Background: an optimization exercise with open tools, aiming at small area. Do not read the settings as production practice. RTL that was checked went through simulation tests only; none was proved equivalent to the original. The series may have gaps, and a smaller design here may also do less where the tests do not look. The RTL of runs 3 and 6 was laid out without a check of its function. The clock cells of runs 7 to 9 come from the design's own scripts or RTL, not from TritonCTS. The clock input has no modelled driver; a real chip could not lean on it and would need a root buffer or a full tree.

--- constraint.sdc ---
create_clock -name core_clock -period 10.0 [get_ports {clk}]
set_input_delay 2.0000 -clock core_clock [delete_from_list [all_inputs] [get_ports {clk}]]
set_output_delay 2.0000 -clock core_clock [all_outputs]
set_load 0.01 [all_outputs]
--- design.v ---
module com_ser(
	input [55:0] data_in,
	input clk,
	input rst,
	input n_det, 
	output end_trs,
	output tx_on,
	output Tx
    );
	 reg [2:0] state;
	 reg [11:0] count;
	 reg reg_Tx;
	 reg [7:0] d_shift;
	 reg [3:0] nr_bit;
	 wire [271:0] afis = 272'h4d617375726120756e676869756c756920657374652064653a202E67726164650a0d;
	 reg [271:0] text;
	 reg [55:0] same_d;
	 reg ok;
	 reg reg_end_trs;
	 reg reg_tx_on;
	 reg [5:0] nr_pachet;
	 reg [15:0] delay;
	 parameter stop_begin = 3'b0; 
	 parameter idle = 3'b01;
	 parameter start = 3'b010;
	 parameter trs_state = 3'b011;
	 parameter final_st = 3'b100;
	 assign Tx = reg_Tx;
	 assign end_trs = reg_end_trs;
	 assign tx_on = reg_tx_on;
	 always @(posedge clk) begin
			if (rst) begin
				state <= stop_begin;
				reg_Tx <= 1'b1;
				reg_end_trs <= 1'b0;
				reg_tx_on <= 1'b0;
			end else
			case (state)
				stop_begin: begin
					reg_Tx<=1'b1;
					count <=12'b0;
					nr_pachet<=0;
					delay<=0;
					text <= afis;
					d_shift <=0;
					nr_bit <=0;
					same_d <= data_in;
					reg_end_trs <= 1'b0;
					reg_tx_on <=1'b0;
					if (rst)
						state <=stop_begin;
					else if ((~rst) && (n_det))
						state <= idle;		
				end
				idle: begin
					reg_tx_on <=1'b1;
					state <= start;
					if ((nr_pachet == 6'b11010) || (nr_pachet == 6'b11011) || (nr_pachet == 6'b11100) || (nr_pachet == 6'd30) || (nr_pachet == 6'd31)|| (nr_pachet == 6'd32) || (nr_pachet == 6'd33))  begin
						if (nr_pachet == 6'b11010) begin
							d_shift <= data_in[55:48];
							nr_pachet <= nr_pachet+1'b1;
						end else if (nr_pachet == 6'b11011) begin
							d_shift <= data_in[47:40];
							nr_pachet <= nr_pachet+1'b1;
						end else if (nr_pachet == 6'b11100) begin
							d_shift <= data_in[39:32];
							nr_pachet <= nr_pachet+1'b1;
						end else if (nr_pachet == 6'd30) begin
							d_shift <= data_in[31:24];
							nr_pachet <= nr_pachet+1'b1;
						end else if (nr_pachet == 6'd31) begin
							d_shift <= data_in[23:16];
							nr_pachet <= nr_pachet+1'b1;
						end else if (nr_pachet == 6'd32) begin
							d_shift <= data_in[15:8];
							nr_pachet <= nr_pachet+1'b1;
						end else if (nr_pachet == 6'd33) begin
							d_shift <= data_in[7:0];
							nr_pachet <= nr_pachet+1'b1;
						end
					end else begin
						text <= {text[263:0],8'b0};
						d_shift <= text[271:264];
						nr_pachet <= nr_pachet+1'b1;
					end
				end
				start: begin
					if (count == 12'h363) begin	
						state <= trs_state;
						count <= 12'b0;
						reg_Tx <= d_shift[0] ;
						d_shift <= {1'b0,d_shift[7:1]};
						nr_bit <= nr_bit + 1'b1;
					end else begin
						state <= start;
						count <= count + 1'b1;
						reg_Tx <= 1'b0;
					end
				end
				trs_state: begin
					if(count == 12'h363)
						if ( nr_bit > 4'd7) begin
							state <= final_st;
							count <= 12'b0;
							nr_bit <= 4'b0;
						end else begin
							count <= 12'b0;
							reg_Tx <= d_shift[0] ;
							d_shift <= {1'b0,d_shift[7:1]};
							nr_bit <= nr_bit + 1'b1;
							state <= trs_state;
						end
					else
						count <= count + 1'b1;
				end
				final_st : begin
					reg_Tx <= 1'b1;
					if(nr_pachet > 6'd40) begin
						if(delay==16'h1)
							reg_end_trs <= 1'b1;
						else
							reg_end_trs <= 1'b0;
						if ( delay == 16'hf) begin
							delay <= 16'b0;
							state <= stop_begin;
							text <= afis;
						end else
							delay <= delay+1'b1;					
					end else if ( nr_pachet <= 6'd40) begin
						if ( delay == 16'hffff)
							delay <= 16'b0;
						else
							delay <= delay+1'b1;
						state <= (delay == 16'hffff) ? idle : final_st;	
					end
				end
			endcase
	 end
endmodule
module no_signal(
	input clk,
	input rst,
	input n_det, 
	output end_trs,
	output Tx
    );
	 reg [2:0] state;
	 reg [11:0] count;
	 reg reg_Tx;
	 reg [7:0] d_shift;
	 reg [3:0] nr_bit;
	 wire [151:0] nedetectat = 152'h53656d6e616c206e6564657465637461740a0d;
	 reg [151:0] ned_text;
	 reg ok;
	 reg reg_end_trs;
	 reg [5:0] nr_pachet;
	 reg [15:0] delay;
	 parameter stop_begin = 3'b0; 
	 parameter idle = 3'b01;
	 parameter start = 3'b010;
	 parameter trs_state = 3'b011;
	 parameter final_st = 3'b100;
	 assign Tx = reg_Tx;
	 assign end_trs = reg_end_trs;
	 always @(posedge clk) begin
			if (rst) begin
				state <= stop_begin;
				reg_Tx <= 1'b1;
				reg_end_trs <= 1'b0;
			end else
			case (state)
				stop_begin: begin
					reg_Tx<=1'b1;
					count <=12'b0;
					nr_pachet<=0;
					delay<=0;
					ned_text <= nedetectat;
					d_shift <=0;
					nr_bit <=0;
					reg_end_trs <= 1'b0;
					if(rst)
						state<=stop_begin;
					else if((~rst) && (n_det))
						state <= idle;		
				end
				idle: begin
					state <= start;
					ned_text <= {ned_text[143:0],8'b0};
					d_shift <= ned_text[151:144];
					nr_pachet <= nr_pachet+1'b1;	
				end
				start: begin
					if (count == 12'h363) begin	
						state <= trs_state;
						count <= 12'b0;
						reg_Tx <= d_shift[0] ;
						d_shift <= {1'b0,d_shift[7:1]};
						nr_bit <= nr_bit + 1'b1;
					end else begin
						state <= start;
						count <= count + 1'b1;
						reg_Tx <= 1'b0;
					end
				end
				trs_state: begin
					if(count == 12'h363)
						if ( nr_bit > 4'd7) begin
							state <= final_st;
							count <= 12'b0;
							nr_bit <= 4'b0;
						end else begin
							count <= 12'b0;
							reg_Tx <= d_shift[0] ;
							d_shift <= {1'b0,d_shift[7:1]};
							nr_bit <= nr_bit + 1'b1;
							state <= trs_state;
						end
					else
						count <= count + 1'b1;
				end
				final_st : begin
					reg_Tx <= 1'b1;
					if (nr_pachet > 6'd19) begin
						reg_end_trs <= 1'b1;
						state <=stop_begin;
					end
					if (nr_pachet <= 6'd19) begin
						if ( delay == 16'hffff)
							delay <= 16'b0;
						else
							delay <= delay+1'b1;
						state <= (delay == 16'hffff) ? idle : final_st;	
					end
				end	
			endcase
	 end
endmodule
module report_tx(
	input clk,
	input rst,
	input [55:0] frame,
	input send_frame,
	input send_nosig,
	output tx,
	output frame_done,
	output nosig_done
    );
	 wire Tx_on, Tx_off;
	 wire tx_on;
	 assign tx = (tx_on) ? Tx_on : Tx_off;
	 com_ser EMISIE(.clk(clk),.rst(rst),.data_in(frame),.n_det(send_frame),.Tx(Tx_on),.end_trs(frame_done),.tx_on(tx_on));
	 no_signal No_signal(.clk(clk),.rst(rst),.n_det(send_nosig),.Tx(Tx_off),.end_trs(nosig_done));
endmodule
--- config.mk ---
export PLATFORM = sky130hd
export DESIGN_NAME = report_tx
export DESIGN_NICKNAME = report_tx
export VERILOG_FILES = /design/flow/design.v
export SDC_FILE = /design/flow/constraint.sdc
export NUM_CORES = 8
export LEC_CHECK = 0
export CAP_MARGIN = 20
export CORE_MARGIN = 2
export CORE_UTILIZATION = 40
export SLEW_MARGIN = 20
--- run.sh ---
#!/bin/bash
# synth_recipe.tcl (not shown) runs the flow's synth.tcl, then flattens the netlist and writes it again
# the make line also repeats each setting of config.mk as NAME=value (left out here)
make -C /OpenROAD-flow-scripts/flow DESIGN_CONFIG=/design/flow/config.mk WORK_HOME=/design/flow/orfs CLKGATE_MAP_FILE= SYNTH_SCRIPT=/design/flow/synth_recipe.tcl finish
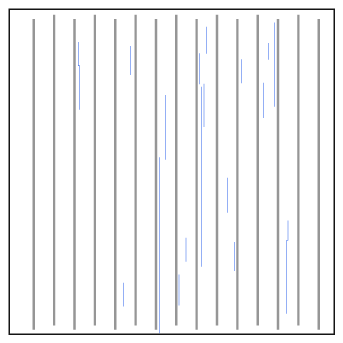
Figure 1: run 1, M4 wires.
Scale: 1.5 px per µm. Supply wires on this layer in grey.
main direction: vertical
wire length on this layer: 673 µm
total wire length after detailed routing: 29900 µm
total number of vias: 10.0k

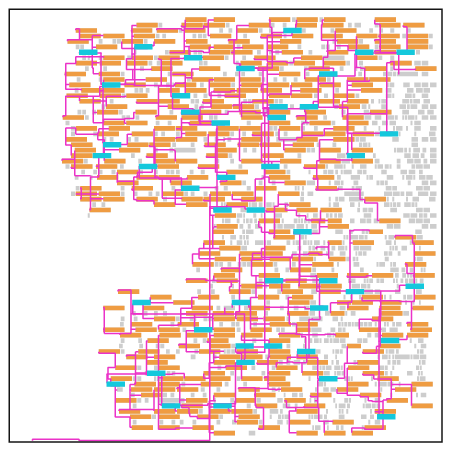
Figure 2: run 1, clock network drawn from the DEF.
Scale: 2 px per µm.
[magenta] clock wires | length: 5230 µm
[orange] flip-flops | count: 425
[cyan] cells driving clock nets | count: 45
routed clock nets: 46

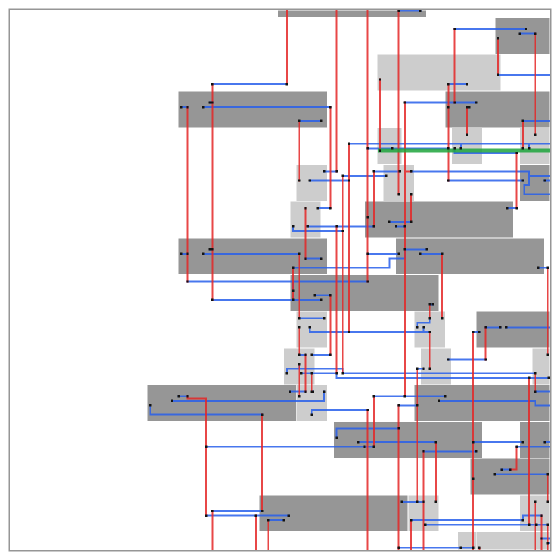
Figure 3: run 1, layout detail.
Window x 34 to 74, y 34 to 74 µm. Cells in grey, sequential cells in the stronger grey; small squares are vias.
[red] met2
[green] met3
[blue] met1
netlist names of flops here include: `No_signal.ned_text` (11)
cells with their middle in the window: 28
most frequent: edfxtp_1 (11), and3_1 (7), nand2b_1 (6)
sequential cells in the window: 11

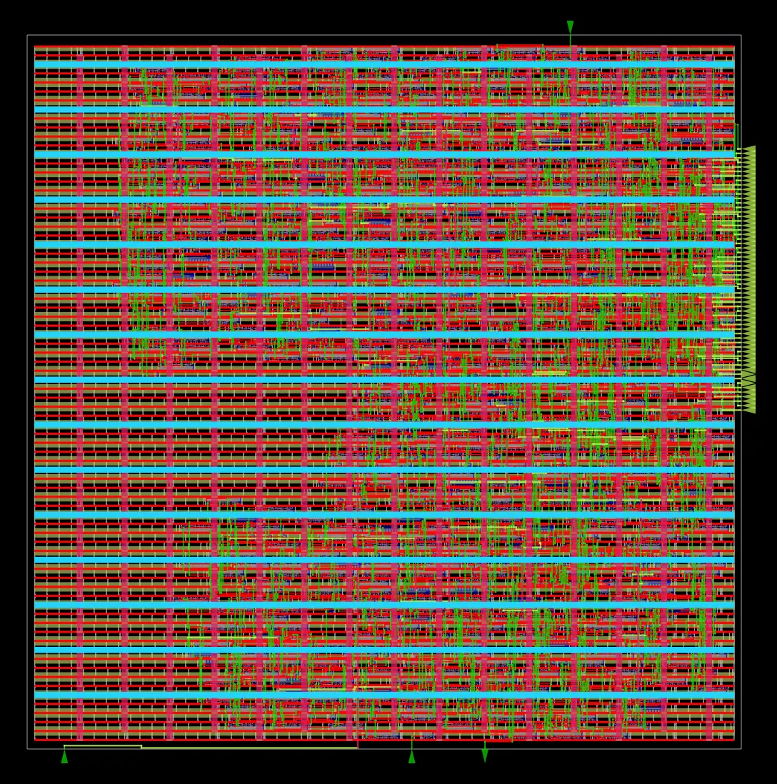
Figure 4: run 1, finished layout with every layer on.
Cell Rows: 77
summed area of non-filler cells in the final layout: 20600 µm²

[run 1: metal layers]
metal / vias to the layer above / part of all wire (%) / track usage (%)
met5: - / 0 / 0
met4: 0 / 2.3 / 4.39
met3: 44 / 4.0 / 2.37
met2: 164 / 44 / 19.2
met1: 4960 / 50 / 18.7
li1: 4874 / - / -
[run 1: through the flow]
step | std cells | hold slack (ns) | utilization, % | area [µm²]
finish | 1971 | 0.490 | 46.6 | 20600
global route | 1971 | 0.506 | 46.6 | 20600
CTS | 1970 | 0.486 | 46.5 | 20600
detailed placement | 1886 | 0.478 | 43.3 | 19100
global placement | 1886 | 0.472 | 43.3 | 19100
floorplan | 1297 | 0.431 | - | 17900
[run 1: logic make-up after synthesis]
family | count (synthesis)
buf+inv | 100
mux | 10
xor+xnor | 58
fa+ha+maj | 12
simple gates | 586
flops | 425
compound gates | 106
==> summary.txt, run 1 <==
The run finished with no timing, DRC or antenna violations. On the critical path the largest part of the delay comes from buffers and inverters. The count of buffers added on input and output ports is 62. The fraction of area in registers came out at 61.4%. The worst setup path is captured at a flip-flop. The number of clock-tree buffers in the layout came out at 49. The most critical setup path has its startpoint at rst. Routability-driven placement finished with a final weighted congestion of 0.810. The multi-input combinational cell area came out at 4920 µm². The number of flops mapped to enable cells by yosys is 414.

The buffering overhead came out at 3.75%. Tap insertion was completed with 592 tapcells. The clock latency of the later-clocked register in the worst-skew pair came out at 0.55 ns. The largest net degree at the start of global routing came out at 214. 772 cells are multi-input combinational gates. The total of cells resized after clock tree synthesis is 0. The hold buffer count at CTS came out at 0. The inverter count of the layout excluding clock inverters came out at 20.

The TritonCTS sink count is 425. The sum of negative setup slack is 0 ns. The cell depth of the worst setup path is 5. The net count of the mapped netlist came out at 1369. The total number of yosys warnings came out at 2. Registers take 12700 µm².

Using the TritonRoute via totals, the vias-per-cell ratio works out to 5.09. After the first detailed-routing iteration, the DRC count stood at 867. The number of endpoints failing setup at the final stage is 0. STA classifies the critical path startpoint as an input pin. The upper clock frequency limit is 252 MHz.

The post-detailed-route count of antenna-violating nets came out at 0. The dominant combinational cell family by area after synthesis is simple AND/OR/NAND/NOR gates. The area share of the leading cell type in the synthesized netlist came out at 69.4%.

Setup repair after global routing left no endpoint under its margin. The actual transition at the worst max-transition pin is 1.08 ns. The fraction of standard cell area in multi-input logic is 23.9%.

The routed design could run at a clock period as short as 3.96 ns. The count of antenna diodes in the layout came out at 0. The remaining global-route overflow is 0. The worst relative slew slack came out at 27.9%. The post-synthesis compound-gate area fraction came out at 4.33%. The top fanout value on the critical path came out at 87. EMISIE.text holds more flip-flops than any other register. The share of cell area taken by muxes after synthesis is 0.601%. The wire length of the first global-routing pass is 49900 µm. By area the synthesized netlist is led by sky130_fd_sc_hd__edfxtp_1 69%, sky130_fd_sc_hd__or3_1 4.0%, sky130_fd_sc_hd__and2_1 3.8%, sky130_fd_sc_hd__and3_1 2.4%, sky130_fd_sc_hd__nand2b_1 2.1%. The starting utilization of the core area is 40.5%. The most instantiated library cell after synthesis is sky130_fd_sc_hd__edfxtp_1.

The non-clock buffer instance count of the final layout is 78. The data required time of the critical path is 10.16 ns. The number of setup buffers added after CTS came out at 0. The top cell types in the final layout, fill and taps aside, are 414 x sky130_fd_sc_hd__edfxtp_1, 115 x sky130_fd_sc_hd__or3_1, 107 x sky130_fd_sc_hd__and2_1.

Setup slack on the critical path of the routed design comes to 6.04 ns. The via count of the first global-routing pass came out at 9737. The cell type of the slowest stage on the worst timing path is sky130_fd_sc_hd__buf_4.

Counting instances in the post-synthesis netlist gives the leading cell types as 414 x sky130_fd_sc_hd__edfxtp_1, 115 x sky130_fd_sc_hd__or3_1, 108 x sky130_fd_sc_hd__and2_1. At the placement stage, the worst setup path has a slack of 5.49 ns. After technology mapping, the gate count stands at 1297. The synthesized netlist devotes 0.838% of its cell area to adder and majority cells.

The critical path ends at No_signal.ned_text[91]. In the final design, more cell area goes to sequential cells than to any other class. The final number of max-transition violations was 0.

The fraction of layout instances using a drive strength above 1 came out at 7.76%. The horizontal die dimension came out at 216 µm. The share of the Yosys chip area taken by registers is 70.6%. The fraction of synthesized cell area in xor and xnor cells is 2.84%. The number of hold violations in the final report came to 0. The hold-critical path depth came out at 2. For this run, the leading register cell type out of synthesis is sky130_fd_sc_hd__edfxtp_1.

For the worst flop-to-flop path, the logic depth is 8. The flip-flop and latch count is 425. The setup check on the worst reg-to-reg path leaves a slack of 6.22 ns. The cell type with the largest total area after synthesis is sky130_fd_sc_hd__edfxtp_1. The period utilization came out at 39.6%. The routed wirelength normalized by instance count came out at 15.2 µm.

The number of iterations in the first detailed-routing pass is 5. The total global routing track utilization came out at 12.8%. The die area is 46500 µm².
==> run 1 -> run 2 <==
==> design.v (replaced) <==
module report_tx(
	input clk,
	input rst,
	input [55:0] frame,
	input send_frame,
	input send_nosig,
	output tx,
	output frame_done,
	output nosig_done
    );
	reg act;
	reg [5:0] b;
	reg [6:0] s;
	reg [9:0] p;
	wire gap = s[6] | s[5] | s[4];
	wire pre = (s == 7'd6);
	wire st  = (s == 7'd7);
	wire dat = (s[6:3] == 4'b0001);
	wire d7  = (s == 7'd15);
	wire h   = p[9] & p[8] & p[6] & p[5];
	wire wrap = pre | (st & h & p[1]) | (dat & ~d7 & h & p[1] & p[0]) |
	            (d7 & h & p[2]) | (gap & (&p));
	reg [7:0] t;
	always @(*) begin
		case (b)
		6'd0: t = 8'h74;
		6'd1: t = 8'h0a;
		6'd2: t = 8'h0d;
		6'd3: t = 8'h00;
		6'd6: t = 8'h4d;
		6'd7: t = 8'h61;
		6'd8: t = 8'h73;
		6'd9: t = 8'h75;
		6'd10: t = 8'h72;
		6'd11: t = 8'h61;
		6'd12: t = 8'h20;
		6'd13: t = 8'h75;
		6'd14: t = 8'h6e;
		6'd15: t = 8'h67;
		6'd16: t = 8'h68;
		6'd17: t = 8'h69;
		6'd18: t = 8'h75;
		6'd19: t = 8'h6c;
		6'd20: t = 8'h75;
		6'd21: t = 8'h69;
		6'd22: t = 8'h20;
		6'd23: t = 8'h65;
		6'd24: t = 8'h73;
		6'd25: t = 8'h74;
		6'd26: t = 8'h65;
		6'd27: t = 8'h20;
		6'd28: t = 8'h64;
		6'd29: t = 8'h65;
		6'd30: t = 8'h3a;
		6'd31: t = 8'h20;
		6'd32: t = 8'h00;
		6'd33: t = 8'h00;
		6'd34: t = 8'h00;
		6'd35: t = 8'h2e;
		6'd36: t = 8'h00;
		6'd37: t = 8'h00;
		6'd38: t = 8'h00;
		6'd39: t = 8'h00;
		6'd40: t = 8'h67;
		6'd41: t = 8'h72;
		6'd42: t = 8'h61;
		6'd43: t = 8'h64;
		6'd44: t = 8'h65;
		6'd45: t = 8'h0a;
		6'd46: t = 8'h0d;
		6'd48: t = 8'h53;
		6'd49: t = 8'h65;
		6'd50: t = 8'h6d;
		6'd51: t = 8'h6e;
		6'd52: t = 8'h61;
		6'd53: t = 8'h6c;
		6'd54: t = 8'h20;
		6'd55: t = 8'h6e;
		6'd56: t = 8'h65;
		6'd57: t = 8'h64;
		6'd58: t = 8'h65;
		6'd59: t = 8'h74;
		6'd60: t = 8'h65;
		6'd61: t = 8'h63;
		6'd62: t = 8'h74;
		6'd63: t = 8'h61;
		default: t = 8'h00;
		endcase
	end
	reg [7:0] fbyte;
	always @(*) begin
		case (b[2:0])
		3'd0: fbyte = frame[55:48];
		3'd1: fbyte = frame[47:40];
		3'd2: fbyte = frame[39:32];
		3'd3: fbyte = 8'h2e;
		3'd4: fbyte = frame[31:24];
		3'd5: fbyte = frame[23:16];
		3'd6: fbyte = frame[15:8];
		default: fbyte = frame[7:0];
		endcase
	end
	wire [7:0] byte_v = (b[5:3] == 3'b100) ? fbyte : t;
	wire bitv = byte_v[s[2:0]];
	assign frame_done = act & (b == 6'd47) & p[0];
	assign nosig_done = act & (b == 6'd4);
	assign tx = ~act | pre | gap | (dat & bitv);
	always @(posedge clk) begin
		if (rst)
			act <= 1'b0;
		else if (act)
			act <= ~(frame_done | nosig_done);
		else
			act <= send_frame | send_nosig;
		if (~act) begin
			s <= 7'd79;
			p <= 10'd1023;
			b <= send_frame ? 6'd6 : 6'd48;
		end else begin
			if (wrap) begin
				p <= 10'd0;
				s <= (s == 7'd79) ? 7'd6 : s + 1'b1;
			end else
				p <= p + 1'b1;
			if (wrap & d7)
				b <= b + 1'b1;
		end
	end
endmodule
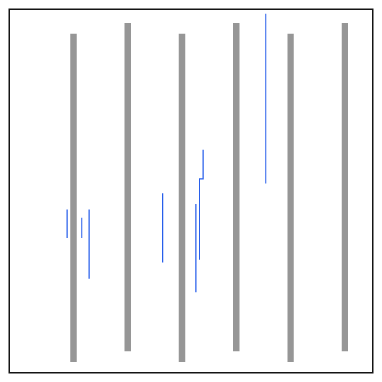
Figure 5: run 2, M4 wires.
Scale: 4 px per µm. Supply wires on this layer in grey.
share of all routed wire: 1.5%
longest straight run: 42.2 µm
total number of vias: 3142
total wire length after detailed routing: 8950 µm

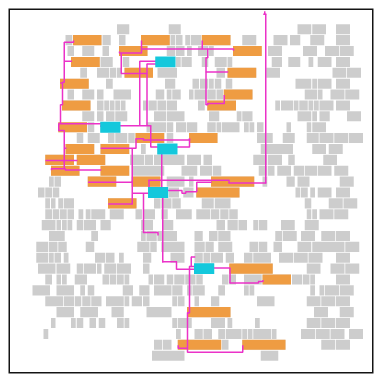
Figure 6: run 2, clock network drawn from the DEF.
Scale: 4 px per µm.
[cyan] cells driving clock nets | count: 5
[orange] flip-flops | count: 31
[magenta] clock wires | length: 493 µm
routed clock nets: 6
Max Clock Skew: 0.00616 ns

==> summary.txt, run 2 <==
The most critical setup path has its startpoint at frame[14]. The TritonCTS sink count is 31 (-93%). The register containing the most flip-flops in the final layout is p. The clock latency of the later-clocked register in the worst-skew pair is 0.28 ns (-0.27 ns). The worst-case reg-to-reg path depth was 10 (+2). The final cell utilization of the core is 50.9% (+4.3 points). The worst reg-to-reg setup slack came out at 6.10 ns (-0.12 ns). The site row count is 31 (-60%). The adder-cell share of the synthesized area came out at 6.27% (+5.4 points). By area the synthesized netlist is led by sky130_fd_sc_hd__dfxtp_1 17%, sky130_fd_sc_hd__ha_1 6.3%, sky130_fd_sc_hd__edfxtp_1 6.0%, sky130_fd_sc_hd__nand2_1 4.8%, sky130_fd_sc_hd__a222oi_1 4.0%. The endpoint kind of the worst setup timing path is a primary output. The period utilization is 62.0% (+22 points).

The remaining global-route overflow is 0 (unchanged). The cell type group with the largest total delay on the critical path is buffers and inverters. The met2 layer usage reported by global route came out at 33.3% (+14 points). Yosys instantiated no cell more often than sky130_fd_sc_hd__nand2_1. In this run the most used layer during global routing was met2. The fraction of layout instances using a drive strength above 1 came out at 8.17% (+0.41 points). The area share of the leading cell type in the synthesized netlist came out at 16.7% (-53 points). The share of cell area taken by muxes after synthesis was 6.90% (+6.3 points). The number of DRC markers after the initial detailed-route iteration is 264 (-70%).

The run finished with no timing, DRC or antenna violations. The largest net degree at the start of global routing came to 38 (-82%). The dominant combinational cell family by area after synthesis is compound AO/OA/AOI/OAI gates. The number of flops mapped to enable cells by yosys came out at 6 (-99%). The share of the yosys chip area belonging to registers came to 22.7% (-48 points). The fraction of synthesized cell area in xor and xnor cells is 3.51% (+0.68 points). The post-place instance area was 3590 µm² (-81%). The number of setup buffers added after CTS was 0 (unchanged). The routability-driven placement congestion ratio is 0.906 (+12%). Among all stages on the critical path, the largest delay is contributed by sky130_fd_sc_hd__clkdlybuf4s50_1. The net count of the mapped netlist was 448 (-67%). The final critical delay including setup and external delays came out at 6.20 ns (+2.23 ns). The met3 track demand over resource in global routing came to 4.76% (+2.4 points). The count of antenna diodes in the layout is 0 (unchanged).

The upper clock frequency limit is 161 MHz (-36%). The total instance count after detailed placement came out at 507 (-73%). The actual transition at the worst max-transition pin is 0.755 ns (-0.326 ns). The via count of the first global-routing pass is 2862 (-71%). The final number of max-transition violations is 0 (unchanged). The data required time of the critical path came to 8.00 ns (-2.16 ns). Of all cell types, the one taking the most synthesized area is sky130_fd_sc_hd__dfxtp_1. The number of hold violations in the final report is 0 (unchanged). The horizontal die dimension is 90.5 µm (-58%). The number of endpoints failing setup at the final stage came out at 0 (unchanged). The cell depth of the worst setup path came out at 8 (+3). By count the netlist is led by 38 x sky130_fd_sc_hd__nand2_1, 25 x sky130_fd_sc_hd__dfxtp_1, 25 x sky130_fd_sc_hd__nor2_1.

The top fanout value on the critical path came out at 1 (-99%). The hold buffer count at CTS came out at 0 (unchanged). The total number of yosys warnings is 1 (-1).

The wire length of the first global-routing pass is 14700 µm (-71%). The post-detailed-route count of antenna-violating nets came out at 0 (unchanged). The critical path ends at tx. The met1 capacity usage during global routing came out at 30.1% (+11 points). The number of synthesized register bits came out at 31. The die area is 8190 µm² (-82%). The total of cells resized after clock tree synthesis came out at 0 (unchanged). The post-detailed-route via-to-cell ratio is 6.10 (+20%).

The count of input and output buffers came to 62 (unchanged). The number of iterations in the first detailed-routing pass is 5 (unchanged). The sum of negative setup slack is 0 ns (unchanged).

The synthesized instance count came out at 373 (-71%). The routed wirelength normalized by instance count was 17.4 µm (+15%). The total global routing track utilization came out at 21.7% (+8.9 points). Setup repair after global routing left no endpoint under its margin. The hold-critical path depth came out at 2 (unchanged). STA classifies the critical path startpoint as an input pin.
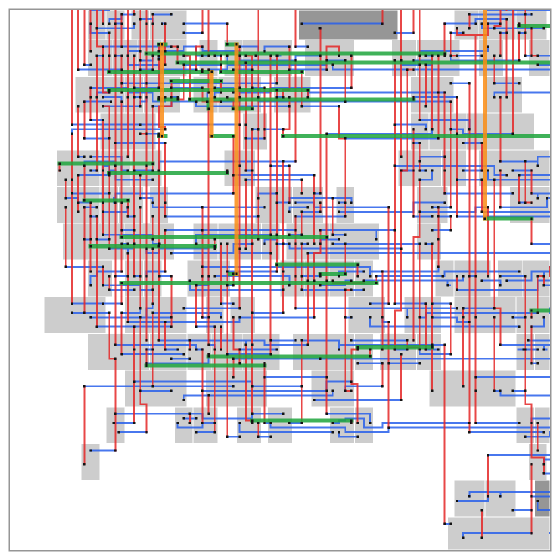
Figure 7: run 2, layout detail.
Window x 3 to 43, y 3 to 43 µm. Cells in grey, sequential cells in the stronger grey; small squares are vias.
[orange] met4
[green] met3
[red] met2
[blue] met1
sequential cells in the window: 1
most frequent: nor2_1 (13), a21oi_1 (10), nand2_1 (9)
netlist names of flops here include: `t` (1)
cells with their middle in the window: 105

## run 2: layout make-up
cell class	instances	area, µm²	area share (%)
Sequential cell	31	681	18.5
Clock buffer	7	96.3	2.61
Clock inverter	1	6.26	0.170
Multi-Input combinational cell	300	2100	56.9
Timing Repair Buffer	64	636	17.2
Inverter	13	48.8	1.32
Tap cell	99	124	3.36
## run 2: per-stage QoR
stage | hold slack, ns | setup WS (ns)
finish | 0.571 | 3.80
global route | 0.622 | 3.74
CTS | 0.568 | 3.81
detailed placement | 0.558 | 3.81
global placement | 0.544 | 3.86
floorplan | 0.504 | 4.91
## run 2: layer usage
metal  vias up  routed length, µm
met4         0                137
met5         -                  0
met1      1468               4100
li1       1518                  -
met3        14                806
met2       142               3910
==> run 2 -> run 3 <==
==> design.v (replaced) <==
module report_tx(
	input clk,
	input rst,
	input [55:0] frame,
	input send_frame,
	input send_nosig,
	output tx,
	output frame_done,
	output nosig_done
    );
	reg act;
	reg [5:0] b;
	reg [6:0] s;
	reg [9:0] p;
	wire gap = s[6] | s[5] | s[4];
	wire pre = (s == 7'd6);
	wire st  = (s == 7'd7);
	wire dat = (s[6:3] == 4'b0001);
	wire d7  = (s == 7'd15);
	wire h   = p[9] & p[8] & p[6] & p[5];
	wire wrap = pre | (st & h & p[1]) | (dat & ~d7 & h & p[1] & p[0]) |
	            (d7 & h & p[2]) | (gap & (&p));
	wire [511:0] text = 512'h61746365746564656e206c616e6d6553000d0a6564617267000000002e000000203a656420657473652069756c756968676e752061727573614d0000000d0a74;
	wire [7:0] t = text[{b, 3'd0} +: 8];
	reg [7:0] fbyte;
	always @(*) begin
		case (b[2:0])
		3'd0: fbyte = frame[55:48];
		3'd1: fbyte = frame[47:40];
		3'd2: fbyte = frame[39:32];
		3'd3: fbyte = 8'h2e;
		3'd4: fbyte = frame[31:24];
		3'd5: fbyte = frame[23:16];
		3'd6: fbyte = frame[15:8];
		default: fbyte = frame[7:0];
		endcase
	end
	wire [7:0] byte_v = (b[5:3] == 3'b100) ? fbyte : t;
	wire bitv = byte_v[s[2:0]];
	assign frame_done = act & (b == 6'd47) & p[0];
	assign nosig_done = act & (b == 6'd4);
	assign tx = ~act | pre | gap | (dat & bitv);
	always @(posedge clk) begin
		if (rst)
			act <= 1'b0;
		else if (act)
			act <= ~(frame_done | nosig_done);
		else
			act <= send_frame | send_nosig;
		if (~act) begin
			s <= 7'd79;
			p <= 10'd1023;
			b <= send_frame ? 6'd6 : 6'd48;
		end else begin
			if (wrap) begin
				p <= 10'd0;
				s <= (s == 7'd79) ? 7'd6 : s + 1'b1;
			end else
				p <= p + 1'b1;
			if (wrap & d7)
				b <= b + 1'b1;
		end
	end
endmodule
==> flow/run.sh (new file) <==
#!/bin/bash
# Layout flow: the standard flow (standard.sh), with two changes:
#  - synthesis maps the logic with an area-oriented ABC script (flow/abc.script)
#  - port buffers are the smallest buffer cell (buf_1)
set -euo pipefail
W=$PWD
rm -rf "$W/scripts"
cp -r "$FLOW_HOME/scripts" "$W/scripts"
cp "$W/flow/abc.script" "$W/scripts/abc_speed.script"
cp "$W/flow/abc.script" "$W/scripts/abc_area.script"
bash standard.sh synth SCRIPTS_DIR="$W/scripts" > "$W/synth.log" 2>&1
bash standard.sh finish SCRIPTS_DIR="$W/scripts" \
  BUFFER_PORTS_ARGS="-buffer_cell sky130_fd_sc_hd__buf_1" > "$W/layout.log" 2>&1
==> flow/abc.script (new file) <==
strash
balance -l
resub -K 6 -l
rewrite -l
resub -K 6 -N 2 -l
refactor -l
resub -K 8 -l
balance -l
resub -K 8 -N 2 -l
rewrite -l
resub -K 10 -l
rewrite -z -l
resub -K 10 -N 2 -l
balance -l
resub -K 12 -l
refactor -z -l
resub -K 12 -N 2 -l
rewrite -z -l
balance -l
dch -f
amap
topo
==> standard.sh (new file) <==
#!/bin/bash
# synth_recipe.tcl (not shown) runs the flow's synth.tcl, then flattens the netlist and writes it again
# the make line also repeats each setting of config.mk as NAME=value (left out here)
make -C /OpenROAD-flow-scripts/flow DESIGN_CONFIG=/design/flow/config.mk WORK_HOME=/design/flow/orfs CLKGATE_MAP_FILE= SYNTH_SCRIPT=/design/flow/synth_recipe.tcl "${@:-finish}"
removed: run.sh
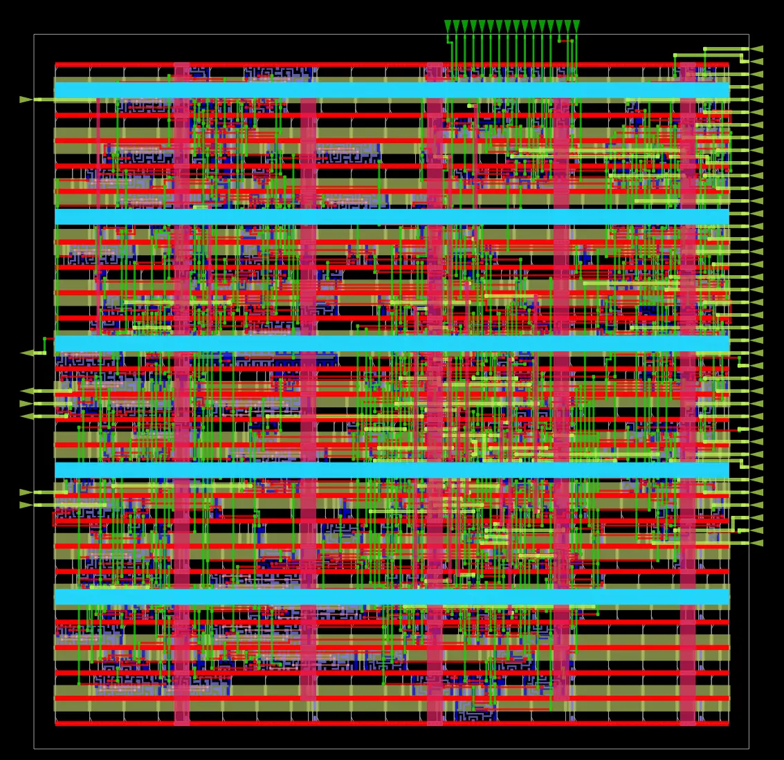
Figure 8: run 3, finished layout with every layer on.
Cell Count, Final, Fillers Out: 448
count of boundary I/O pins: 63
DIE HEIGHT: 76.7 µm

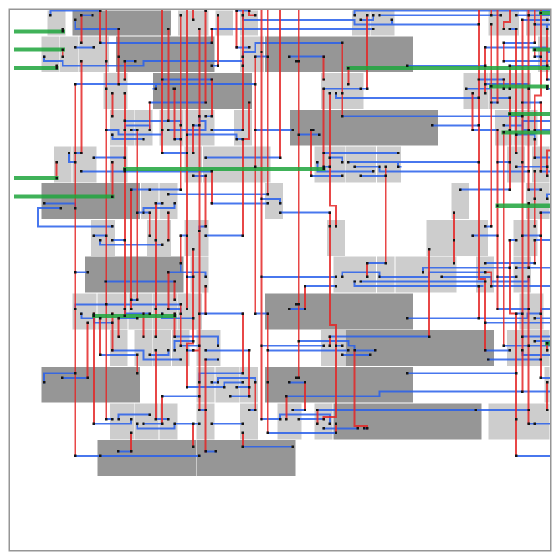
Figure 9: run 3, layout detail.
Window x 0 to 40, y 0 to 40 µm. Cells in grey, sequential cells in the stronger grey; small squares are vias.
[green] met3
[blue] met1
[red] met2
netlist names of flops here include: `p` (7), `b` (6)
sequential cells in the window: 14
cells with their middle in the window: 89
most frequent: o21ai_0 (18), clkinv_1 (11), nor2_1 (9)

==> summary.txt, run 3 <==
The run finished with no timing, DRC or antenna violations. The multi-input combinational cell area was 1410 µm² (-33%). The worst setup path is captured at a primary output. The total global routing track utilization came out at 21.9% (+0.20 points). In the post-synthesis netlist, the cell with the most instances is sky130_fd_sc_hd__nor2_1. The routability-driven placement congestion ratio is 0.948 (+4.7%). The clock latency of the later-clocked register in the worst-skew pair came out at 0.27 ns (about the same). The number of iterations in the first detailed-routing pass is 5 (unchanged).

The net count of the mapped netlist came out at 383 (-15%). The detailed-route wire length came out at 6710 µm (-25%). The wire length on met3 is 580 µm (-28%).

The data required time of the critical path came to 8.00 ns (about the same). The number of DRC markers after the initial detailed-route iteration is 325 (+23%). The site row count is 26 (-16%). The count of antenna diodes in the layout came out at 0 (unchanged).

The met2 layer usage reported by global route came out at 37.5% (+4.2 points). The routed wirelength normalized by instance count is 15.0 µm (-14%). The total number of yosys warnings is 1 (unchanged). The worst hold margin is 0.500 ns (-0.0706 ns). The met3 track demand over resource in global routing was 2.47% (-2.3 points). The number of endpoints failing setup at the final stage is 0 (unchanged). For this design, the slowest cell found on the critical path is sky130_fd_sc_hd__nor2_1. The wire length the detailed router placed on met1 is 2880 µm (-30%). The top fanout value on the critical path is 11 (+10). The post-detailed-route via-to-cell ratio was 5.83 (-4.5%). The fraction of synthesized cell area in xor and xnor cells is 0% (-3.5 points). The total instance count after detailed placement is 444 (-12%). The hold buffer count at CTS came out at 0 (unchanged). By count the netlist is led by 56 x sky130_fd_sc_hd__nor2_1, 43 x sky130_fd_sc_hd__clkinv_1, 37 x sky130_fd_sc_hd__o21ai_0. The remaining global-route overflow was 0 (unchanged). The setup clock skew after layout came out at 0.00159 ns (-0.00457 ns). The routed wire length on met2 is 3030 µm (-23%).

The number of flops mapped to enable cells by yosys was 6 (unchanged). The period utilization was 61.2% (-0.73 points). The upper clock frequency limit is 163 MHz (+1.2%). The actual transition at the worst max-transition pin came out at 0.798 ns (+0.0429 ns). The final number of max-transition violations came out at 0 (unchanged).

The fraction of layout instances using a drive strength above 1 is 1.06% (-7.1 points). The count of input and output buffers is 62 (unchanged). The total of cells resized after clock tree synthesis came out at 0 (unchanged). The TritonCTS sink count came out at 24 (-23%). The largest net degree at the start of global routing is 21 (-45%).
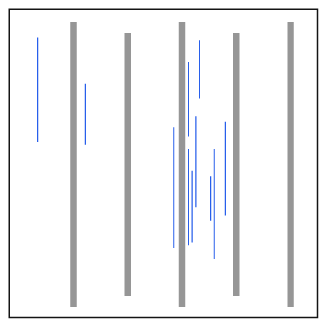
Figure 10: run 3, M4 wires.
Scale: 4 px per µm. Supply wires on this layer in grey.
nets with wire on the layer: 11
longest straight run: 29.9 µm

[run 3: changes by cell type after synthesis, sizes merged, moves of 8 or more]
cell / change
clkinv: +43
nand3: -10
inv: -13
clkbuf: -19
and2: -8
nor2: +31
nand2: -8
buf: -10
o22ai: +8
o21ai: +15
[run 3: final timing paths]
| check | start | endpoint | slack, ns | cells after the start |
|---|---|---|---|---|
| setup / recovery | b[0] | tx | 3.88 | 19 |
| hold / removal | s[5] | s[5] | 0.50 | 1 |
| setup reg to reg | p[0] | b[0] | 6.84 | 12 |
| hold reg to reg | s[5] | s[5] | 0.50 | 1 |
[run 3: area by class of cell]
type	instances	share of cell area, %
Sequential cell	24	21.6
Clock inverter	1	1.20
Inverter	43	6.44
Clock buffer	3	1.65
Timing Repair Buffer	62	9.29
Tap cell	70	3.49
Multi-Input combinational cell	245	56.4
==> run 3 -> run 4 <==
--- a/design.v
+++ b/design.v
@@ -8,18 +8,19 @@
 	output frame_done,
 	output nosig_done
     );
+	localparam [9:0] P_END   = 10'd358;   
+	localparam [9:0] P_START = 10'd1;     
+	localparam [9:0] P_LAST  = 10'd512;   
+	localparam [9:0] P_PRE   = 10'd928;   
+	localparam [9:0] P_IDLE  = 10'd691;   
 	reg act;
 	reg [5:0] b;
 	reg [6:0] s;
 	reg [9:0] p;
 	wire gap = s[6] | s[5] | s[4];
 	wire pre = (s == 7'd6);
-	wire st  = (s == 7'd7);
 	wire dat = (s[6:3] == 4'b0001);
-	wire d7  = (s == 7'd15);
-	wire h   = p[9] & p[8] & p[6] & p[5];
-	wire wrap = pre | (st & h & p[1]) | (dat & ~d7 & h & p[1] & p[0]) |
-	            (d7 & h & p[2]) | (gap & (&p));
+	wire wrap = (p == P_END);
 	wire [511:0] text = 512'h61746365746564656e206c616e6d6553000d0a6564617267000000002e000000203a656420657473652069756c756968676e752061727573614d0000000d0a74;
 	wire [7:0] t = text[{b, 3'd0} +: 8];
 	reg [7:0] fbyte;
@@ -48,17 +49,16 @@
 		else
 			act <= send_frame | send_nosig;
 		if (~act) begin
-			s <= 7'd79;
-			p <= 10'd1023;
+			s <= 7'd6;
+			p <= P_IDLE;
 			b <= send_frame ? 6'd6 : 6'd48;
-		end else begin
-			if (wrap) begin
-				p <= 10'd0;
-				s <= (s == 7'd79) ? 7'd6 : s + 1'b1;
-			end else
-				p <= p + 1'b1;
-			if (wrap & d7)
+		end else if (wrap) begin
+			s <= (s == 7'd90) ? 7'd6 : s + 1'b1;
+			p <= (s == 7'd6) ? P_START : (s == 7'd14) ? P_LAST :
+			     (s == 7'd90) ? P_PRE : 10'd0;
+			if (s == 7'd15)
 				b <= b + 1'b1;
-		end
+		end else
+			p <= {p[8:0], ~(p[9] ^ p[6])};
 	end
 endmodule
==> flow/run.sh (replaced) <==
#!/bin/bash
# Layout flow: the standard flow (standard.sh), with these changes:
#  - synthesis maps the logic with an area-oriented ABC script (flow/abc.script)
#    and leaves adders to ABC (no ADDER_MAP_FILE); registers are unchanged
#  - port buffers are the smallest buffer cell (buf_1)
# Each step's full output goes to a log file in this folder.
set -euo pipefail
W=$PWD
rm -rf "$W/scripts"
cp -r "$FLOW_HOME/scripts" "$W/scripts"
cp "$W/flow/abc.script" "$W/scripts/abc_speed.script"
cp "$W/flow/abc.script" "$W/scripts/abc_area.script"
bash standard.sh synth SCRIPTS_DIR="$W/scripts" ADDER_MAP_FILE= > "$W/synth.log" 2>&1
bash standard.sh finish SCRIPTS_DIR="$W/scripts" ADDER_MAP_FILE= \
  BUFFER_PORTS_ARGS="-buffer_cell sky130_fd_sc_hd__buf_1" > "$W/layout.log" 2>&1
--- a/flow/abc.script
+++ b/flow/abc.script
@@ -18,5 +18,5 @@
 rewrite -z -l
 balance -l
 dch -f
-amap
+map -a
 topo
--- a/config.mk
+++ b/config.mk
@@ -8,4 +8,5 @@
 export CAP_MARGIN = 20
 export CORE_MARGIN = 2
 export CORE_UTILIZATION = 40
+export CTS_BUF_LIST = sky130_fd_sc_hd__clkbuf_4 sky130_fd_sc_hd__clkbuf_8
 export SLEW_MARGIN = 20
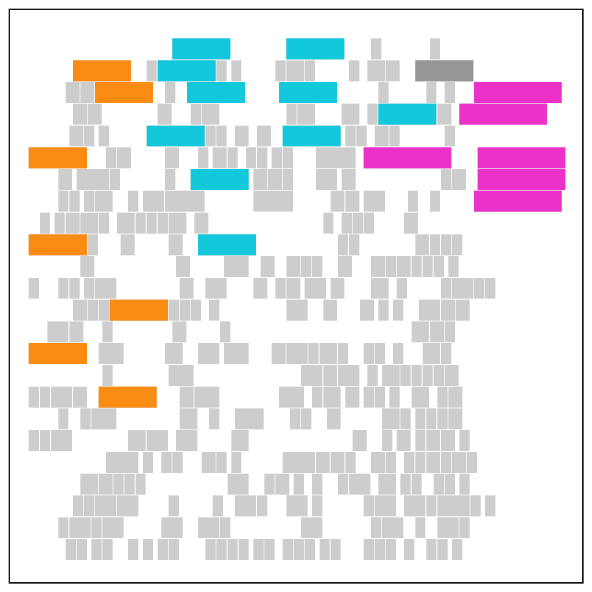
Figure 11: run 4, sequential cells coloured by netlist name.
Scale: 8 px per µm. Other sequential cells in the stronger grey, the rest of the logic in the fainter grey.
[cyan] `p` | flops: 10
[magenta] `b` | flops: 6 | where: north-east
[orange] `s` | flops: 7
not coloured: 1

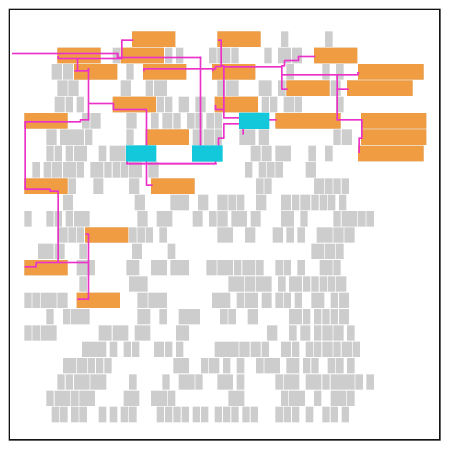
Figure 12: run 4, clock network drawn from the DEF.
Scale: 6 px per µm.
[cyan] cells driving clock nets | count: 3
[orange] flip-flops | count: 24
[magenta] clock wires | length: 290 µm
routed clock nets: 4
clock latency of the later-clocked register in the worst-skew pair: 0.26 ns
Max Clock Skew: 0.00254 ns

==> summary.txt, run 4 <==
The first global-routing pass estimated 9990 µm of wire. In the layout the commonest cells are 62 x sky130_fd_sc_hd__buf_1, 54 x sky130_fd_sc_hd__nor2_1, 41 x sky130_fd_sc_hd__clkinv_1. The actual transition at the worst max-transition pin came out at 0.987 ns (+0.189 ns). The fraction of layout instances using a drive strength above 1 is 2.92% (+1.9 points).

The deepest level of the CTS H-tree is 1. The netlist area before placement is 1820 µm². The async set-or-reset flop fraction in the synthesized netlist is 0%. Once detail routing completed, the nets flagged for antenna violations numbered 0.

The endpoint kind of the worst setup timing path is a primary output. The cell sitting at the root of the clock tree is a sky130_fd_sc_hd__clkbuf_8. The synthesized design spends more area on one cell type than any other, namely sky130_fd_sc_hd__dfxtp_1. The TritonCTS sink count came out at 24 (unchanged).

The largest net degree at the start of global routing was 17 (-19%). Clock-pin slew was measured on the worst setup and hold paths at 0.08 ns. The total global routing track utilization came out at 24.2% (+2.3 points).

The routability-driven placement congestion ratio came to 0.975 (+2.9%). The worst reg-to-reg setup slack is 7.15 ns (+0.31 ns). The number of iterations in the first detailed-routing pass came out at 6 (+1). The maximum clock path buffer count is 2. The number of buffer and inverter stages on the critical path is 3. In this run the critical register-to-register path is captured at act. The floorplan core area is 4380 µm².

Once detailed placement completed, the half-perimeter wirelength came to 4760 µm. The data required time of the critical path was 8.00 ns (about the same). The library cell used most frequently in the layout, excluding fill and tap cells, is sky130_fd_sc_hd__buf_1. At the end of the flow the core is filled with cells to 49.5%.

The critical path starts at b[0]. Synthesis handed over a netlist of 277 instances. The critical path goes through clkinv_1 -> nor2_1 -> o21ai_0 -> a21oi_1 -> o21ai_0 -> clkinv_1 -> o211ai_1 -> a22oi_1 -> nor2_1 -> nor2_1 -> a21oi_1 -> o21ai_0 -> nand4_1 -> buf_1.

The final critical delay including setup and external delays is 5.55 ns. Ranked by total cell area, the synthesized netlist is headed by sky130_fd_sc_hd__dfxtp_1 20%, sky130_fd_sc_hd__nor2_1 11%, sky130_fd_sc_hd__edfxtp_1 9.9%, sky130_fd_sc_hd__clkinv_1 8.4%, sky130_fd_sc_hd__a22oi_1 7.4%. Ranked by instance count, the synthesized netlist is headed by 54 x sky130_fd_sc_hd__nor2_1, 41 x sky130_fd_sc_hd__clkinv_1, 26 x sky130_fd_sc_hd__o21ai_0. The worst hold margin came to 0.435 ns (-0.0649 ns). The met2 layer usage reported by global route is 38.5% (+1.0 points). The most common flop cell mapped by yosys is sky130_fd_sc_hd__dfxtp_1. Sequential cells were found to cover 29.6% of the synthesized design area. The initial antenna violation count is 0.

The run finished with no timing, DRC or antenna violations. In the post-synthesis netlist, the cell with the most instances is sky130_fd_sc_hd__nor2_1. The number of max-cap violations is 0.

The count of input and output buffers came out at 62 (unchanged). The hold-critical path depth was 2 (+1). The worst relative slew slack is 33.6%. The post-detailed-route via-to-cell ratio is 5.84 (+0.17%). The count of antenna diodes in the layout is 0 (unchanged).

The uppermost metal layer occupied by signal nets is met4. The routed wire length on met2 is 2770 µm (-8.4%). For this run, the slowest stage of the critical path takes 0.60 ns. The total instance count after detailed placement is 391 (-12%). The worst hold-check path type is reg2reg. The met1 capacity usage during global routing is 34.3%. The hold buffer count at CTS is 0 (unchanged). The cell depth of the worst setup path came to 14 (-5). Following the worst setup path forward leads to its endpoint at tx. In this run, CTS created clock tree buffers numbering 3. The number of synthesized register bits came out at 24. The layout net count is 404. The worst-case reg-to-reg path depth came out at 9 (-3).

The number of flops mapped to enable cells by yosys came out at 6 (unchanged). The number of DRC markers after the initial detailed-route iteration is 255 (-22%). The DRC violation count after routing came out at 0. The wire length on met3 was 412 µm (-29%). The remaining global-route overflow came to 0 (unchanged). STA classifies the critical path startpoint as a flip-flop.

The hold path endpoint is p[3]. The met3 track demand over resource in global routing came out at 3.80% (+1.3 points). The final number of max-transition violations is 0 (unchanged). The number of endpoints failing setup at the final stage came out at 0 (unchanged). The net count of the mapped netlist is 337 (-12%).

The slowest stage of the critical path belongs to the cell sky130_fd_sc_hd__edfxtp_1. The startpoint identified for the worst hold timing path is p[2]. The starting utilization of the core area came out at 41.6%. The period utilization came out at 55.5% (-5.8 points). The I/O pin count is 63 (unchanged).

The average cell area after synthesis came out at 6.58 µm². The count of unique library cells instantiated by Yosys came out at 31. The wire length the detailed router placed on met1 is 2830 µm (-1.5%). The routed wirelength normalized by instance count came to 15.5 µm (+3.2%). The top fanout value on the critical path came to 11 (unchanged).

The upper clock frequency limit is 180 MHz (+10%). The total of cells resized after clock tree synthesis came out at 0 (unchanged). The total number of yosys warnings is 1 (unchanged). The startpoint identified for the worst register-to-register timing path is b[2].
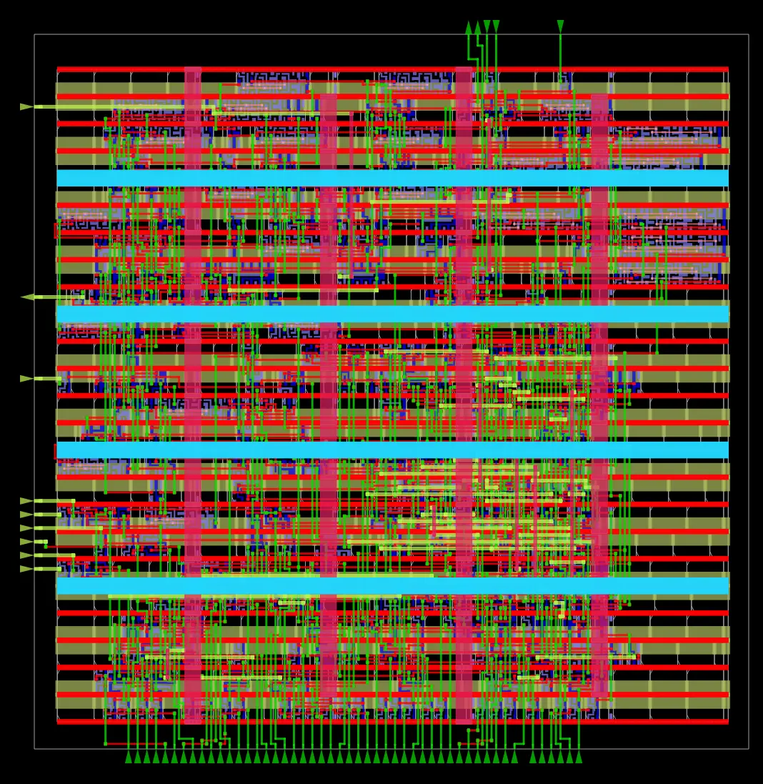
Figure 13: run 4, finished layout with every layer on.
Cell Count, Final, Fillers Out: 395
summed area of non-filler cells in the final layout: 2170 µm²
Cell Rows: 24
total wire length after detailed routing: 6110 µm
DIE HEIGHT: 71.5 µm

-- run 4: cell types whose count changed after synthesis, moves of 4 or more --
cell and delta:
sky130_fd_sc_hd__o22ai_1 -6, sky130_fd_sc_hd__a22oi_1 +14, sky130_fd_sc_hd__and3_1 -4, sky130_fd_sc_hd__a311oi_1 -4, sky130_fd_sc_hd__a21oi_1 +10, sky130_fd_sc_hd__o211ai_1 +6, sky130_fd_sc_hd__nand4_1 +5, sky130_fd_sc_hd__ha_1 -11
sky130_fd_sc_hd__a222oi_1 -9, sky130_fd_sc_hd__a2111oi_0 -5, sky130_fd_sc_hd__o21ai_0 -11, sky130_fd_sc_hd__nand2_1 -6
-- run 4: final cells by class --
type | count | area [µm²] | share of cell area [%]
clock buffer | 4 | 48.8 | 2.25
inverter | 41 | 154 | 7.09
multi-input combinational | 212 | 1130 | 52.0
sequential | 24 | 541 | 24.9
tap | 52 | 65.1 | 3.00
timing repair buffer | 62 | 233 | 10.7
-- run 4: cell families after synthesis --
family | Yosys count | share of synthesized area (%)
buffers and inverters | 41 | 8.44
AOI/OAI and AO/OA | 99 | 34.8
DFF | 24 | 29.7
and+or+nand+nor | 112 | 26.6
xor gates and xnor gates | 1 | 0.481
==> run 4 -> run 5 <==
--- a/config.mk
+++ b/config.mk
@@ -8,5 +8,4 @@
 export CAP_MARGIN = 20
 export CORE_MARGIN = 2
 export CORE_UTILIZATION = 40
-export CTS_BUF_LIST = sky130_fd_sc_hd__clkbuf_4 sky130_fd_sc_hd__clkbuf_8
 export SLEW_MARGIN = 20
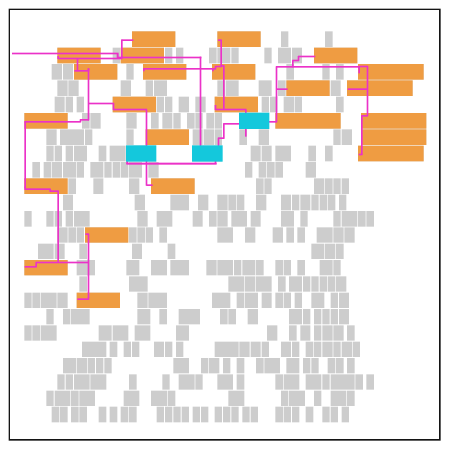
Figure 14: run 5, clock network drawn from the DEF.
Scale: 6 px per µm.
[magenta] clock wires | length: 288 µm
[cyan] cells driving clock nets | count: 3
[orange] flip-flops | count: 24
routed clock nets: 4

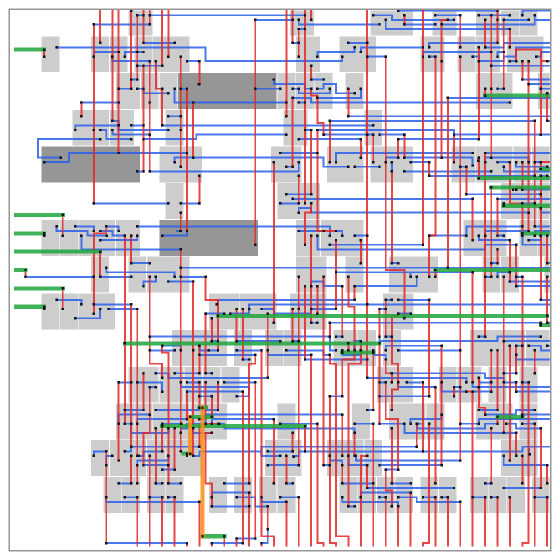
Figure 15: run 5, layout detail.
Window x 0 to 40, y 0 to 40 µm. Cells in grey, sequential cells in the stronger grey; small squares are vias.
[green] met3
[orange] met4
[red] met2
[blue] met1
most frequent: buf_1 (41), a22oi_1 (13), nor2_1 (10)
netlist names of flops here include: `s` (3)
sequential cells in the window: 3
cells with their middle in the window: 123

==> summary.txt, run 5 <==
The run finished with no timing, DRC or antenna violations. The most critical setup path has its endpoint at tx. The post-detailed-placement half-perimeter wirelength is 4760 µm (unchanged). By area the synthesized netlist is led by sky130_fd_sc_hd__dfxtp_1 20%, sky130_fd_sc_hd__nor2_1 11%, sky130_fd_sc_hd__edfxtp_1 9.9%, sky130_fd_sc_hd__clkinv_1 8.4%, sky130_fd_sc_hd__a22oi_1 7.4%. The number of endpoints failing setup at the final stage came to 0 (unchanged).

The count of antenna diodes in the layout came out at 0 (unchanged). The number of DRC markers after the initial detailed-route iteration is 255 (unchanged). Among all cell types in the netlist, the one instantiated most often is sky130_fd_sc_hd__nor2_1.

After synthesis, the most frequently instantiated cells are 54 x sky130_fd_sc_hd__nor2_1, 41 x sky130_fd_sc_hd__clkinv_1, 26 x sky130_fd_sc_hd__o21ai_0. The critical path goes through clkinv_1 -> nor2_1 -> o21ai_0 -> a21oi_1 -> o21ai_0 -> clkinv_1 -> o211ai_1 -> a22oi_1 -> nor2_1 -> nor2_1 -> a21oi_1 -> o21ai_0 -> nand4_1 -> buf_1. The number of iterations in the first detailed-routing pass came out at 5 (-1). The total number of yosys warnings is 1 (unchanged). The maximum clock path buffer count was 2 (unchanged). The layout net count is 404 (unchanged).

The simple-gate share of the synthesized area is 26.6% (unchanged). The I/O pin count is 63 (unchanged). The share of the yosys chip area belonging to registers came to 29.6% (unchanged). In the layout the commonest cells are 62 x sky130_fd_sc_hd__buf_1, 54 x sky130_fd_sc_hd__nor2_1, 41 x sky130_fd_sc_hd__clkinv_1. The post-synthesis compound-gate area fraction came out at 34.8% (unchanged). The worst relative slew slack was 34.0% (+0.37 points).

The number of well taps is 52 (unchanged). The site row count came to 24 (unchanged). The netlist area before placement came out at 1820 µm² (unchanged). The net count of the mapped netlist is 337 (unchanged). The remaining global-route overflow is 0 (unchanged). The post-detailed-route count of antenna-violating nets is 0 (unchanged). The fraction of layout instances using a drive strength above 1 is 2.62% (-0.29 points). The flip-flop and latch count was 24 (unchanged). The number of flops mapped to enable cells by yosys is 6 (unchanged). The wire length on met3 came out at 369 µm (-10%). The inverter count of the layout excluding clock inverters is 41 (unchanged). After synthesis, the largest family of logic cells by area is compound AO/OA/AOI/OAI gates. The post-detailed-route via-to-cell ratio came to 5.89 (+0.82%). The wire length of the first global-routing pass came out at 9990 µm (unchanged).

The met2 layer usage reported by global route is 38.5% (unchanged). The final instance count without filler cells is 395 (unchanged). The number of buffers inserted during clock tree synthesis came out at 3 (unchanged). The multi-input combinational cell area came to 1130 µm² (unchanged).

The die extent in y is 71.5 µm (unchanged). The count of input and output buffers was 62 (unchanged). The number of synthesized register bits came out at 24 (unchanged). The period utilization came out at 55.7% (+0.27 points). For this run, the leading register cell type out of synthesis is sky130_fd_sc_hd__dfxtp_1. The total instance count after detailed placement is 391 (unchanged). The number of buffer and inverter stages on the critical path came to 3 (unchanged). The deepest level of the CTS H-tree is 1 (unchanged). The total global routing track utilization came to 24.2% (unchanged). The average cell area after synthesis was 6.58 µm² (unchanged). The final cell utilization of the core came out at 49.4% (-0.086 points). The worst reg-to-reg setup slack came out at 7.13 ns (-0.02 ns).
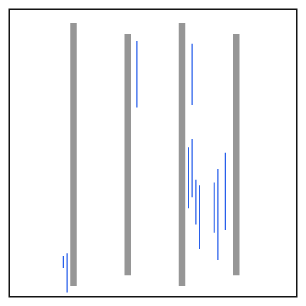
Figure 16: run 5, M4 wires.
Scale: 4 px per µm. Supply wires on this layer in grey.
share of all routed wire: 2.5%
main direction: vertical
wire length on this layer: 153 µm
longest straight run: 22.4 µm
total number of vias: 2325
total wire length after detailed routing: 6110 µm

[run 5: worst min path at each step]
| stage | start | endpoint | slack (ns) | cells after the start |
|---|---|---|---|---|
| final | p[2] | p[3] | 0.43 | 2 |
| after global routing | p[1] | p[2] | 0.45 | 2 |
| after CTS | p[5] | p[6] | 0.43 | 2 |
| after detailed placement | p[5] | p[6] | 0.42 | 2 |
| after global placement | p[5] | p[6] | 0.41 | 2 |
| after floorplan | p[5] | p[6] | 0.40 | 2 |
[run 5: metrics by stage]
step / cell area (µm²) / hold WS (ns)
after global placement: 2120 / 0.412
after global routing: 2170 / 0.447
after CTS: 2170 / 0.428
final: 2170 / 0.432
after detailed placement: 2120 / 0.417
after floorplan: 1820 / 0.403
--- run 6 (changed files replaced; the others as in run 5) ---
removed: flow/abc.script
==> design.v <==
module report_tx_logic(input rst, input [55:0] frame, input send_frame, input send_nosig, input act, input [5:0] b, input [6:0] s, input [9:0] p, output act_d, output [5:0] b_d, output [6:0] s_d, output [9:0] p_d, output tx, output frame_done, output nosig_done);
  wire new_n111, new_n112, new_n113, new_n114, new_n115, new_n116, new_n117,
    new_n118, new_n119, new_n120, new_n121, new_n122, new_n123, new_n124,
    new_n125, new_n126, new_n127, new_n128, new_n129, new_n130, new_n131,
    new_n132, new_n133, new_n134, new_n135, new_n136, new_n137, new_n138,
    new_n139, new_n140, new_n141, new_n142, new_n144, new_n145, new_n146,
    new_n147, new_n149, new_n150, new_n151, new_n152, new_n154, new_n155,
    new_n156, new_n157, new_n158, new_n159, new_n160, new_n161, new_n162,
    new_n163, new_n164, new_n165, new_n166, new_n167, new_n168, new_n169,
    new_n170, new_n171, new_n172, new_n174, new_n175, new_n176, new_n177,
    new_n179, new_n180, new_n181, new_n182, new_n183, new_n185, new_n186,
    new_n187, new_n189, new_n190, new_n191, new_n192, new_n194, new_n195,
    new_n196, new_n197, new_n199, new_n200, new_n201, new_n202, new_n203,
    new_n204, new_n205, new_n206, new_n207, new_n208, new_n210, new_n211,
    new_n213, new_n214, new_n216, new_n217, new_n219, new_n220, new_n221,
    new_n223, new_n224, new_n225, new_n227, new_n228, new_n229, new_n231,
    new_n232, new_n233, new_n234, new_n235, new_n236, new_n237, new_n238,
    new_n246, new_n248, new_n250, new_n251, new_n252, new_n253, new_n255,
    new_n256, new_n257, new_n258, new_n259, new_n260, new_n261, new_n262,
    new_n263, new_n264, new_n265, new_n266, new_n267, new_n268, new_n269,
    new_n270, new_n271, new_n272, new_n273, new_n274, new_n275, new_n276,
    new_n277, new_n278, new_n279, new_n280, new_n281, new_n282, new_n283,
    new_n284, new_n285, new_n286, new_n287, new_n288, new_n289, new_n290,
    new_n291, new_n292, new_n293, new_n294, new_n295, new_n296, new_n297,
    new_n298, new_n299, new_n300, new_n301, new_n302, new_n303, new_n304,
    new_n305, new_n306, new_n307, new_n308, new_n309, new_n310, new_n311,
    new_n312, new_n313, new_n314, new_n315, new_n316, new_n317, new_n318,
    new_n319, new_n320, new_n321, new_n322, new_n323, new_n324, new_n325,
    new_n326, new_n327, new_n328, new_n329, new_n330, new_n331, new_n332,
    new_n333, new_n334, new_n335, new_n336, new_n337, new_n338, new_n339,
    new_n340, new_n341, new_n342, new_n343, new_n344, new_n345, new_n346,
    new_n347, new_n348, new_n349, new_n350, new_n351, new_n352, new_n353,
    new_n354, new_n355, new_n356, new_n357, new_n358, new_n359, new_n360,
    new_n361, new_n362, new_n363, new_n364, new_n365, new_n366, new_n367,
    new_n368, new_n369, new_n370, new_n371, new_n372, new_n373, new_n374,
    new_n375, new_n376, new_n377, new_n378, new_n379, new_n380, new_n381,
    new_n382, new_n383, new_n384, new_n385, new_n386, new_n387, new_n388,
    new_n389, new_n390, new_n391, new_n392, new_n393, new_n394, new_n395,
    new_n396, new_n397, new_n398, new_n399, new_n400, new_n401, new_n402,
    new_n403, new_n404, new_n405, new_n406, new_n407, new_n408, new_n409,
    new_n410, new_n411, new_n412, new_n413, new_n414, new_n415, new_n416,
    new_n417, new_n418, new_n419, new_n420, new_n421, new_n422, new_n423,
    new_n424, new_n425, new_n426, new_n427, new_n428, new_n429, new_n430,
    new_n431, new_n432, new_n433, new_n434, new_n435, new_n436, new_n437,
    new_n438, new_n439, new_n440, new_n441, new_n442, new_n443, new_n444,
    new_n445, new_n446, new_n447, new_n448, new_n449, new_n450, new_n451,
    new_n452, new_n453, new_n454, new_n455, new_n456, new_n457, new_n458,
    new_n459, new_n460, new_n461, new_n462, new_n463, new_n464, new_n465,
    new_n466, new_n467, new_n468, new_n469, new_n470, new_n471, new_n472,
    new_n473, new_n474, new_n475, new_n476, new_n477, new_n478, new_n479,
    new_n480, new_n481, new_n482, new_n483, new_n484, new_n485, new_n486,
    new_n487, new_n488, new_n489, new_n490;
  assign new_n111 = b[0] & b[2];
  assign new_n112 = b[3] & new_n111;
  assign new_n113 = ~b[0] & ~b[3];
  assign new_n114 = b[5] & ~new_n113;
  assign new_n115 = ~new_n112 & new_n114;
  assign new_n116 = ~b[3] & ~b[4];
  assign new_n117 = b[5] & new_n116;
  assign new_n118 = b[0] & b[1];
  assign new_n119 = ~b[3] & b[4];
  assign new_n120 = new_n118 & new_n119;
  assign new_n121 = b[0] & ~b[1];
  assign new_n122 = b[3] & ~b[5];
  assign new_n123 = new_n121 & new_n122;
  assign new_n124 = ~new_n120 & ~new_n123;
  assign new_n125 = ~new_n117 & new_n124;
  assign new_n126 = ~new_n115 & new_n125;
  assign new_n127 = ~b[1] & b[2];
  assign new_n128 = ~b[0] & new_n116;
  assign new_n129 = b[3] & ~b[4];
  assign new_n130 = b[2] & ~b[5];
  assign new_n131 = new_n129 & new_n130;
  assign new_n132 = ~new_n128 & ~new_n131;
  assign new_n133 = ~new_n127 & ~new_n132;
  assign new_n134 = ~b[0] & b[1];
  assign new_n135 = ~b[2] & new_n134;
  assign new_n136 = ~b[0] & ~b[1];
  assign new_n137 = new_n130 & new_n136;
  assign new_n138 = ~new_n135 & ~new_n137;
  assign new_n139 = b[4] & ~new_n138;
  assign new_n140 = ~new_n133 & ~new_n139;
  assign new_n141 = new_n126 & new_n140;
  assign new_n142 = act & new_n128;
  assign nosig_done = new_n141 & new_n142;
  assign new_n144 = b[2] & b[5];
  assign new_n145 = new_n129 & new_n144;
  assign new_n146 = act & p[0];
  assign new_n147 = new_n118 & new_n146;
  assign frame_done = new_n145 & new_n147;
  assign new_n149 = ~send_frame & ~act;
  assign new_n150 = ~send_nosig & new_n149;
  assign new_n151 = ~rst & ~new_n150;
  assign new_n152 = ~frame_done & new_n151;
  assign act_d = ~nosig_done & new_n152;
  assign new_n154 = ~s[4] & ~s[5];
  assign new_n155 = ~s[6] & new_n154;
  assign new_n156 = ~p[4] & p[5];
  assign new_n157 = ~p[7] & p[8];
  assign new_n158 = new_n156 & new_n157;
  assign new_n159 = p[6] & ~p[9];
  assign new_n160 = ~p[0] & p[1];
  assign new_n161 = p[2] & ~p[3];
  assign new_n162 = new_n160 & new_n161;
  assign new_n163 = new_n159 & new_n162;
  assign new_n164 = new_n158 & new_n163;
  assign new_n165 = s[0] & new_n164;
  assign new_n166 = s[1] & new_n165;
  assign new_n167 = s[2] & new_n166;
  assign new_n168 = s[3] & new_n167;
  assign new_n169 = new_n155 & new_n168;
  assign new_n170 = ~b[0] & ~new_n169;
  assign new_n171 = b[0] & new_n169;
  assign new_n172 = act & ~new_n171;
  assign b_d[0] = ~new_n170 & new_n172;
  assign new_n174 = ~b[1] & ~new_n171;
  assign new_n175 = new_n118 & new_n169;
  assign new_n176 = ~new_n174 & ~new_n175;
  assign new_n177 = act & ~new_n176;
  assign b_d[1] = ~new_n149 & ~new_n177;
  assign new_n179 = ~b[2] & ~new_n175;
  assign new_n180 = b[2] & new_n118;
  assign new_n181 = new_n169 & new_n180;
  assign new_n182 = ~new_n179 & ~new_n181;
  assign new_n183 = act & ~new_n182;
  assign b_d[2] = ~new_n149 & ~new_n183;
  assign new_n185 = ~b[3] & ~new_n181;
  assign new_n186 = b[3] & new_n181;
  assign new_n187 = act & ~new_n186;
  assign b_d[3] = ~new_n185 & new_n187;
  assign new_n189 = ~b[4] & ~new_n186;
  assign new_n190 = b[4] & new_n186;
  assign new_n191 = act & ~new_n190;
  assign new_n192 = ~new_n189 & new_n191;
  assign b_d[4] = new_n149 | new_n192;
  assign new_n194 = ~b[5] & ~new_n190;
  assign new_n195 = b[5] & new_n190;
  assign new_n196 = act & ~new_n195;
  assign new_n197 = ~new_n194 & new_n196;
  assign b_d[5] = new_n149 | new_n197;
  assign new_n199 = s[4] & ~s[5];
  assign new_n200 = s[6] & new_n199;
  assign new_n201 = ~s[2] & s[3];
  assign new_n202 = ~s[0] & s[1];
  assign new_n203 = new_n201 & new_n202;
  assign new_n204 = new_n200 & new_n203;
  assign new_n205 = new_n164 & new_n204;
  assign new_n206 = act & ~new_n205;
  assign new_n207 = ~s[0] & ~new_n164;
  assign new_n208 = ~new_n165 & ~new_n207;
  assign s_d[0] = new_n206 & new_n208;
  assign new_n210 = ~s[1] & ~new_n165;
  assign new_n211 = ~new_n166 & ~new_n210;
  assign s_d[1] = ~act | new_n211;
  assign new_n213 = ~s[2] & ~new_n166;
  assign new_n214 = ~new_n167 & ~new_n213;
  assign s_d[2] = ~new_n206 | new_n214;
  assign new_n216 = ~s[3] & ~new_n167;
  assign new_n217 = ~new_n168 & new_n206;
  assign s_d[3] = ~new_n216 & new_n217;
  assign new_n219 = ~s[4] & ~new_n168;
  assign new_n220 = s[4] & new_n168;
  assign new_n221 = new_n206 & ~new_n220;
  assign s_d[4] = ~new_n219 & new_n221;
  assign new_n223 = ~s[5] & ~new_n220;
  assign new_n224 = s[5] & new_n220;
  assign new_n225 = act & ~new_n224;
  assign s_d[5] = ~new_n223 & new_n225;
  assign new_n227 = s[6] & new_n224;
  assign new_n228 = ~s[6] & ~new_n224;
  assign new_n229 = new_n206 & ~new_n228;
  assign s_d[6] = ~new_n227 & new_n229;
  assign new_n231 = act & ~new_n164;
  assign new_n232 = new_n155 & new_n202;
  assign new_n233 = s[2] & ~s[3];
  assign new_n234 = new_n232 & new_n233;
  assign new_n235 = act & ~new_n234;
  assign new_n236 = ~new_n231 & ~new_n235;
  assign new_n237 = ~p[6] & p[9];
  assign new_n238 = ~new_n159 & ~new_n237;
  assign p_d[0] = new_n236 | new_n238;
  assign p_d[1] = ~act | p[0];
  assign p_d[2] = p[1] & new_n231;
  assign p_d[3] = p[2] & new_n231;
  assign p_d[4] = ~act | p[3];
  assign p_d[5] = p[4] | ~new_n206;
  assign p_d[6] = p[5] & new_n231;
  assign new_n246 = p[6] & ~new_n164;
  assign p_d[7] = ~new_n206 | new_n246;
  assign new_n248 = ~p[7] & ~new_n205;
  assign p_d[8] = act & ~new_n248;
  assign new_n250 = s[2] & s[3];
  assign new_n251 = new_n232 & new_n250;
  assign new_n252 = new_n164 & ~new_n251;
  assign new_n253 = p[8] & ~new_n252;
  assign p_d[9] = ~new_n206 | new_n253;
  assign new_n255 = ~b[5] & new_n116;
  assign new_n256 = ~new_n145 & ~new_n255;
  assign new_n257 = ~new_n130 & ~new_n256;
  assign new_n258 = ~new_n136 & new_n257;
  assign new_n259 = ~b[1] & ~b[2];
  assign new_n260 = b[5] & new_n259;
  assign new_n261 = new_n126 & new_n260;
  assign new_n262 = ~s[1] & ~new_n261;
  assign new_n263 = b[1] & b[2];
  assign new_n264 = ~frame[13] & new_n263;
  assign new_n265 = ~b[0] & ~new_n264;
  assign new_n266 = ~frame[29] & new_n127;
  assign new_n267 = b[1] & ~b[2];
  assign new_n268 = ~frame[37] & new_n267;
  assign new_n269 = ~frame[53] & new_n259;
  assign new_n270 = ~new_n268 & ~new_n269;
  assign new_n271 = ~new_n266 & new_n270;
  assign new_n272 = new_n265 & new_n271;
  assign new_n273 = ~frame[21] & new_n127;
  assign new_n274 = b[0] & ~new_n273;
  assign new_n275 = ~frame[5] & new_n263;
  assign new_n276 = ~frame[45] & new_n259;
  assign new_n277 = ~new_n275 & ~new_n276;
  assign new_n278 = new_n274 & new_n277;
  assign new_n279 = new_n117 & ~new_n278;
  assign new_n280 = ~new_n272 & new_n279;
  assign new_n281 = b[2] & ~new_n118;
  assign new_n282 = new_n255 & new_n281;
  assign new_n283 = ~new_n280 & ~new_n282;
  assign new_n284 = new_n262 & new_n283;
  assign new_n285 = ~b[1] & b[4];
  assign new_n286 = new_n281 & ~new_n285;
  assign new_n287 = new_n141 & new_n286;
  assign new_n288 = ~frame[30] & new_n136;
  assign new_n289 = b[2] & ~new_n288;
  assign new_n290 = ~frame[22] & new_n121;
  assign new_n291 = ~frame[6] & new_n118;
  assign new_n292 = ~frame[14] & new_n134;
  assign new_n293 = ~new_n291 & ~new_n292;
  assign new_n294 = ~new_n290 & new_n293;
  assign new_n295 = new_n289 & new_n294;
  assign new_n296 = frame[54] & new_n136;
  assign new_n297 = frame[38] & new_n134;
  assign new_n298 = frame[46] & new_n121;
  assign new_n299 = ~new_n297 & ~new_n298;
  assign new_n300 = ~new_n296 & new_n299;
  assign new_n301 = ~b[2] & ~new_n300;
  assign new_n302 = new_n117 & ~new_n301;
  assign new_n303 = ~new_n295 & new_n302;
  assign new_n304 = b[3] & b[4];
  assign new_n305 = new_n118 & new_n304;
  assign new_n306 = ~b[5] & new_n305;
  assign new_n307 = ~s[0] & ~new_n306;
  assign new_n308 = ~new_n303 & new_n307;
  assign new_n309 = ~new_n287 & new_n308;
  assign new_n310 = ~new_n284 & ~new_n309;
  assign new_n311 = ~new_n258 & ~new_n310;
  assign new_n312 = ~s[0] & ~s[1];
  assign new_n313 = frame[15] & new_n134;
  assign new_n314 = b[2] & ~new_n313;
  assign new_n315 = frame[31] & new_n136;
  assign new_n316 = frame[23] & new_n121;
  assign new_n317 = frame[7] & new_n118;
  assign new_n318 = ~new_n316 & ~new_n317;
  assign new_n319 = ~new_n315 & new_n318;
  assign new_n320 = new_n314 & new_n319;
  assign new_n321 = frame[55] & new_n136;
  assign new_n322 = ~b[2] & ~new_n321;
  assign new_n323 = frame[39] & new_n134;
  assign new_n324 = frame[47] & new_n121;
  assign new_n325 = ~new_n323 & ~new_n324;
  assign new_n326 = new_n322 & new_n325;
  assign new_n327 = s[0] & s[1];
  assign new_n328 = new_n117 & new_n327;
  assign new_n329 = ~new_n326 & new_n328;
  assign new_n330 = ~new_n320 & new_n329;
  assign new_n331 = ~new_n312 & ~new_n330;
  assign new_n332 = ~new_n311 & new_n331;
  assign new_n333 = b[2] & new_n134;
  assign new_n334 = frame[12] & new_n333;
  assign new_n335 = b[0] & new_n259;
  assign new_n336 = frame[44] & new_n335;
  assign new_n337 = ~new_n334 & ~new_n336;
  assign new_n338 = frame[36] & new_n135;
  assign new_n339 = frame[4] & new_n180;
  assign new_n340 = ~new_n338 & ~new_n339;
  assign new_n341 = b[2] & new_n121;
  assign new_n342 = frame[20] & new_n341;
  assign new_n343 = ~b[0] & new_n127;
  assign new_n344 = frame[28] & new_n343;
  assign new_n345 = ~new_n342 & ~new_n344;
  assign new_n346 = new_n340 & new_n345;
  assign new_n347 = new_n337 & new_n346;
  assign new_n348 = new_n117 & ~new_n347;
  assign new_n349 = ~b[1] & b[3];
  assign new_n350 = ~b[0] & ~new_n285;
  assign new_n351 = ~new_n349 & ~new_n350;
  assign new_n352 = ~new_n119 & ~new_n129;
  assign new_n353 = b[1] & new_n352;
  assign new_n354 = ~new_n351 & ~new_n353;
  assign new_n355 = ~b[5] & ~new_n354;
  assign new_n356 = ~frame[52] & ~b[4];
  assign new_n357 = ~b[1] & new_n113;
  assign new_n358 = ~new_n356 & new_n357;
  assign new_n359 = b[5] & ~new_n305;
  assign new_n360 = ~new_n358 & new_n359;
  assign new_n361 = ~b[2] & ~new_n360;
  assign new_n362 = ~new_n355 & new_n361;
  assign new_n363 = new_n304 & new_n333;
  assign new_n364 = new_n312 & ~new_n363;
  assign new_n365 = new_n119 & new_n137;
  assign new_n366 = new_n129 & ~new_n144;
  assign new_n367 = new_n121 & new_n366;
  assign new_n368 = ~new_n365 & ~new_n367;
  assign new_n369 = new_n364 & new_n368;
  assign new_n370 = ~new_n362 & new_n369;
  assign new_n371 = ~new_n348 & new_n370;
  assign new_n372 = new_n250 & ~new_n371;
  assign new_n373 = ~new_n332 & new_n372;
  assign new_n374 = frame[17] & new_n121;
  assign new_n375 = b[2] & ~new_n374;
  assign new_n376 = frame[9] & new_n134;
  assign new_n377 = frame[25] & new_n136;
  assign new_n378 = frame[1] & new_n118;
  assign new_n379 = ~new_n377 & ~new_n378;
  assign new_n380 = ~new_n376 & new_n379;
  assign new_n381 = new_n375 & new_n380;
  assign new_n382 = ~frame[33] & new_n135;
  assign new_n383 = new_n117 & ~new_n382;
  assign new_n384 = ~b[0] & new_n259;
  assign new_n385 = ~frame[49] & new_n384;
  assign new_n386 = ~frame[41] & new_n335;
  assign new_n387 = ~new_n385 & ~new_n386;
  assign new_n388 = new_n383 & new_n387;
  assign new_n389 = ~new_n381 & new_n388;
  assign new_n390 = ~b[1] & new_n112;
  assign new_n391 = ~new_n120 & ~new_n390;
  assign new_n392 = b[5] & ~new_n391;
  assign new_n393 = b[3] & new_n384;
  assign new_n394 = ~b[5] & new_n393;
  assign new_n395 = ~new_n134 & ~new_n263;
  assign new_n396 = ~b[5] & ~new_n395;
  assign new_n397 = ~new_n260 & ~new_n396;
  assign new_n398 = new_n129 & ~new_n397;
  assign new_n399 = ~new_n394 & ~new_n398;
  assign new_n400 = ~new_n392 & new_n399;
  assign new_n401 = ~new_n389 & new_n400;
  assign new_n402 = new_n262 & new_n401;
  assign new_n403 = new_n134 & ~new_n256;
  assign new_n404 = ~frame[35] & new_n135;
  assign new_n405 = new_n117 & ~new_n404;
  assign new_n406 = ~frame[11] & new_n333;
  assign new_n407 = ~frame[3] & new_n180;
  assign new_n408 = ~new_n406 & ~new_n407;
  assign new_n409 = new_n405 & new_n408;
  assign new_n410 = ~new_n403 & ~new_n409;
  assign new_n411 = ~frame[27] & new_n343;
  assign new_n412 = ~frame[43] & new_n335;
  assign new_n413 = ~new_n411 & ~new_n412;
  assign new_n414 = ~frame[51] & new_n384;
  assign new_n415 = ~frame[19] & new_n341;
  assign new_n416 = ~new_n414 & ~new_n415;
  assign new_n417 = new_n413 & new_n416;
  assign new_n418 = ~new_n410 & new_n417;
  assign new_n419 = ~b[0] & b[2];
  assign new_n420 = new_n119 & ~new_n419;
  assign new_n421 = new_n397 & new_n420;
  assign new_n422 = s[1] & ~new_n421;
  assign new_n423 = ~new_n418 & new_n422;
  assign new_n424 = ~new_n402 & ~new_n423;
  assign new_n425 = new_n121 & new_n257;
  assign new_n426 = new_n122 & new_n333;
  assign new_n427 = s[0] & ~new_n426;
  assign new_n428 = ~new_n425 & new_n427;
  assign new_n429 = ~new_n424 & new_n428;
  assign new_n430 = ~frame[0] & new_n118;
  assign new_n431 = new_n116 & ~new_n430;
  assign new_n432 = ~frame[24] & new_n136;
  assign new_n433 = ~frame[16] & new_n121;
  assign new_n434 = ~frame[8] & new_n134;
  assign new_n435 = ~new_n433 & ~new_n434;
  assign new_n436 = ~new_n432 & new_n435;
  assign new_n437 = new_n431 & new_n436;
  assign new_n438 = ~new_n305 & ~new_n437;
  assign new_n439 = b[2] & ~new_n438;
  assign new_n440 = frame[48] & new_n259;
  assign new_n441 = frame[32] & new_n267;
  assign new_n442 = ~new_n129 & ~new_n285;
  assign new_n443 = ~new_n441 & new_n442;
  assign new_n444 = ~new_n440 & new_n443;
  assign new_n445 = ~b[0] & ~new_n444;
  assign new_n446 = frame[40] & new_n335;
  assign new_n447 = new_n443 & new_n446;
  assign new_n448 = ~new_n445 & ~new_n447;
  assign new_n449 = ~new_n439 & new_n448;
  assign new_n450 = b[5] & ~new_n449;
  assign new_n451 = ~new_n135 & ~new_n390;
  assign new_n452 = b[4] & ~new_n451;
  assign new_n453 = new_n116 & new_n396;
  assign new_n454 = new_n312 & ~new_n393;
  assign new_n455 = ~new_n453 & new_n454;
  assign new_n456 = ~new_n335 & ~new_n343;
  assign new_n457 = new_n119 & ~new_n456;
  assign new_n458 = ~new_n122 & ~new_n130;
  assign new_n459 = b[0] & ~new_n352;
  assign new_n460 = ~new_n458 & new_n459;
  assign new_n461 = ~new_n457 & ~new_n460;
  assign new_n462 = new_n455 & new_n461;
  assign new_n463 = ~new_n452 & new_n462;
  assign new_n464 = ~new_n450 & new_n463;
  assign new_n465 = frame[50] & new_n259;
  assign new_n466 = new_n113 & ~new_n465;
  assign new_n467 = frame[26] & new_n127;
  assign new_n468 = frame[10] & new_n263;
  assign new_n469 = frame[34] & new_n267;
  assign new_n470 = ~new_n468 & ~new_n469;
  assign new_n471 = ~new_n467 & new_n470;
  assign new_n472 = new_n466 & new_n471;
  assign new_n473 = ~new_n121 & ~new_n135;
  assign new_n474 = b[3] & ~new_n473;
  assign new_n475 = ~frame[42] & new_n335;
  assign new_n476 = ~frame[18] & new_n341;
  assign new_n477 = ~frame[2] & new_n180;
  assign new_n478 = ~new_n476 & ~new_n477;
  assign new_n479 = ~new_n475 & new_n478;
  assign new_n480 = ~new_n474 & new_n479;
  assign new_n481 = ~new_n472 & new_n480;
  assign new_n482 = ~b[4] & b[5];
  assign new_n483 = ~new_n481 & new_n482;
  assign new_n484 = ~new_n141 & ~new_n483;
  assign new_n485 = new_n202 & ~new_n484;
  assign new_n486 = new_n201 & ~new_n485;
  assign new_n487 = ~new_n464 & new_n486;
  assign new_n488 = ~new_n429 & new_n487;
  assign new_n489 = new_n155 & new_n235;
  assign new_n490 = ~new_n488 & new_n489;
  assign tx = new_n373 | ~new_n490;
endmodule
module report_tx(
	input clk,
	input rst,
	input [55:0] frame,
	input send_frame,
	input send_nosig,
	output tx,
	output frame_done,
	output nosig_done
    );
	reg act;
	reg [5:0] b;
	reg [6:0] s;
	reg [9:0] p;
	wire act_d;
	wire [5:0] b_d;
	wire [6:0] s_d;
	wire [9:0] p_d;
	report_tx_logic L(.rst(rst), .frame(frame), .send_frame(send_frame),
		.send_nosig(send_nosig), .act(act), .b(b), .s(s), .p(p),
		.act_d(act_d), .b_d(b_d), .s_d(s_d), .p_d(p_d),
		.tx(tx), .frame_done(frame_done), .nosig_done(nosig_done));
	always @(posedge clk) begin
		act <= act_d;
		b <= b_d;
		s <= s_d;
		p <= p_d;
	end
endmodule
==> flow/run.sh <==
#!/bin/bash
# Layout flow: the standard flow (standard.sh) with these changes:
#  - synthesis is run once per ABC mapping script in flow/abc_*.script
#    (area-oriented scripts; adders are left to ABC: no ADDER_MAP_FILE),
#    and the run with the smallest cell area is kept.  Only the mapping of
#    the combinational logic differs between runs; the registers are the
#    standard synthesis's.
#  - port buffers are the smallest buffer cell (buf_1)
# Each run's full output goes to a log file in this folder.
set -euo pipefail
W=$PWD
rm -rf "$W/scripts"
cp -r "$FLOW_HOME/scripts" "$W/scripts"
best=""
bestarea=""
for sc in "$W"/flow/abc_*.script; do
  n=$(basename "$sc" .script)
  cp "$sc" "$W/scripts/abc_speed.script"
  cp "$sc" "$W/scripts/abc_area.script"
  rm -rf "$W/orfs"
  if bash standard.sh synth SCRIPTS_DIR="$W/scripts" ADDER_MAP_FILE= > "$W/synth_$n.log" 2>&1; then
    a=$(grep -h "Chip area for module" "$W"/orfs/reports/*/*/*/synth_stat.txt | awk '{print $NF}')
    echo "$n $a" >> "$W/synth_areas.log"
    if [[ -z "$best" ]] || awk -v a="$a" -v b="$bestarea" 'BEGIN{exit !(a<b)}'; then
      best=$n; bestarea=$a
    fi
    rm -rf "$W/orfs_$n"; mv "$W/orfs" "$W/orfs_$n"
  fi
done
echo "best $best $bestarea" >> "$W/synth_areas.log"
rm -rf "$W/orfs"
mv "$W/orfs_$best" "$W/orfs"
cp "$W/flow/$best.script" "$W/scripts/abc_speed.script"
cp "$W/flow/$best.script" "$W/scripts/abc_area.script"
for d in "$W"/orfs_abc_*; do rm -rf "$d"; done
bash standard.sh finish SCRIPTS_DIR="$W/scripts" ADDER_MAP_FILE= \
  BUFFER_PORTS_ARGS="-buffer_cell sky130_fd_sc_hd__buf_1" > "$W/layout.log" 2>&1
==> flow/abc_1.script <==
strash
dch -f
map -a
topo
==> flow/abc_2.script <==
strash
&get -n
&dch -f
&nf -a -R 1000 -p -C 32
&put
topo
==> flow/abc_3.script <==
strash
dc2
&get -n
&dch -f
&nf -a -R 1000 -p
&put
topo
==> flow/abc_4.script <==
strash
balance -l
resub -K 6 -l
rewrite -l
resub -K 6 -N 2 -l
refactor -l
resub -K 8 -l
balance -l
resub -K 8 -N 2 -l
rewrite -l
resub -K 10 -l
rewrite -z -l
resub -K 10 -N 2 -l
balance -l
resub -K 12 -l
refactor -z -l
resub -K 12 -N 2 -l
rewrite -z -l
balance -l
dch -f
map -a
topo
==> flow/abc_5.script <==
strash
balance -l
resub -K 6 -l
rewrite -l
resub -K 6 -N 2 -l
refactor -l
resub -K 8 -l
balance -l
resub -K 8 -N 2 -l
rewrite -l
resub -K 10 -l
rewrite -z -l
resub -K 10 -N 2 -l
balance -l
resub -K 12 -l
refactor -z -l
resub -K 12 -N 2 -l
rewrite -z -l
balance -l
balance -l
resub -K 6 -l
rewrite -l
resub -K 6 -N 2 -l
refactor -l
resub -K 8 -l
balance -l
resub -K 8 -N 2 -l
rewrite -l
resub -K 10 -l
rewrite -z -l
resub -K 10 -N 2 -l
balance -l
resub -K 12 -l
refactor -z -l
resub -K 12 -N 2 -l
rewrite -z -l
balance -l
dch -f
map -a
topo
==> flow/abc_6.script <==
strash
dch -f
amap -m
topo
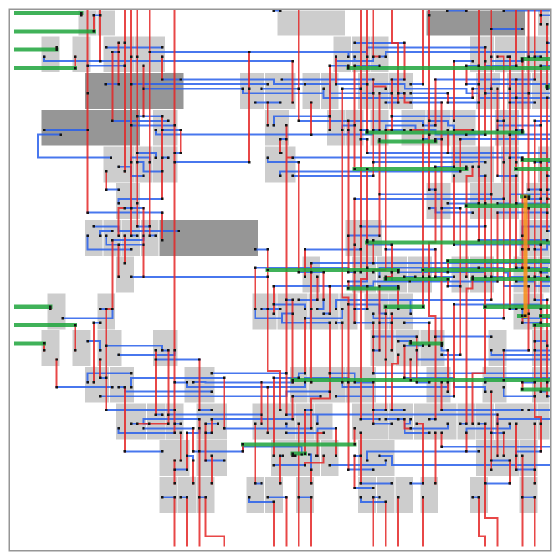
Figure 17: run 6, layout detail.
Window x 0 to 40, y 0 to 40 µm. Cells in grey, sequential cells in the stronger grey; small squares are vias.
[blue] met1
[red] met2
[green] met3
[orange] met4
netlist names of flops here include: `b` (3), `s` (1)
cells with their middle in the window: 118
sequential cells in the window: 4
most frequent: buf_1 (23), nand2_1 (12)

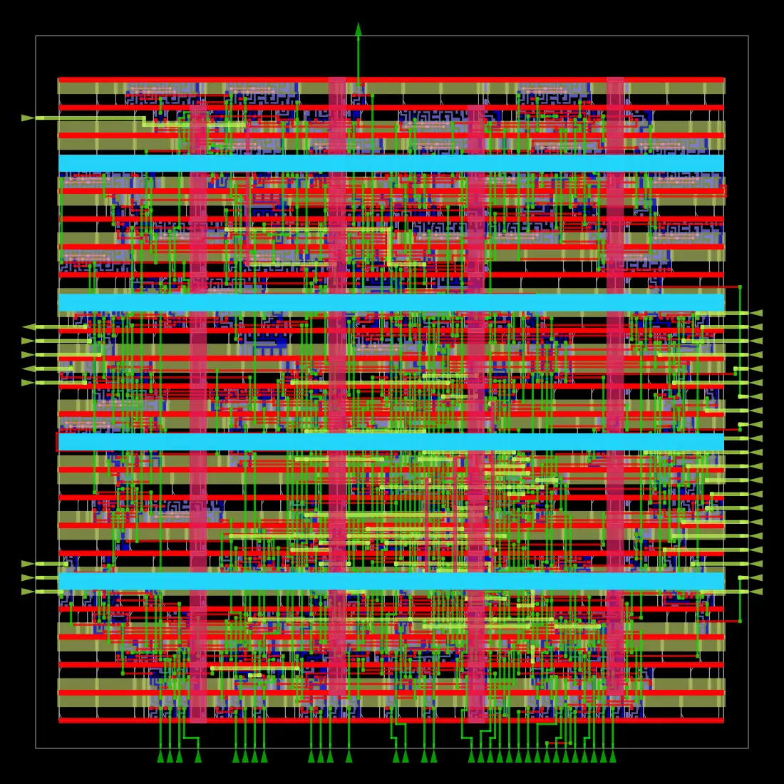
Figure 18: run 6, finished layout with every layer on.
Die W: 69.6 µm
die outline area: 4840 µm²
utilization after layout: 51.4%

==> summary.txt, run 6 <==
The number of endpoints failing setup at the final stage was 0 (unchanged). The layout net count came out at 379 (-6.2%). The number of synthesized register bits came out at 24 (unchanged). The wire length of the first global-routing pass is 9870 µm (-1.2%). For hold timing, the worst endpoint is p[4]. The multi-input combinational cell area was 1220 µm² (+8.2%). The total global routing track utilization was 24.6% (+0.42 points). The detailed-route wire length is 5840 µm (-4.5%). The worst reg-to-reg setup slack came out at 6.87 ns (-0.26 ns).

The share of the yosys chip area belonging to registers is 27.9% (-1.7 points). The number of flops mapped to enable cells by yosys was 0 (-6).

The final instance count without filler cells came out at 368 (-6.8%). The number of iterations in the first detailed-routing pass is 5 (unchanged). The number of DRC markers after the initial detailed-route iteration came out at 154 (-40%). The site row count was 23 (-4.2%). The worst hold path begins at p[3]. The flip-flop and latch count is 24 (unchanged). Walking the worst path, the cells encountered are buf_1 -> o22ai_1 -> nor3_1 -> nor3_1 -> nor4_1 -> o22ai_1 -> a211o_1 -> nand3_1 -> buf_1. The total number of vias came out at 2248 (-3.3%). The post-detailed-placement half-perimeter wirelength is 4270 µm (-10%). By area the synthesized netlist is led by sky130_fd_sc_hd__dfxtp_1 28%, sky130_fd_sc_hd__a21oi_1 7.0%, sky130_fd_sc_hd__nand2_1 6.5%, sky130_fd_sc_hd__nor2_1 6.5%, sky130_fd_sc_hd__nor3_1 4.9%. The top cell types in the final layout, fill and taps aside, are 62 x sky130_fd_sc_hd__buf_1, 30 x sky130_fd_sc_hd__nand2_1, 30 x sky130_fd_sc_hd__nor2_1. The inverter count of the layout excluding clock inverters is 5 (-88%). The fraction of layout instances using a drive strength above 1 is 1.89% (-0.74 points). The maximum clock path buffer count is 2 (unchanged).

The remaining global-route overflow came to 0 (unchanged). The number of well taps came to 50 (-3.8%). The run finished with no timing, DRC or antenna violations. The worst hold margin is 0.443 ns (+0.0116 ns). The deepest level of the CTS H-tree came out at 1 (unchanged).

The count of input and output buffers is 62 (unchanged). The period utilization was 53.9% (-1.8 points).
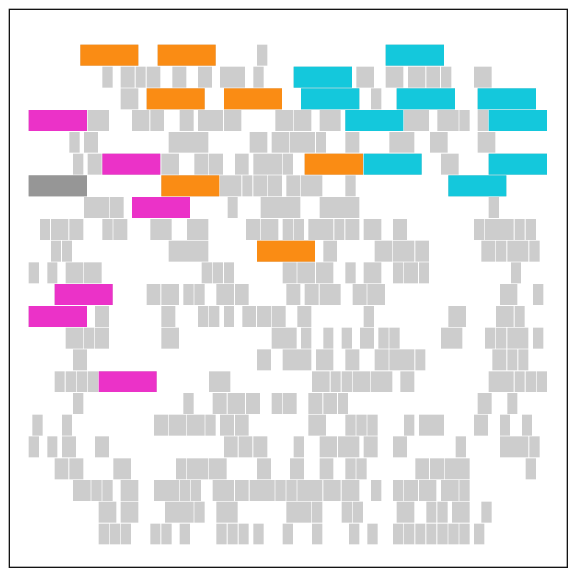
Figure 19: run 6, sequential cells coloured by netlist name.
Scale: 8 px per µm. Other sequential cells in the stronger grey, the rest of the logic in the fainter grey.
[cyan] `p` | flops: 10
[orange] `s` | flops: 7
[magenta] `b` | flops: 6

-- run 6: cell types whose count changed after synthesis, moves of 7 or more --
cell                       previous run  this run
sky130_fd_sc_hd__a22oi_1             18         3
sky130_fd_sc_hd__clkinv_1            41         5
sky130_fd_sc_hd__nand2b_1             0        11
sky130_fd_sc_hd__nand3_1              7        14
sky130_fd_sc_hd__nor2_1              54        30
sky130_fd_sc_hd__o21ai_0             26        17
-- run 6: kinds of logic (layout without fill, tap and decap cells) --
kind of cell | Yosys count | in the layout | synth area share, %
flops | 24 | 24 | 27.9
xor+xnor | 3 | 3 | 1.53
simple gates | 129 | 129 | 36.5
compound gates | 89 | 89 | 32.9
buf+inv | 5 | 73 | 1.09
-- run 6: routing by layer --
| layer | vias up | global-route usage (%) |
|---|---|---|
| met4 | 0 | 4.58 |
| met3 | 11 | 4.36 |
| met1 | 1017 | 35.1 |
| met5 | - | 0 |
| met2 | 111 | 39.2 |
| li1 | 1109 | - |
-- run 6: worst max-delay path by stage --
stage / startpoint / to / cells past startpoint
after CTS: frame[53] / tx / 9
after floorplan: frame[6] / tx / 7
final: frame[6] / tx / 9
after global placement: frame[6] / tx / 9
after global routing: b[1] / tx / 11
after detailed placement: frame[6] / tx / 9
--- run 7: outline of the changes from run 6 ---
design.v: 463 -> 462 lines; modules unchanged: 0
  report_tx_logic: edited, 434 -> 433 lines
  report_tx: edited, 29 -> 29 lines
==> module report_tx as of run 7 <==
module report_tx(
	input clk,
	input rst,
	input [55:0] frame,
	input send_frame,
	input send_nosig,
	output tx,
	output frame_done,
	output nosig_done
    );
	reg act_q;
	reg [5:0] b_q;
	reg [6:0] s_q;
	reg [9:0] p_q;
	wire act_d;
	wire [5:0] b_d;
	wire [6:0] s_d;
	wire [9:0] p_d;
	report_tx_logic L(.rst(rst), .frame(frame), .send_frame(send_frame),
		.send_nosig(send_nosig), .act_q(act_q), .b_q(b_q), .s_q(s_q), .p_q(p_q),
		.act_d(act_d), .b_d(b_d), .s_d(s_d), .p_d(p_d),
		.tx(tx), .frame_done(frame_done), .nosig_done(nosig_done));
	always @(posedge clk) begin
		act_q <= act_d;
		b_q <= b_d;
		s_q <= s_d;
		p_q <= p_d;
	end
endmodule
--- a/flow/run.sh
+++ b/flow/run.sh
@@ -7,4 +7,8 @@
 #    standard synthesis's.
 #  - port buffers are the smallest buffer cell (buf_1)
+#  - the clock tree is a single clock buffer (flow/my_clkbuf.tcl) placed
+#    at the centre of the registers, in place of clock_tree_synthesis; the
+#    clock port drives only this buffer, and every register gets the clock
+#    from it
 # Each run's full output goes to a log file in this folder.
 set -euo pipefail
@@ -12,4 +16,8 @@
 rm -rf "$W/scripts"
 cp -r "$FLOW_HOME/scripts" "$W/scripts"
+cp "$W/flow/my_clkbuf.tcl" "$W/scripts/my_clkbuf.tcl"
+grep -q '^log_cmd clock_tree_synthesis {\*}$cts_args$' "$W/scripts/cts.tcl"
+sed -i 's|^log_cmd clock_tree_synthesis {\*}$cts_args$|source $::env(SCRIPTS_DIR)/my_clkbuf.tcl\nbench_single_clock_buffer sky130_fd_sc_hd__clkbuf_16|' "$W/scripts/cts.tcl"
+grep -q '^my_single_clock_buffer' "$W/scripts/cts.tcl"
 best=""
 bestarea=""
==> flow/my_clkbuf.tcl (new file) <==
# Single clock buffer instead of a clock tree: the design has few registers,
# so one buffer drives all of them (the clock port drives only this buffer).
proc my_single_clock_buffer { cell } {
  set block [ord::get_db_block]
  set net [$block findNet clk]
  set sx 0; set sy 0; set n 0
  foreach iterm [$net getITerms] {
    set loc [[$iterm getInst] getLocation]
    set sx [expr {$sx + [lindex $loc 0]}]
    set sy [expr {$sy + [lindex $loc 1]}]
    incr n
  }
  set dbu [$block getDbUnitsPerMicron]
  set x [expr {double($sx) / $n / $dbu}]
  set y [expr {double($sy) / $n / $dbu}]
  set r [insert_buffer -buffer_cell $cell -net clk -location [list $x $y] \
    -buffer_name clkbuf_root -net_name clk_root]
  set buf [sta::sta_to_db_inst $r]
  if { $buf == "NULL" } { error "clock buffer not inserted" }
  [[$buf findITerm X] getNet] setSigType CLOCK
  $net setSigType CLOCK
}
--- a/config.mk
+++ b/config.mk
@@ -9,3 +9,4 @@
 export CORE_MARGIN = 2
 export CORE_UTILIZATION = 40
+export GPL_TIMING_DRIVEN = 0
 export SLEW_MARGIN = 20
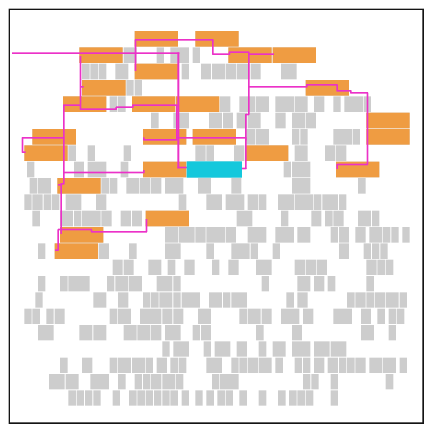
Figure 20: run 7, clock network drawn from the DEF.
Scale: 6 px per µm.
[cyan] cells driving clock nets | count: 1
[orange] flip-flops | count: 24
[magenta] clock wires | length: 259 µm
routed clock nets: 2
Max Clock Skew: 0.00316 ns
clock latency of the later-clocked register in the worst-skew pair: 0.15 ns

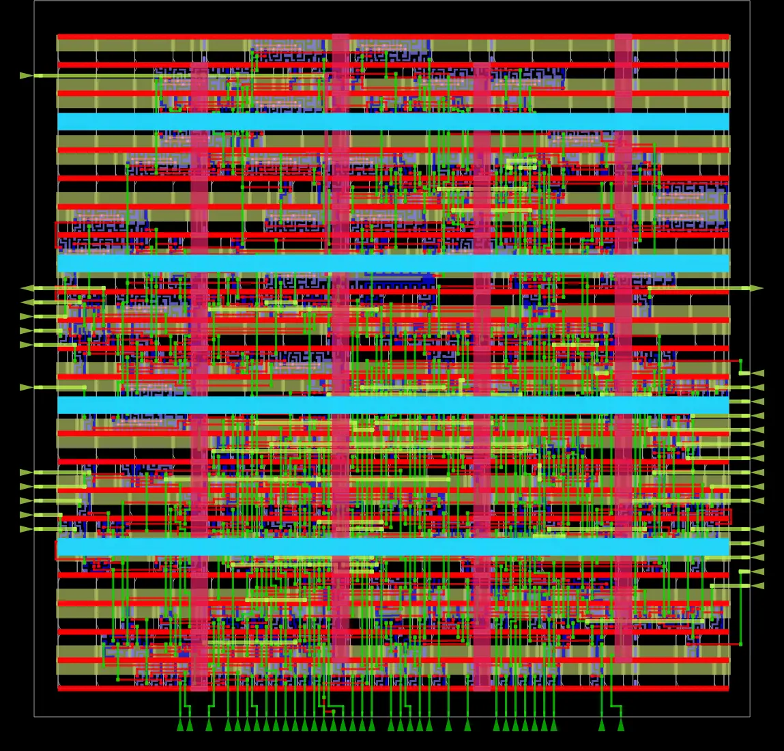
Figure 21: run 7, finished layout with every layer on.
utilization after layout: 49.6%
die outline area: 4730 µm²
Die W: 68.7 µm
Cell Count, Final, Fillers Out: 354

==> summary.txt, run 7 <==
The share of the yosys chip area belonging to registers was 28.7% (+0.73 points). The actual transition at the worst max-transition pin came out at 0.937 ns. The upper clock frequency limit is 170 MHz. The routability-driven placement congestion ratio came out at 0.857. In the synthesized netlist, the cells that appear most often are 37 x sky130_fd_sc_hd__nor2_1, 30 x sky130_fd_sc_hd__nand2_1, 25 x sky130_fd_sc_hd__o21ai_0. The fraction of layout instances using a drive strength above 1 is 0.329% (-1.6 points). The launch point of the worst reg-to-reg path is p_q[5]. The area share of the leading cell type in the synthesized netlist is 28.7%.

The sum of negative setup slack came out at 0 ns. The number of max-cap violations came out at 0. The origin of the worst setup path is frame[0].

The site row count came to 23 (unchanged). The wire length of the first global-routing pass was 8410 µm (-15%).

The total of cells resized after clock tree synthesis came out at 0. Pin placement for this block handled 63 I/O pins. The remaining global-route overflow is 0 (unchanged). The count of input and output buffers was 62 (unchanged). The via count of the first global-routing pass is 1739.

The layout net count came out at 366 (-3.4%). The number of synthesized register bits is 24 (unchanged). The clock transition at the register clock pins on the worst setup and hold paths after CTS is 0.09 ns.

The worst path arrival time is 3.88 ns. The total global routing track utilization is 22.7% (-1.9 points). The number of DRC markers after the initial detailed-route iteration is 245 (+59%). The number of flops mapped to enable cells by yosys was 0 (unchanged).

The total instance count after detailed placement is 353. The detailed-route wire length came to 5360 µm (-8.2%). The worst reg-to-reg setup slack is 6.72 ns (-0.15 ns).

For this run, design rule violations remaining after detail routing come to 0. The worst hold margin is 0.448 ns (+0.00428 ns). The worst-case reg-to-reg path depth came out at 11. The area of all placed cells without fillers came out at 2000 µm². The number of iterations in the first detailed-routing pass came out at 5 (unchanged). The number of hold violations in the final report was 0. After clock tree synthesis, the flow added hold-fix buffers numbering 0. The total number of vias was 2113 (-6.0%). For this run, the leading register cell type out of synthesis is sky130_fd_sc_hd__dfxtp_1. The final critical delay including setup and external delays is 5.88 ns. The data required time of the critical path is 8.00 ns. The worst hold path terminates at p_q[9].

Following the worst setup path forward leads to its endpoint at tx. The worst hold path begins at p_q[8]. The synthesized netlist occupies a cell area of 1680 µm². At the placement stage, the worst setup path has a slack of 4.10 ns.

The worst relative slew slack is 37.4%. The post-detailed-placement half-perimeter wirelength came out at 3880 µm (-9.1%). The register with the most flip-flops in the layout has 10 of them.

The number of endpoints failing setup at the final stage came out at 0 (unchanged).

The run finished with no timing, DRC or antenna violations. Counting instances, the worst hold path has a depth of 1. In the post-synthesis netlist, the biggest area contributors are sky130_fd_sc_hd__dfxtp_1 29%, sky130_fd_sc_hd__nor2_1 8.3%, sky130_fd_sc_hd__o21ai_0 7.5%, sky130_fd_sc_hd__nand2_1 6.7%, sky130_fd_sc_hd__a21oi_1 5.7%.

The slack of the critical path came out at 4.12 ns. In the layout the commonest cells are 62 x sky130_fd_sc_hd__buf_1, 37 x sky130_fd_sc_hd__nor2_1, 30 x sky130_fd_sc_hd__nand2_1. The post-detailed-route via-to-cell ratio is 5.97. The most instantiated library cell after synthesis is sky130_fd_sc_hd__nor2_1. The period utilization came out at 58.8% (+4.9 points).
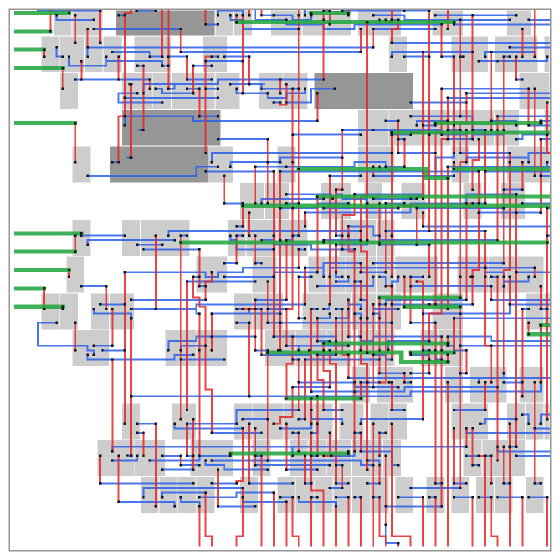
Figure 22: run 7, layout detail.
Window x 0 to 40, y 0 to 40 µm. Cells in grey, sequential cells in the stronger grey; small squares are vias.
[blue] met1
[red] met2
[green] met3
cells with their middle in the window: 133
sequential cells in the window: 4
netlist names of flops here include: `b_q` (4)
most frequent: buf_1 (35), nor2_1 (14), nand2_1 (11)

==> run 7: cell families (layout without fill, tap and decap cells) <==
logic type,count (synthesis),in the layout,share of synthesized area [%]
simple gates,115,115,32.1
flops,24,24,28.7
buf+inv,1,64,0.224
compound gates,96,96,36.4
xor+xnor,5,5,2.61
==> run 7: layout make-up, clock buffers not listed <==
type,instances,area (µm²)
fill,450,2030
multi-input combinational,216,1190
sequential,24,480
timing repair buffer,62,233
tap,50,62.6
inverter,1,3.75
==> run 7: critical path: stages <==
cell	delay [ns]
sky130_fd_sc_hd__buf_1	0.07
sky130_fd_sc_hd__o221ai_1	0.12
sky130_fd_sc_hd__a2111oi_0	0.44
sky130_fd_sc_hd__o22ai_1	0.16
sky130_fd_sc_hd__o21a_1	0.18
sky130_fd_sc_hd__o32ai_1	0.24
sky130_fd_sc_hd__a211oi_1	0.11
sky130_fd_sc_hd__o311ai_0	0.36
sky130_fd_sc_hd__buf_1	0.19
==> run 7: layer usage <==
metal	track usage, %	routed length [µm]
met1	37.1	2600
met2	34.7	2300
met3	0.649	437
met4	0.490	19
met5	0	0
==> run 7 -> run 8 <==
--- a/config.mk
+++ b/config.mk
@@ -8,5 +8,4 @@
 export CAP_MARGIN = 20
 export CORE_MARGIN = 2
 export CORE_UTILIZATION = 40
-export GPL_TIMING_DRIVEN = 0
 export SLEW_MARGIN = 20
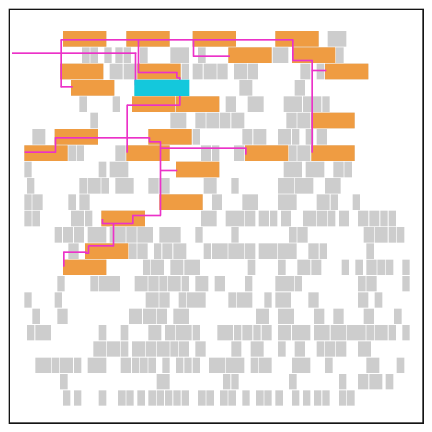
Figure 23: run 8, clock network drawn from the DEF.
Scale: 6 px per µm.
[orange] flip-flops | count: 24
[magenta] clock wires | length: 225 µm
[cyan] cells driving clock nets | count: 1
routed clock nets: 2
Max Clock Skew: 0.00172 ns

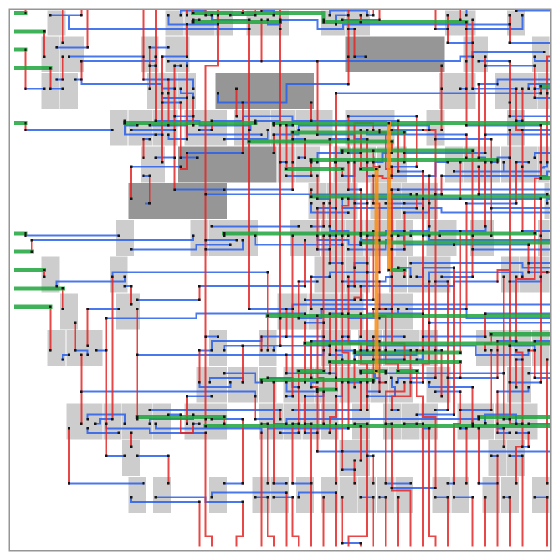
Figure 24: run 8, layout detail.
Window x 0 to 40, y 0 to 40 µm. Cells in grey, sequential cells in the stronger grey; small squares are vias.
[orange] met4
[green] met3
[red] met2
[blue] met1
sequential cells in the window: 4
most frequent: buf_1 (35), nor2_1 (13), nand2_1 (13)
netlist names of flops here include: `b_q` (4)
cells with their middle in the window: 128

==> summary.txt, run 8 <==
The run finished with no timing, DRC or antenna violations. The post-detailed-placement half-perimeter wirelength came out at 4020 µm (+3.4%). The number of endpoints failing setup at the final stage came out at 0 (unchanged). The hold-critical path depth is 1 (unchanged). The number of flops mapped to enable cells by yosys came out at 0 (unchanged). The die extent in y is 68.7 µm. The longest individual stage delay on the worst path is 0.40 ns (-0.04 ns). The number of hold violations in the final report came to 0 (unchanged).

The remaining global-route overflow is 0 (unchanged). The sum of negative setup slack was 0 ns (unchanged). The number of synthesized register bits is 24 (unchanged).

The final number of max-transition violations is 0. The average cell area after synthesis is 6.96 µm². Summing all placed instances gives a cell area of 1990 µm². The number of DRC markers after the initial detailed-route iteration is 216 (-12%). The number of max-cap violations was 0 (unchanged). The cell depth of the worst setup path is 9 (unchanged).

The area of all placed cells without fillers is 2010 µm² (+0.75%). The horizontal die dimension came out at 68.7 µm (unchanged). The most instantiated library cell after synthesis is sky130_fd_sc_hd__nor2_1. The routed wire length on met2 is 2320 µm (+0.91%). The worst register-to-register path ends at b_q[5].

The cell family contributing the most delay on the critical path is compound AO/OA/AOI/OAI gates. The met2 layer usage reported by global route is 36.2% (+1.4 points). Among the stages of the critical path, the cell type that occurs most often is sky130_fd_sc_hd__buf_1.

The die area was 4730 µm² (unchanged). In this run the critical register-to-register path is launched from p_q[5]. The met3 track demand over resource in global routing came out at 0.974% (+0.32 points). The number of buffer and inverter stages on the critical path was 2 (unchanged). The wire length of the first global-routing pass came to 8530 µm (+1.4%). The library cell used most frequently in the layout, excluding fill and tap cells, is sky130_fd_sc_hd__buf_1.

The worst reg-to-reg setup slack came out at 6.76 ns (+0.04 ns). The area share of the leading cell type in the synthesized netlist came out at 28.7% (unchanged). The total instance count after detailed placement is 355 (+0.57%).

Setup repair after global routing left no endpoint under its margin. Ranked by flip-flop count, first place goes to p_q. The routed wirelength normalized by instance count is 15.5 µm. Entering global routing, the biggest net connects 28 pins.

The post-detailed-route via-to-cell ratio is 6.09 (+2.0%). The routability-driven placement congestion ratio is 0.897 (+4.8%). In the synthesized netlist, the number of instances is 241. The detailed-route wire length came out at 5510 µm (+2.7%). The total number of yosys warnings is 1. The upper clock frequency limit came out at 173 MHz (+1.8%).

The initial antenna violation count was 0. The slowest stage of the critical path belongs to the cell sky130_fd_sc_hd__a2111oi_0. The commonest cells after synthesis are 37 x sky130_fd_sc_hd__nor2_1, 30 x sky130_fd_sc_hd__nand2_1, 25 x sky130_fd_sc_hd__o21ai_0.

The netlist area before placement came out at 1680 µm² (unchanged). The data required time of the critical path came to 8.00 ns (about the same). The final instance count without filler cells is 356 (+0.56%).

The number of nets handed over by synthesis was 301. The global routing stage identified its most utilized layer as met2. The initial utilization of the core area, before any placement, comes to 41.6%. The DRC violation count after routing is 0 (unchanged). The total global routing track utilization is 22.9% (+0.13 points). The clock latency of the later-clocked register in the worst-skew pair came out at 0.15 ns (about the same). The timing endpoint of the critical path is tx. The worst relative slew slack is 51.4% (+14 points). The final critical delay including setup and external delays came out at 5.77 ns (-0.105 ns).

The wire length on met3 came out at 541 µm (+24%). The worst-case reg-to-reg path depth is 11 (unchanged). The count of unique library cells instantiated by Yosys came out at 38. The worst path arrival time is 3.77 ns (-0.11 ns).

The path class of the tightest hold or removal check is reg2reg. The I/O pin count came out at 63 (unchanged). Walking the worst path, the cells encountered are buf_1 -> o221ai_1 -> a2111oi_0 -> o22ai_1 -> o21a_1 -> o32ai_1 -> a211oi_1 -> o311ai_0 -> buf_1. The most common flop cell mapped by yosys is sky130_fd_sc_hd__dfxtp_1.

The via count of the first global-routing pass came out at 1827 (+5.1%). The floorplan step defined a core boundary enclosing 4030 µm². Ranked by total cell area, the synthesized netlist is headed by sky130_fd_sc_hd__dfxtp_1 29%, sky130_fd_sc_hd__nor2_1 8.3%, sky130_fd_sc_hd__o21ai_0 7.5%, sky130_fd_sc_hd__nand2_1 6.7%, sky130_fd_sc_hd__a21oi_1 5.7%. The critical path is of the in2out type.

The clock transition at the register clock pins on the worst setup and hold paths after CTS came out at 0.09 ns (about the same). The number of flip-flops under the largest register name is 10 (unchanged). The layout net count is 368 (+0.55%). Leaving out fill and tap cells, the most frequent cells in the layout are 62 x sky130_fd_sc_hd__buf_1, 37 x sky130_fd_sc_hd__nor2_1, 30 x sky130_fd_sc_hd__nand2_1.

The hold buffer count at CTS is 0 (unchanged). 0 antenna diodes ended up in the layout. The total number of vias came out at 2168 (+2.6%).

The kind of launch point of the worst setup path is an input pin. The actual transition at the worst max-transition pin is 0.728 ns (-0.209 ns).

For this run, asynchronously set or reset flops after synthesis account for 0%. The post-detailed-route count of antenna-violating nets is 0. The met1 capacity usage during global routing came out at 35.4% (-1.7 points). The count of input and output buffers is 62 (unchanged). The top fanout value on the critical path came out at 1. The period utilization came to 57.7% (-1.1 points). The startpoint identified for the worst hold timing path is p_q[8]. The wire length the detailed router placed on met1 came out at 2590 µm (-0.65%). The share of the yosys chip area belonging to registers came out at 28.7% (unchanged).

The number of setup buffers added after CTS is 0. The worst hold path terminates at p_q[9]. The total of cells resized after clock tree synthesis came out at 0 (unchanged). The origin of the worst setup path is frame[0].

The number of iterations in the first detailed-routing pass is 8 (+3). The site row count came out at 23 (unchanged). The worst setup path is captured at a primary output. The fraction of layout instances using a drive strength above 1 is 0.980% (+0.65 points). The detailed router used layers up to and including met4.
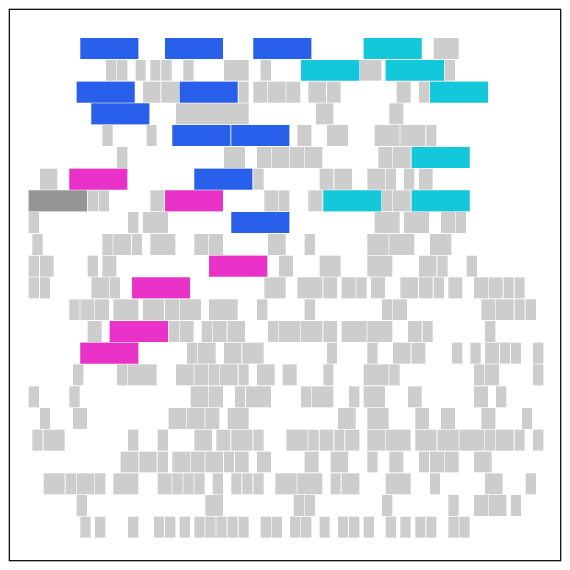
Figure 25: run 8, sequential cells coloured by netlist name.
Scale: 8 px per µm. Other sequential cells in the stronger grey, the rest of the logic in the fainter grey.
[cyan] `s_q` | flops: 7 | where: north-east
[magenta] `b_q` | flops: 6 | where: west
[blue] `p_q` | flops: 10

-- run 8: cell types whose count changed in the layout (fill, tap and decap cells not counted), sizes merged --
cell,change
buf,+2
-- run 8: cells by family after synthesis --
group / synth area share [%]
buffers and inverters: 0.224
flip-flops: 28.7
AO/OA/AOI/OAI: 36.4
XOR/XNOR: 2.61
AND/OR/NAND/NOR: 32.1
-- run 8: per-stage QoR --
stage          util (%)  hold WS, ns  setup WS, ns
2_1_floorplan         -        0.417          4.35
3_3_place_gp       49.3        0.428          4.14
3_5_place_dp       49.3        0.427          4.19
4_1_cts            49.9        0.427          4.20
5_1_grt            49.9        0.460          3.92
6_report           49.9        0.452          4.23
-- run 8: final cells by class, clock buffers not listed --
cell class                      count  area, µm²
Fill cell                         442       2020
Inverter                            1       3.75
Multi-Input combinational cell    216       1190
Sequential cell                    24        480
Tap cell                           50       62.6
Timing Repair Buffer               64        248
==> run 8 -> run 9 <==
--- a/config.mk
+++ b/config.mk
@@ -5,7 +5,7 @@
 export SDC_FILE = /design/flow/constraint.sdc
 export NUM_CORES = 8
 export LEC_CHECK = 0
-export CAP_MARGIN = 20
+export CAP_MARGIN = 0
 export CORE_MARGIN = 2
 export CORE_UTILIZATION = 40
-export SLEW_MARGIN = 20
+export SLEW_MARGIN = 0
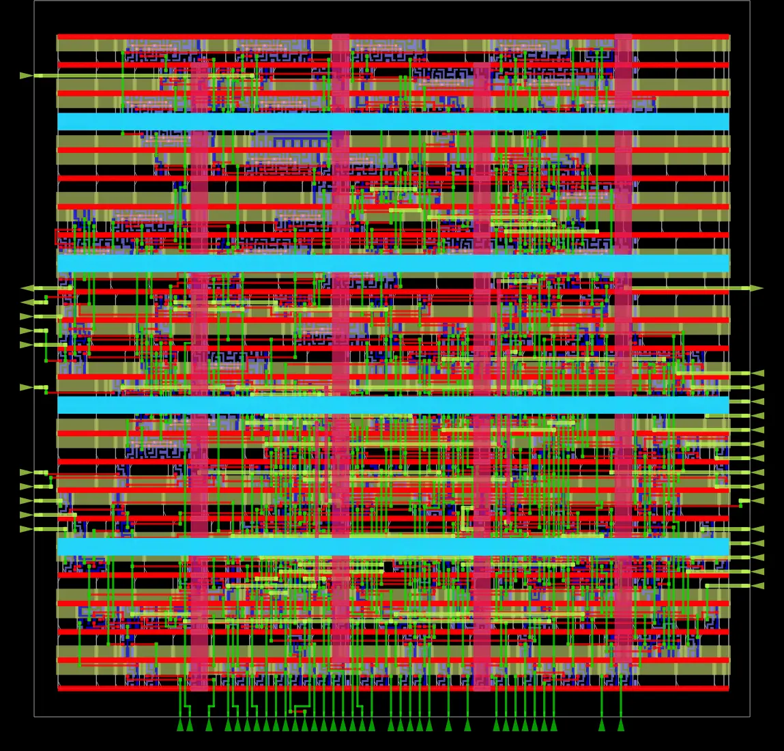
Figure 26: run 9, finished layout with every layer on.
Cell Rows: 23
utilization after layout: 49.9%
summed area of non-filler cells in the final layout: 2010 µm²
Cell Count, Final, Fillers Out: 356

==> summary.txt, run 9 <==
The flow ran to the end and the layout has no timing, DRC or antenna violations. The via count of the first global-routing pass came out at 1827 (unchanged). The top fanout value on the critical path was 1 (unchanged). The most instantiated library cell after synthesis is sky130_fd_sc_hd__nor2_1. The uppermost metal layer occupied by signal nets is met4. The count of input and output buffers came out at 62 (unchanged). The async set-or-reset flop fraction in the synthesized netlist is 0% (unchanged). The initial antenna violation count came out at 0 (unchanged). The share of the yosys chip area belonging to registers is 28.7% (unchanged). The most critical setup path has its startpoint at frame[0]. The met1 capacity usage during global routing came out at 35.4% (unchanged). The startpoint identified for the worst register-to-register timing path is p_q[5].

Ranked by flip-flop count, first place goes to p_q. The global routing stage identified its most utilized layer as met2. The number of iterations in the first detailed-routing pass is 8 (unchanged). The die extent in y came out at 68.7 µm (unchanged). The number of max-cap violations came to 0 (unchanged). The number of endpoints failing setup at the final stage came out at 0 (unchanged). The startpoint of the lowest-slack hold path is p_q[8]. The final number of max-transition violations came out at 0 (unchanged).

In the synthesized netlist the dominant register cell turns out to be sky130_fd_sc_hd__dfxtp_1. The signal on the critical path passes through buf_1 -> o221ai_1 -> a2111oi_0 -> o22ai_1 -> o21a_1 -> o32ai_1 -> a211oi_1 -> o311ai_0 -> buf_1. The count of antenna diodes in the layout came to 0 (unchanged). The wire length on met3 came out at 541 µm (unchanged).

The total instance count after detailed placement is 355 (unchanged). The number of inserted filler cells in the final layout is 442 (unchanged). The actual transition at the worst max-transition pin came out at 0.728 ns (unchanged). The starting utilization of the core area came out at 41.6% (unchanged). By area the synthesized netlist is led by sky130_fd_sc_hd__dfxtp_1 29%, sky130_fd_sc_hd__nor2_1 8.3%, sky130_fd_sc_hd__o21ai_0 7.5%, sky130_fd_sc_hd__nand2_1 6.7%, sky130_fd_sc_hd__a21oi_1 5.7%. The sum of negative setup slack is 0 ns (unchanged). The post-detailed-route via-to-cell ratio is 6.09 (unchanged). The count of unique library cells instantiated by Yosys was 38 (unchanged).

The most common cell after layout, fill and taps aside is sky130_fd_sc_hd__buf_1. The floorplan core area is 4030 µm² (unchanged). The total number of yosys warnings came out at 1 (unchanged). Setup repair after global routing left no endpoint under its margin. Ranked by instance count, the synthesized netlist is headed by 37 x sky130_fd_sc_hd__nor2_1, 30 x sky130_fd_sc_hd__nand2_1, 25 x sky130_fd_sc_hd__o21ai_0. The remaining global-route overflow is 0 (unchanged).

The number of flip-flops under the largest register name was 10 (unchanged). The total number of vias came out at 2168 (unchanged). The met2 layer usage reported by global route is 36.2% (unchanged). The number of synthesized register bits is 24 (unchanged). The clock latency of the later-clocked register in the worst-skew pair is 0.15 ns (about the same).

The number of DRC markers after the initial detailed-route iteration is 216 (unchanged). The detailed-route wire length came out at 5510 µm (unchanged). The setup clock skew after layout came out at 0.00172 ns (unchanged).

The combined flip-flop and latch cell area came out at 480 µm² (unchanged). The number of flops mapped to enable cells by yosys came out at 0 (unchanged). The synthesized instance count is 241 (unchanged). The library cells used most frequently in the layout, excluding fill and tap cells, are 62 x sky130_fd_sc_hd__buf_1, 37 x sky130_fd_sc_hd__nor2_1, 30 x sky130_fd_sc_hd__nand2_1. The worst relative slew slack is 51.4% (unchanged).

The worst hold-check path type is reg2reg. The met3 track demand over resource in global routing came to 0.974% (unchanged). On the critical path, the stage with the largest delay is an instance of sky130_fd_sc_hd__a2111oi_0. The total global routing track utilization came out at 22.9% (unchanged). The die area is 4730 µm² (unchanged). The post-detailed-route count of antenna-violating nets is 0 (unchanged).

The cell type group with the largest total delay on the critical path is compound AO/OA/AOI/OAI gates. The number of hold violations in the final report came out at 0 (unchanged).

The routability-driven placement congestion ratio is 0.897 (unchanged). The worst path arrival time is 3.77 ns (about the same). The number of buffer and inverter stages on the critical path is 2 (unchanged). The data required time of the critical path came to 8.00 ns (about the same). The net count of the mapped netlist is 301 (unchanged). The setup path with the least slack is of type in2out. The wire length the detailed router placed on met1 is 2590 µm (unchanged). The routed wirelength normalized by instance count was 15.5 µm (unchanged).
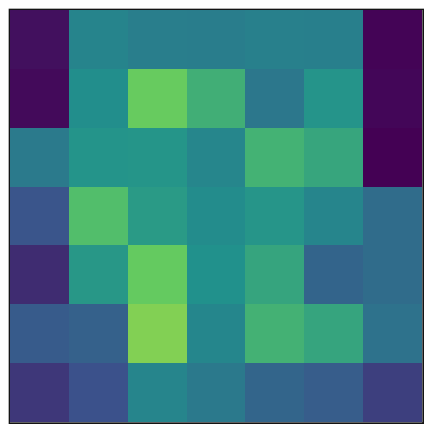
Figure 27: run 9, local utilization.
Scale: 6 px per µm. The die is cut into 7 by 7 equal tiles; dark purple is low, yellow is high, 0 to 100% covered.
nearly empty tiles: 6.1%
emptiest ninth of the die: north-east
mean over tiles: 41%
tiles over 75% full: 6.1%

==> run 9: through the flow <==
stage | setup WS [ns] | util (%) | area, µm² | hold WS, ns
5_1_grt | 3.92 | 49.9 | 2010 | 0.460
3_5_place_dp | 4.19 | 49.3 | 1990 | 0.427
4_1_cts | 4.20 | 49.9 | 2010 | 0.427
2_1_floorplan | 4.35 | - | 1680 | 0.417
6_report | 4.23 | 49.9 | 2010 | 0.452
3_3_place_gp | 4.14 | 49.3 | 1990 | 0.428
==> run 9: worst paths after layout <==
kind             to  cells past startpoint  slack [ns]
max              tx                      9        4.23
min          p_q[9]                      1        0.45
max reg2reg  b_q[5]                     11        6.76
min reg2reg  p_q[9]                      1        0.45
==> run 9: final cells by class, clock buffers not listed <==
type | instances | area share (%)
inverter | 1 | 0.187
multi-input combinational | 216 | 59.3
sequential | 24 | 23.9
tap | 50 | 3.11
timing repair buffer | 64 | 12.3
==> run 9: kinds of logic after synthesis <==
family          synth area share, %
xor+xnor                       2.61
buf+inv                       0.224
compound gates                 36.4
simple gates                   32.1
flops                          28.7

==> screenshots <==
Sequential cells coloured by netlist name.
image #1
Scale: 8 px per µm. Other sequential cells in the stronger grey, the rest of the logic in the fainter grey.
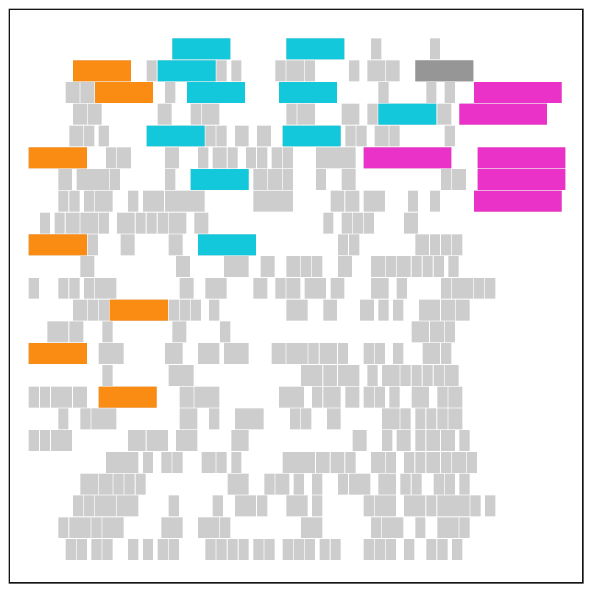
image #2
Scale: 8 px per µm. Other sequential cells in the stronger grey, the rest of the logic in the fainter grey.
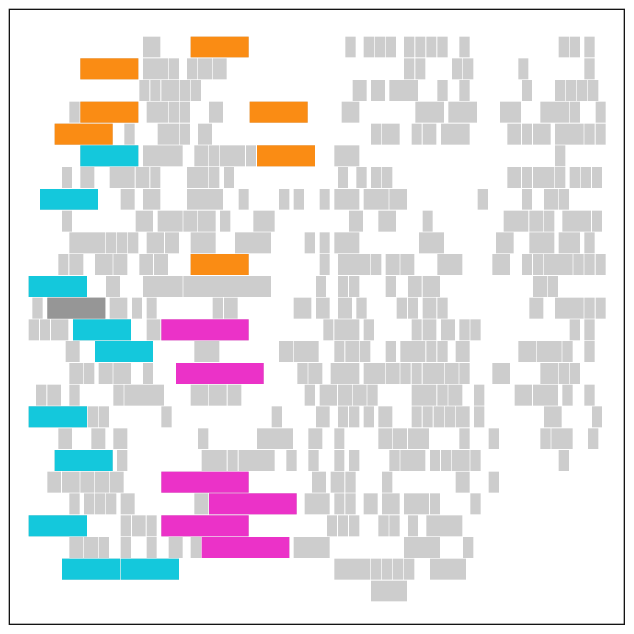
image #3
Scale: 8 px per µm. Other sequential cells in the stronger grey, the rest of the logic in the fainter grey.
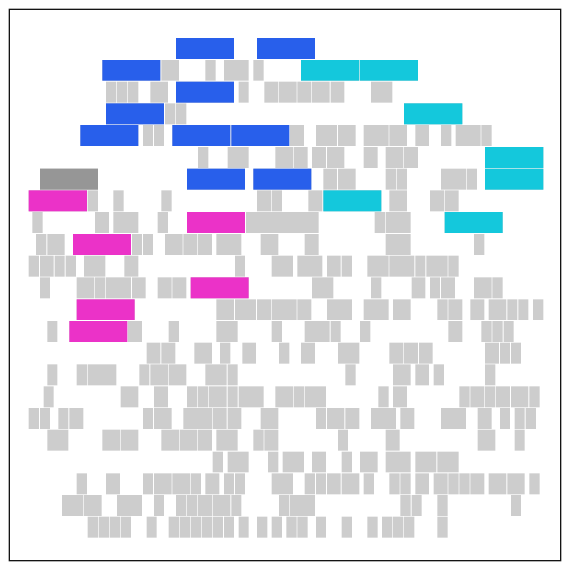
image #4
Scale: 6 px per µm. Other sequential cells in the stronger grey, the rest of the logic in the fainter grey.
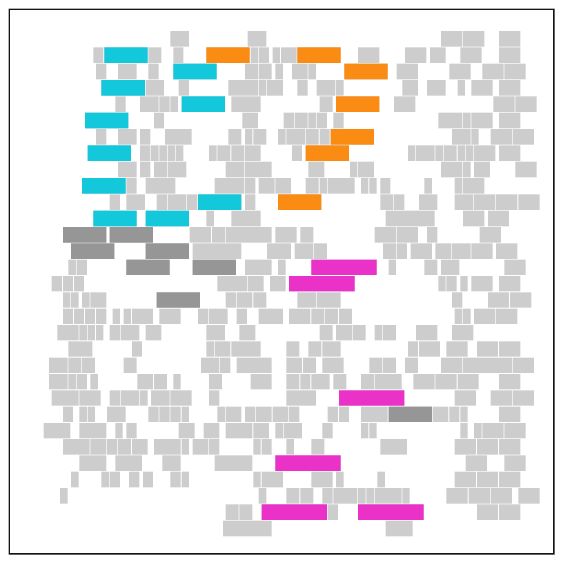
image #5
Scale: 3 px per µm. Other sequential cells in the stronger grey, the rest of the logic in the fainter grey.
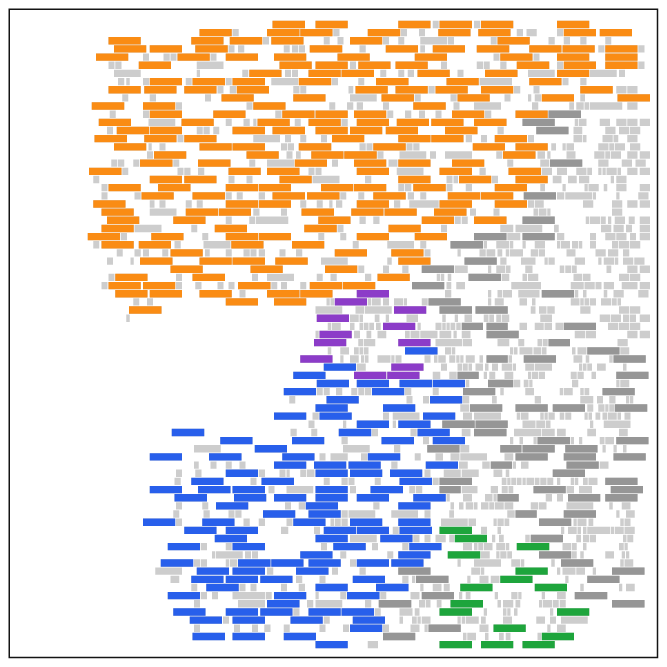
- run 7 = image #3
- run 2 = image #4
- run 3 = image #2
- run 5 = image #1
- run 1 = image #5
- most sequential cells: image #5

[separate check: timing with driven ports]
In the flow no input, the clock included, has a driving cell. The finished layouts below were timed again as built, in two steps. Step 1, drivers: a clkbuf_16 drives clk and a buf_2 each remaining input, both assumed. Step 2 moves the port delays by t, midway between the first and last clock arrival at a register: inputs arrive t later, outputs are due t later. That takes back most of the time a late clock gives input paths. Three values: ideal, step 1, step 2; two values: the first two.
run | t, ns | slack for setup (ns) | worst register clock-pin slew, ns | worst slew at a driven data input, ns | pins driven straight from the clock port
run 1 | 0.598 | 6.037 / 6.059 / 5.461 | 0.06 / 0.06 | 0.06 | 1
run 2 | 0.310 | 3.804 / 3.771 / 3.771 | 0.07 / 0.07 | 0.05 | 1
run 3 | 0.290 | 3.877 / 3.853 / 3.988 | 0.08 / 0.08 | 0.04 | 1
run 4 | 0.285 | 4.454 / 4.429 / 4.485 | 0.08 / 0.08 | 0.04 | 1
run 5 | 0.284 | 4.428 / 4.403 / 4.469 | 0.08 / 0.08 | 0.04 | 1
run 6 | 0.289 | 4.609 / 4.581 / 4.581 | 0.09 / 0.09 | 0.04 | 1
run 7 | 0.182 | 4.120 / 4.099 / 4.099 | 0.09 / 0.09 | 0.03 | 1
run 8 | 0.177 | 4.226 / 4.203 / 4.203 | 0.09 / 0.09 | 0.04 | 1
run 9 | 0.177 | 4.226 / 4.203 / 4.203 | 0.09 / 0.09 | 0.04 | 1
After both steps every run listed still meets setup and hold. For run 1, which loses most, drivers alone change the setup slack by +0.022 ns; drivers and shift together by -0.576 ns.
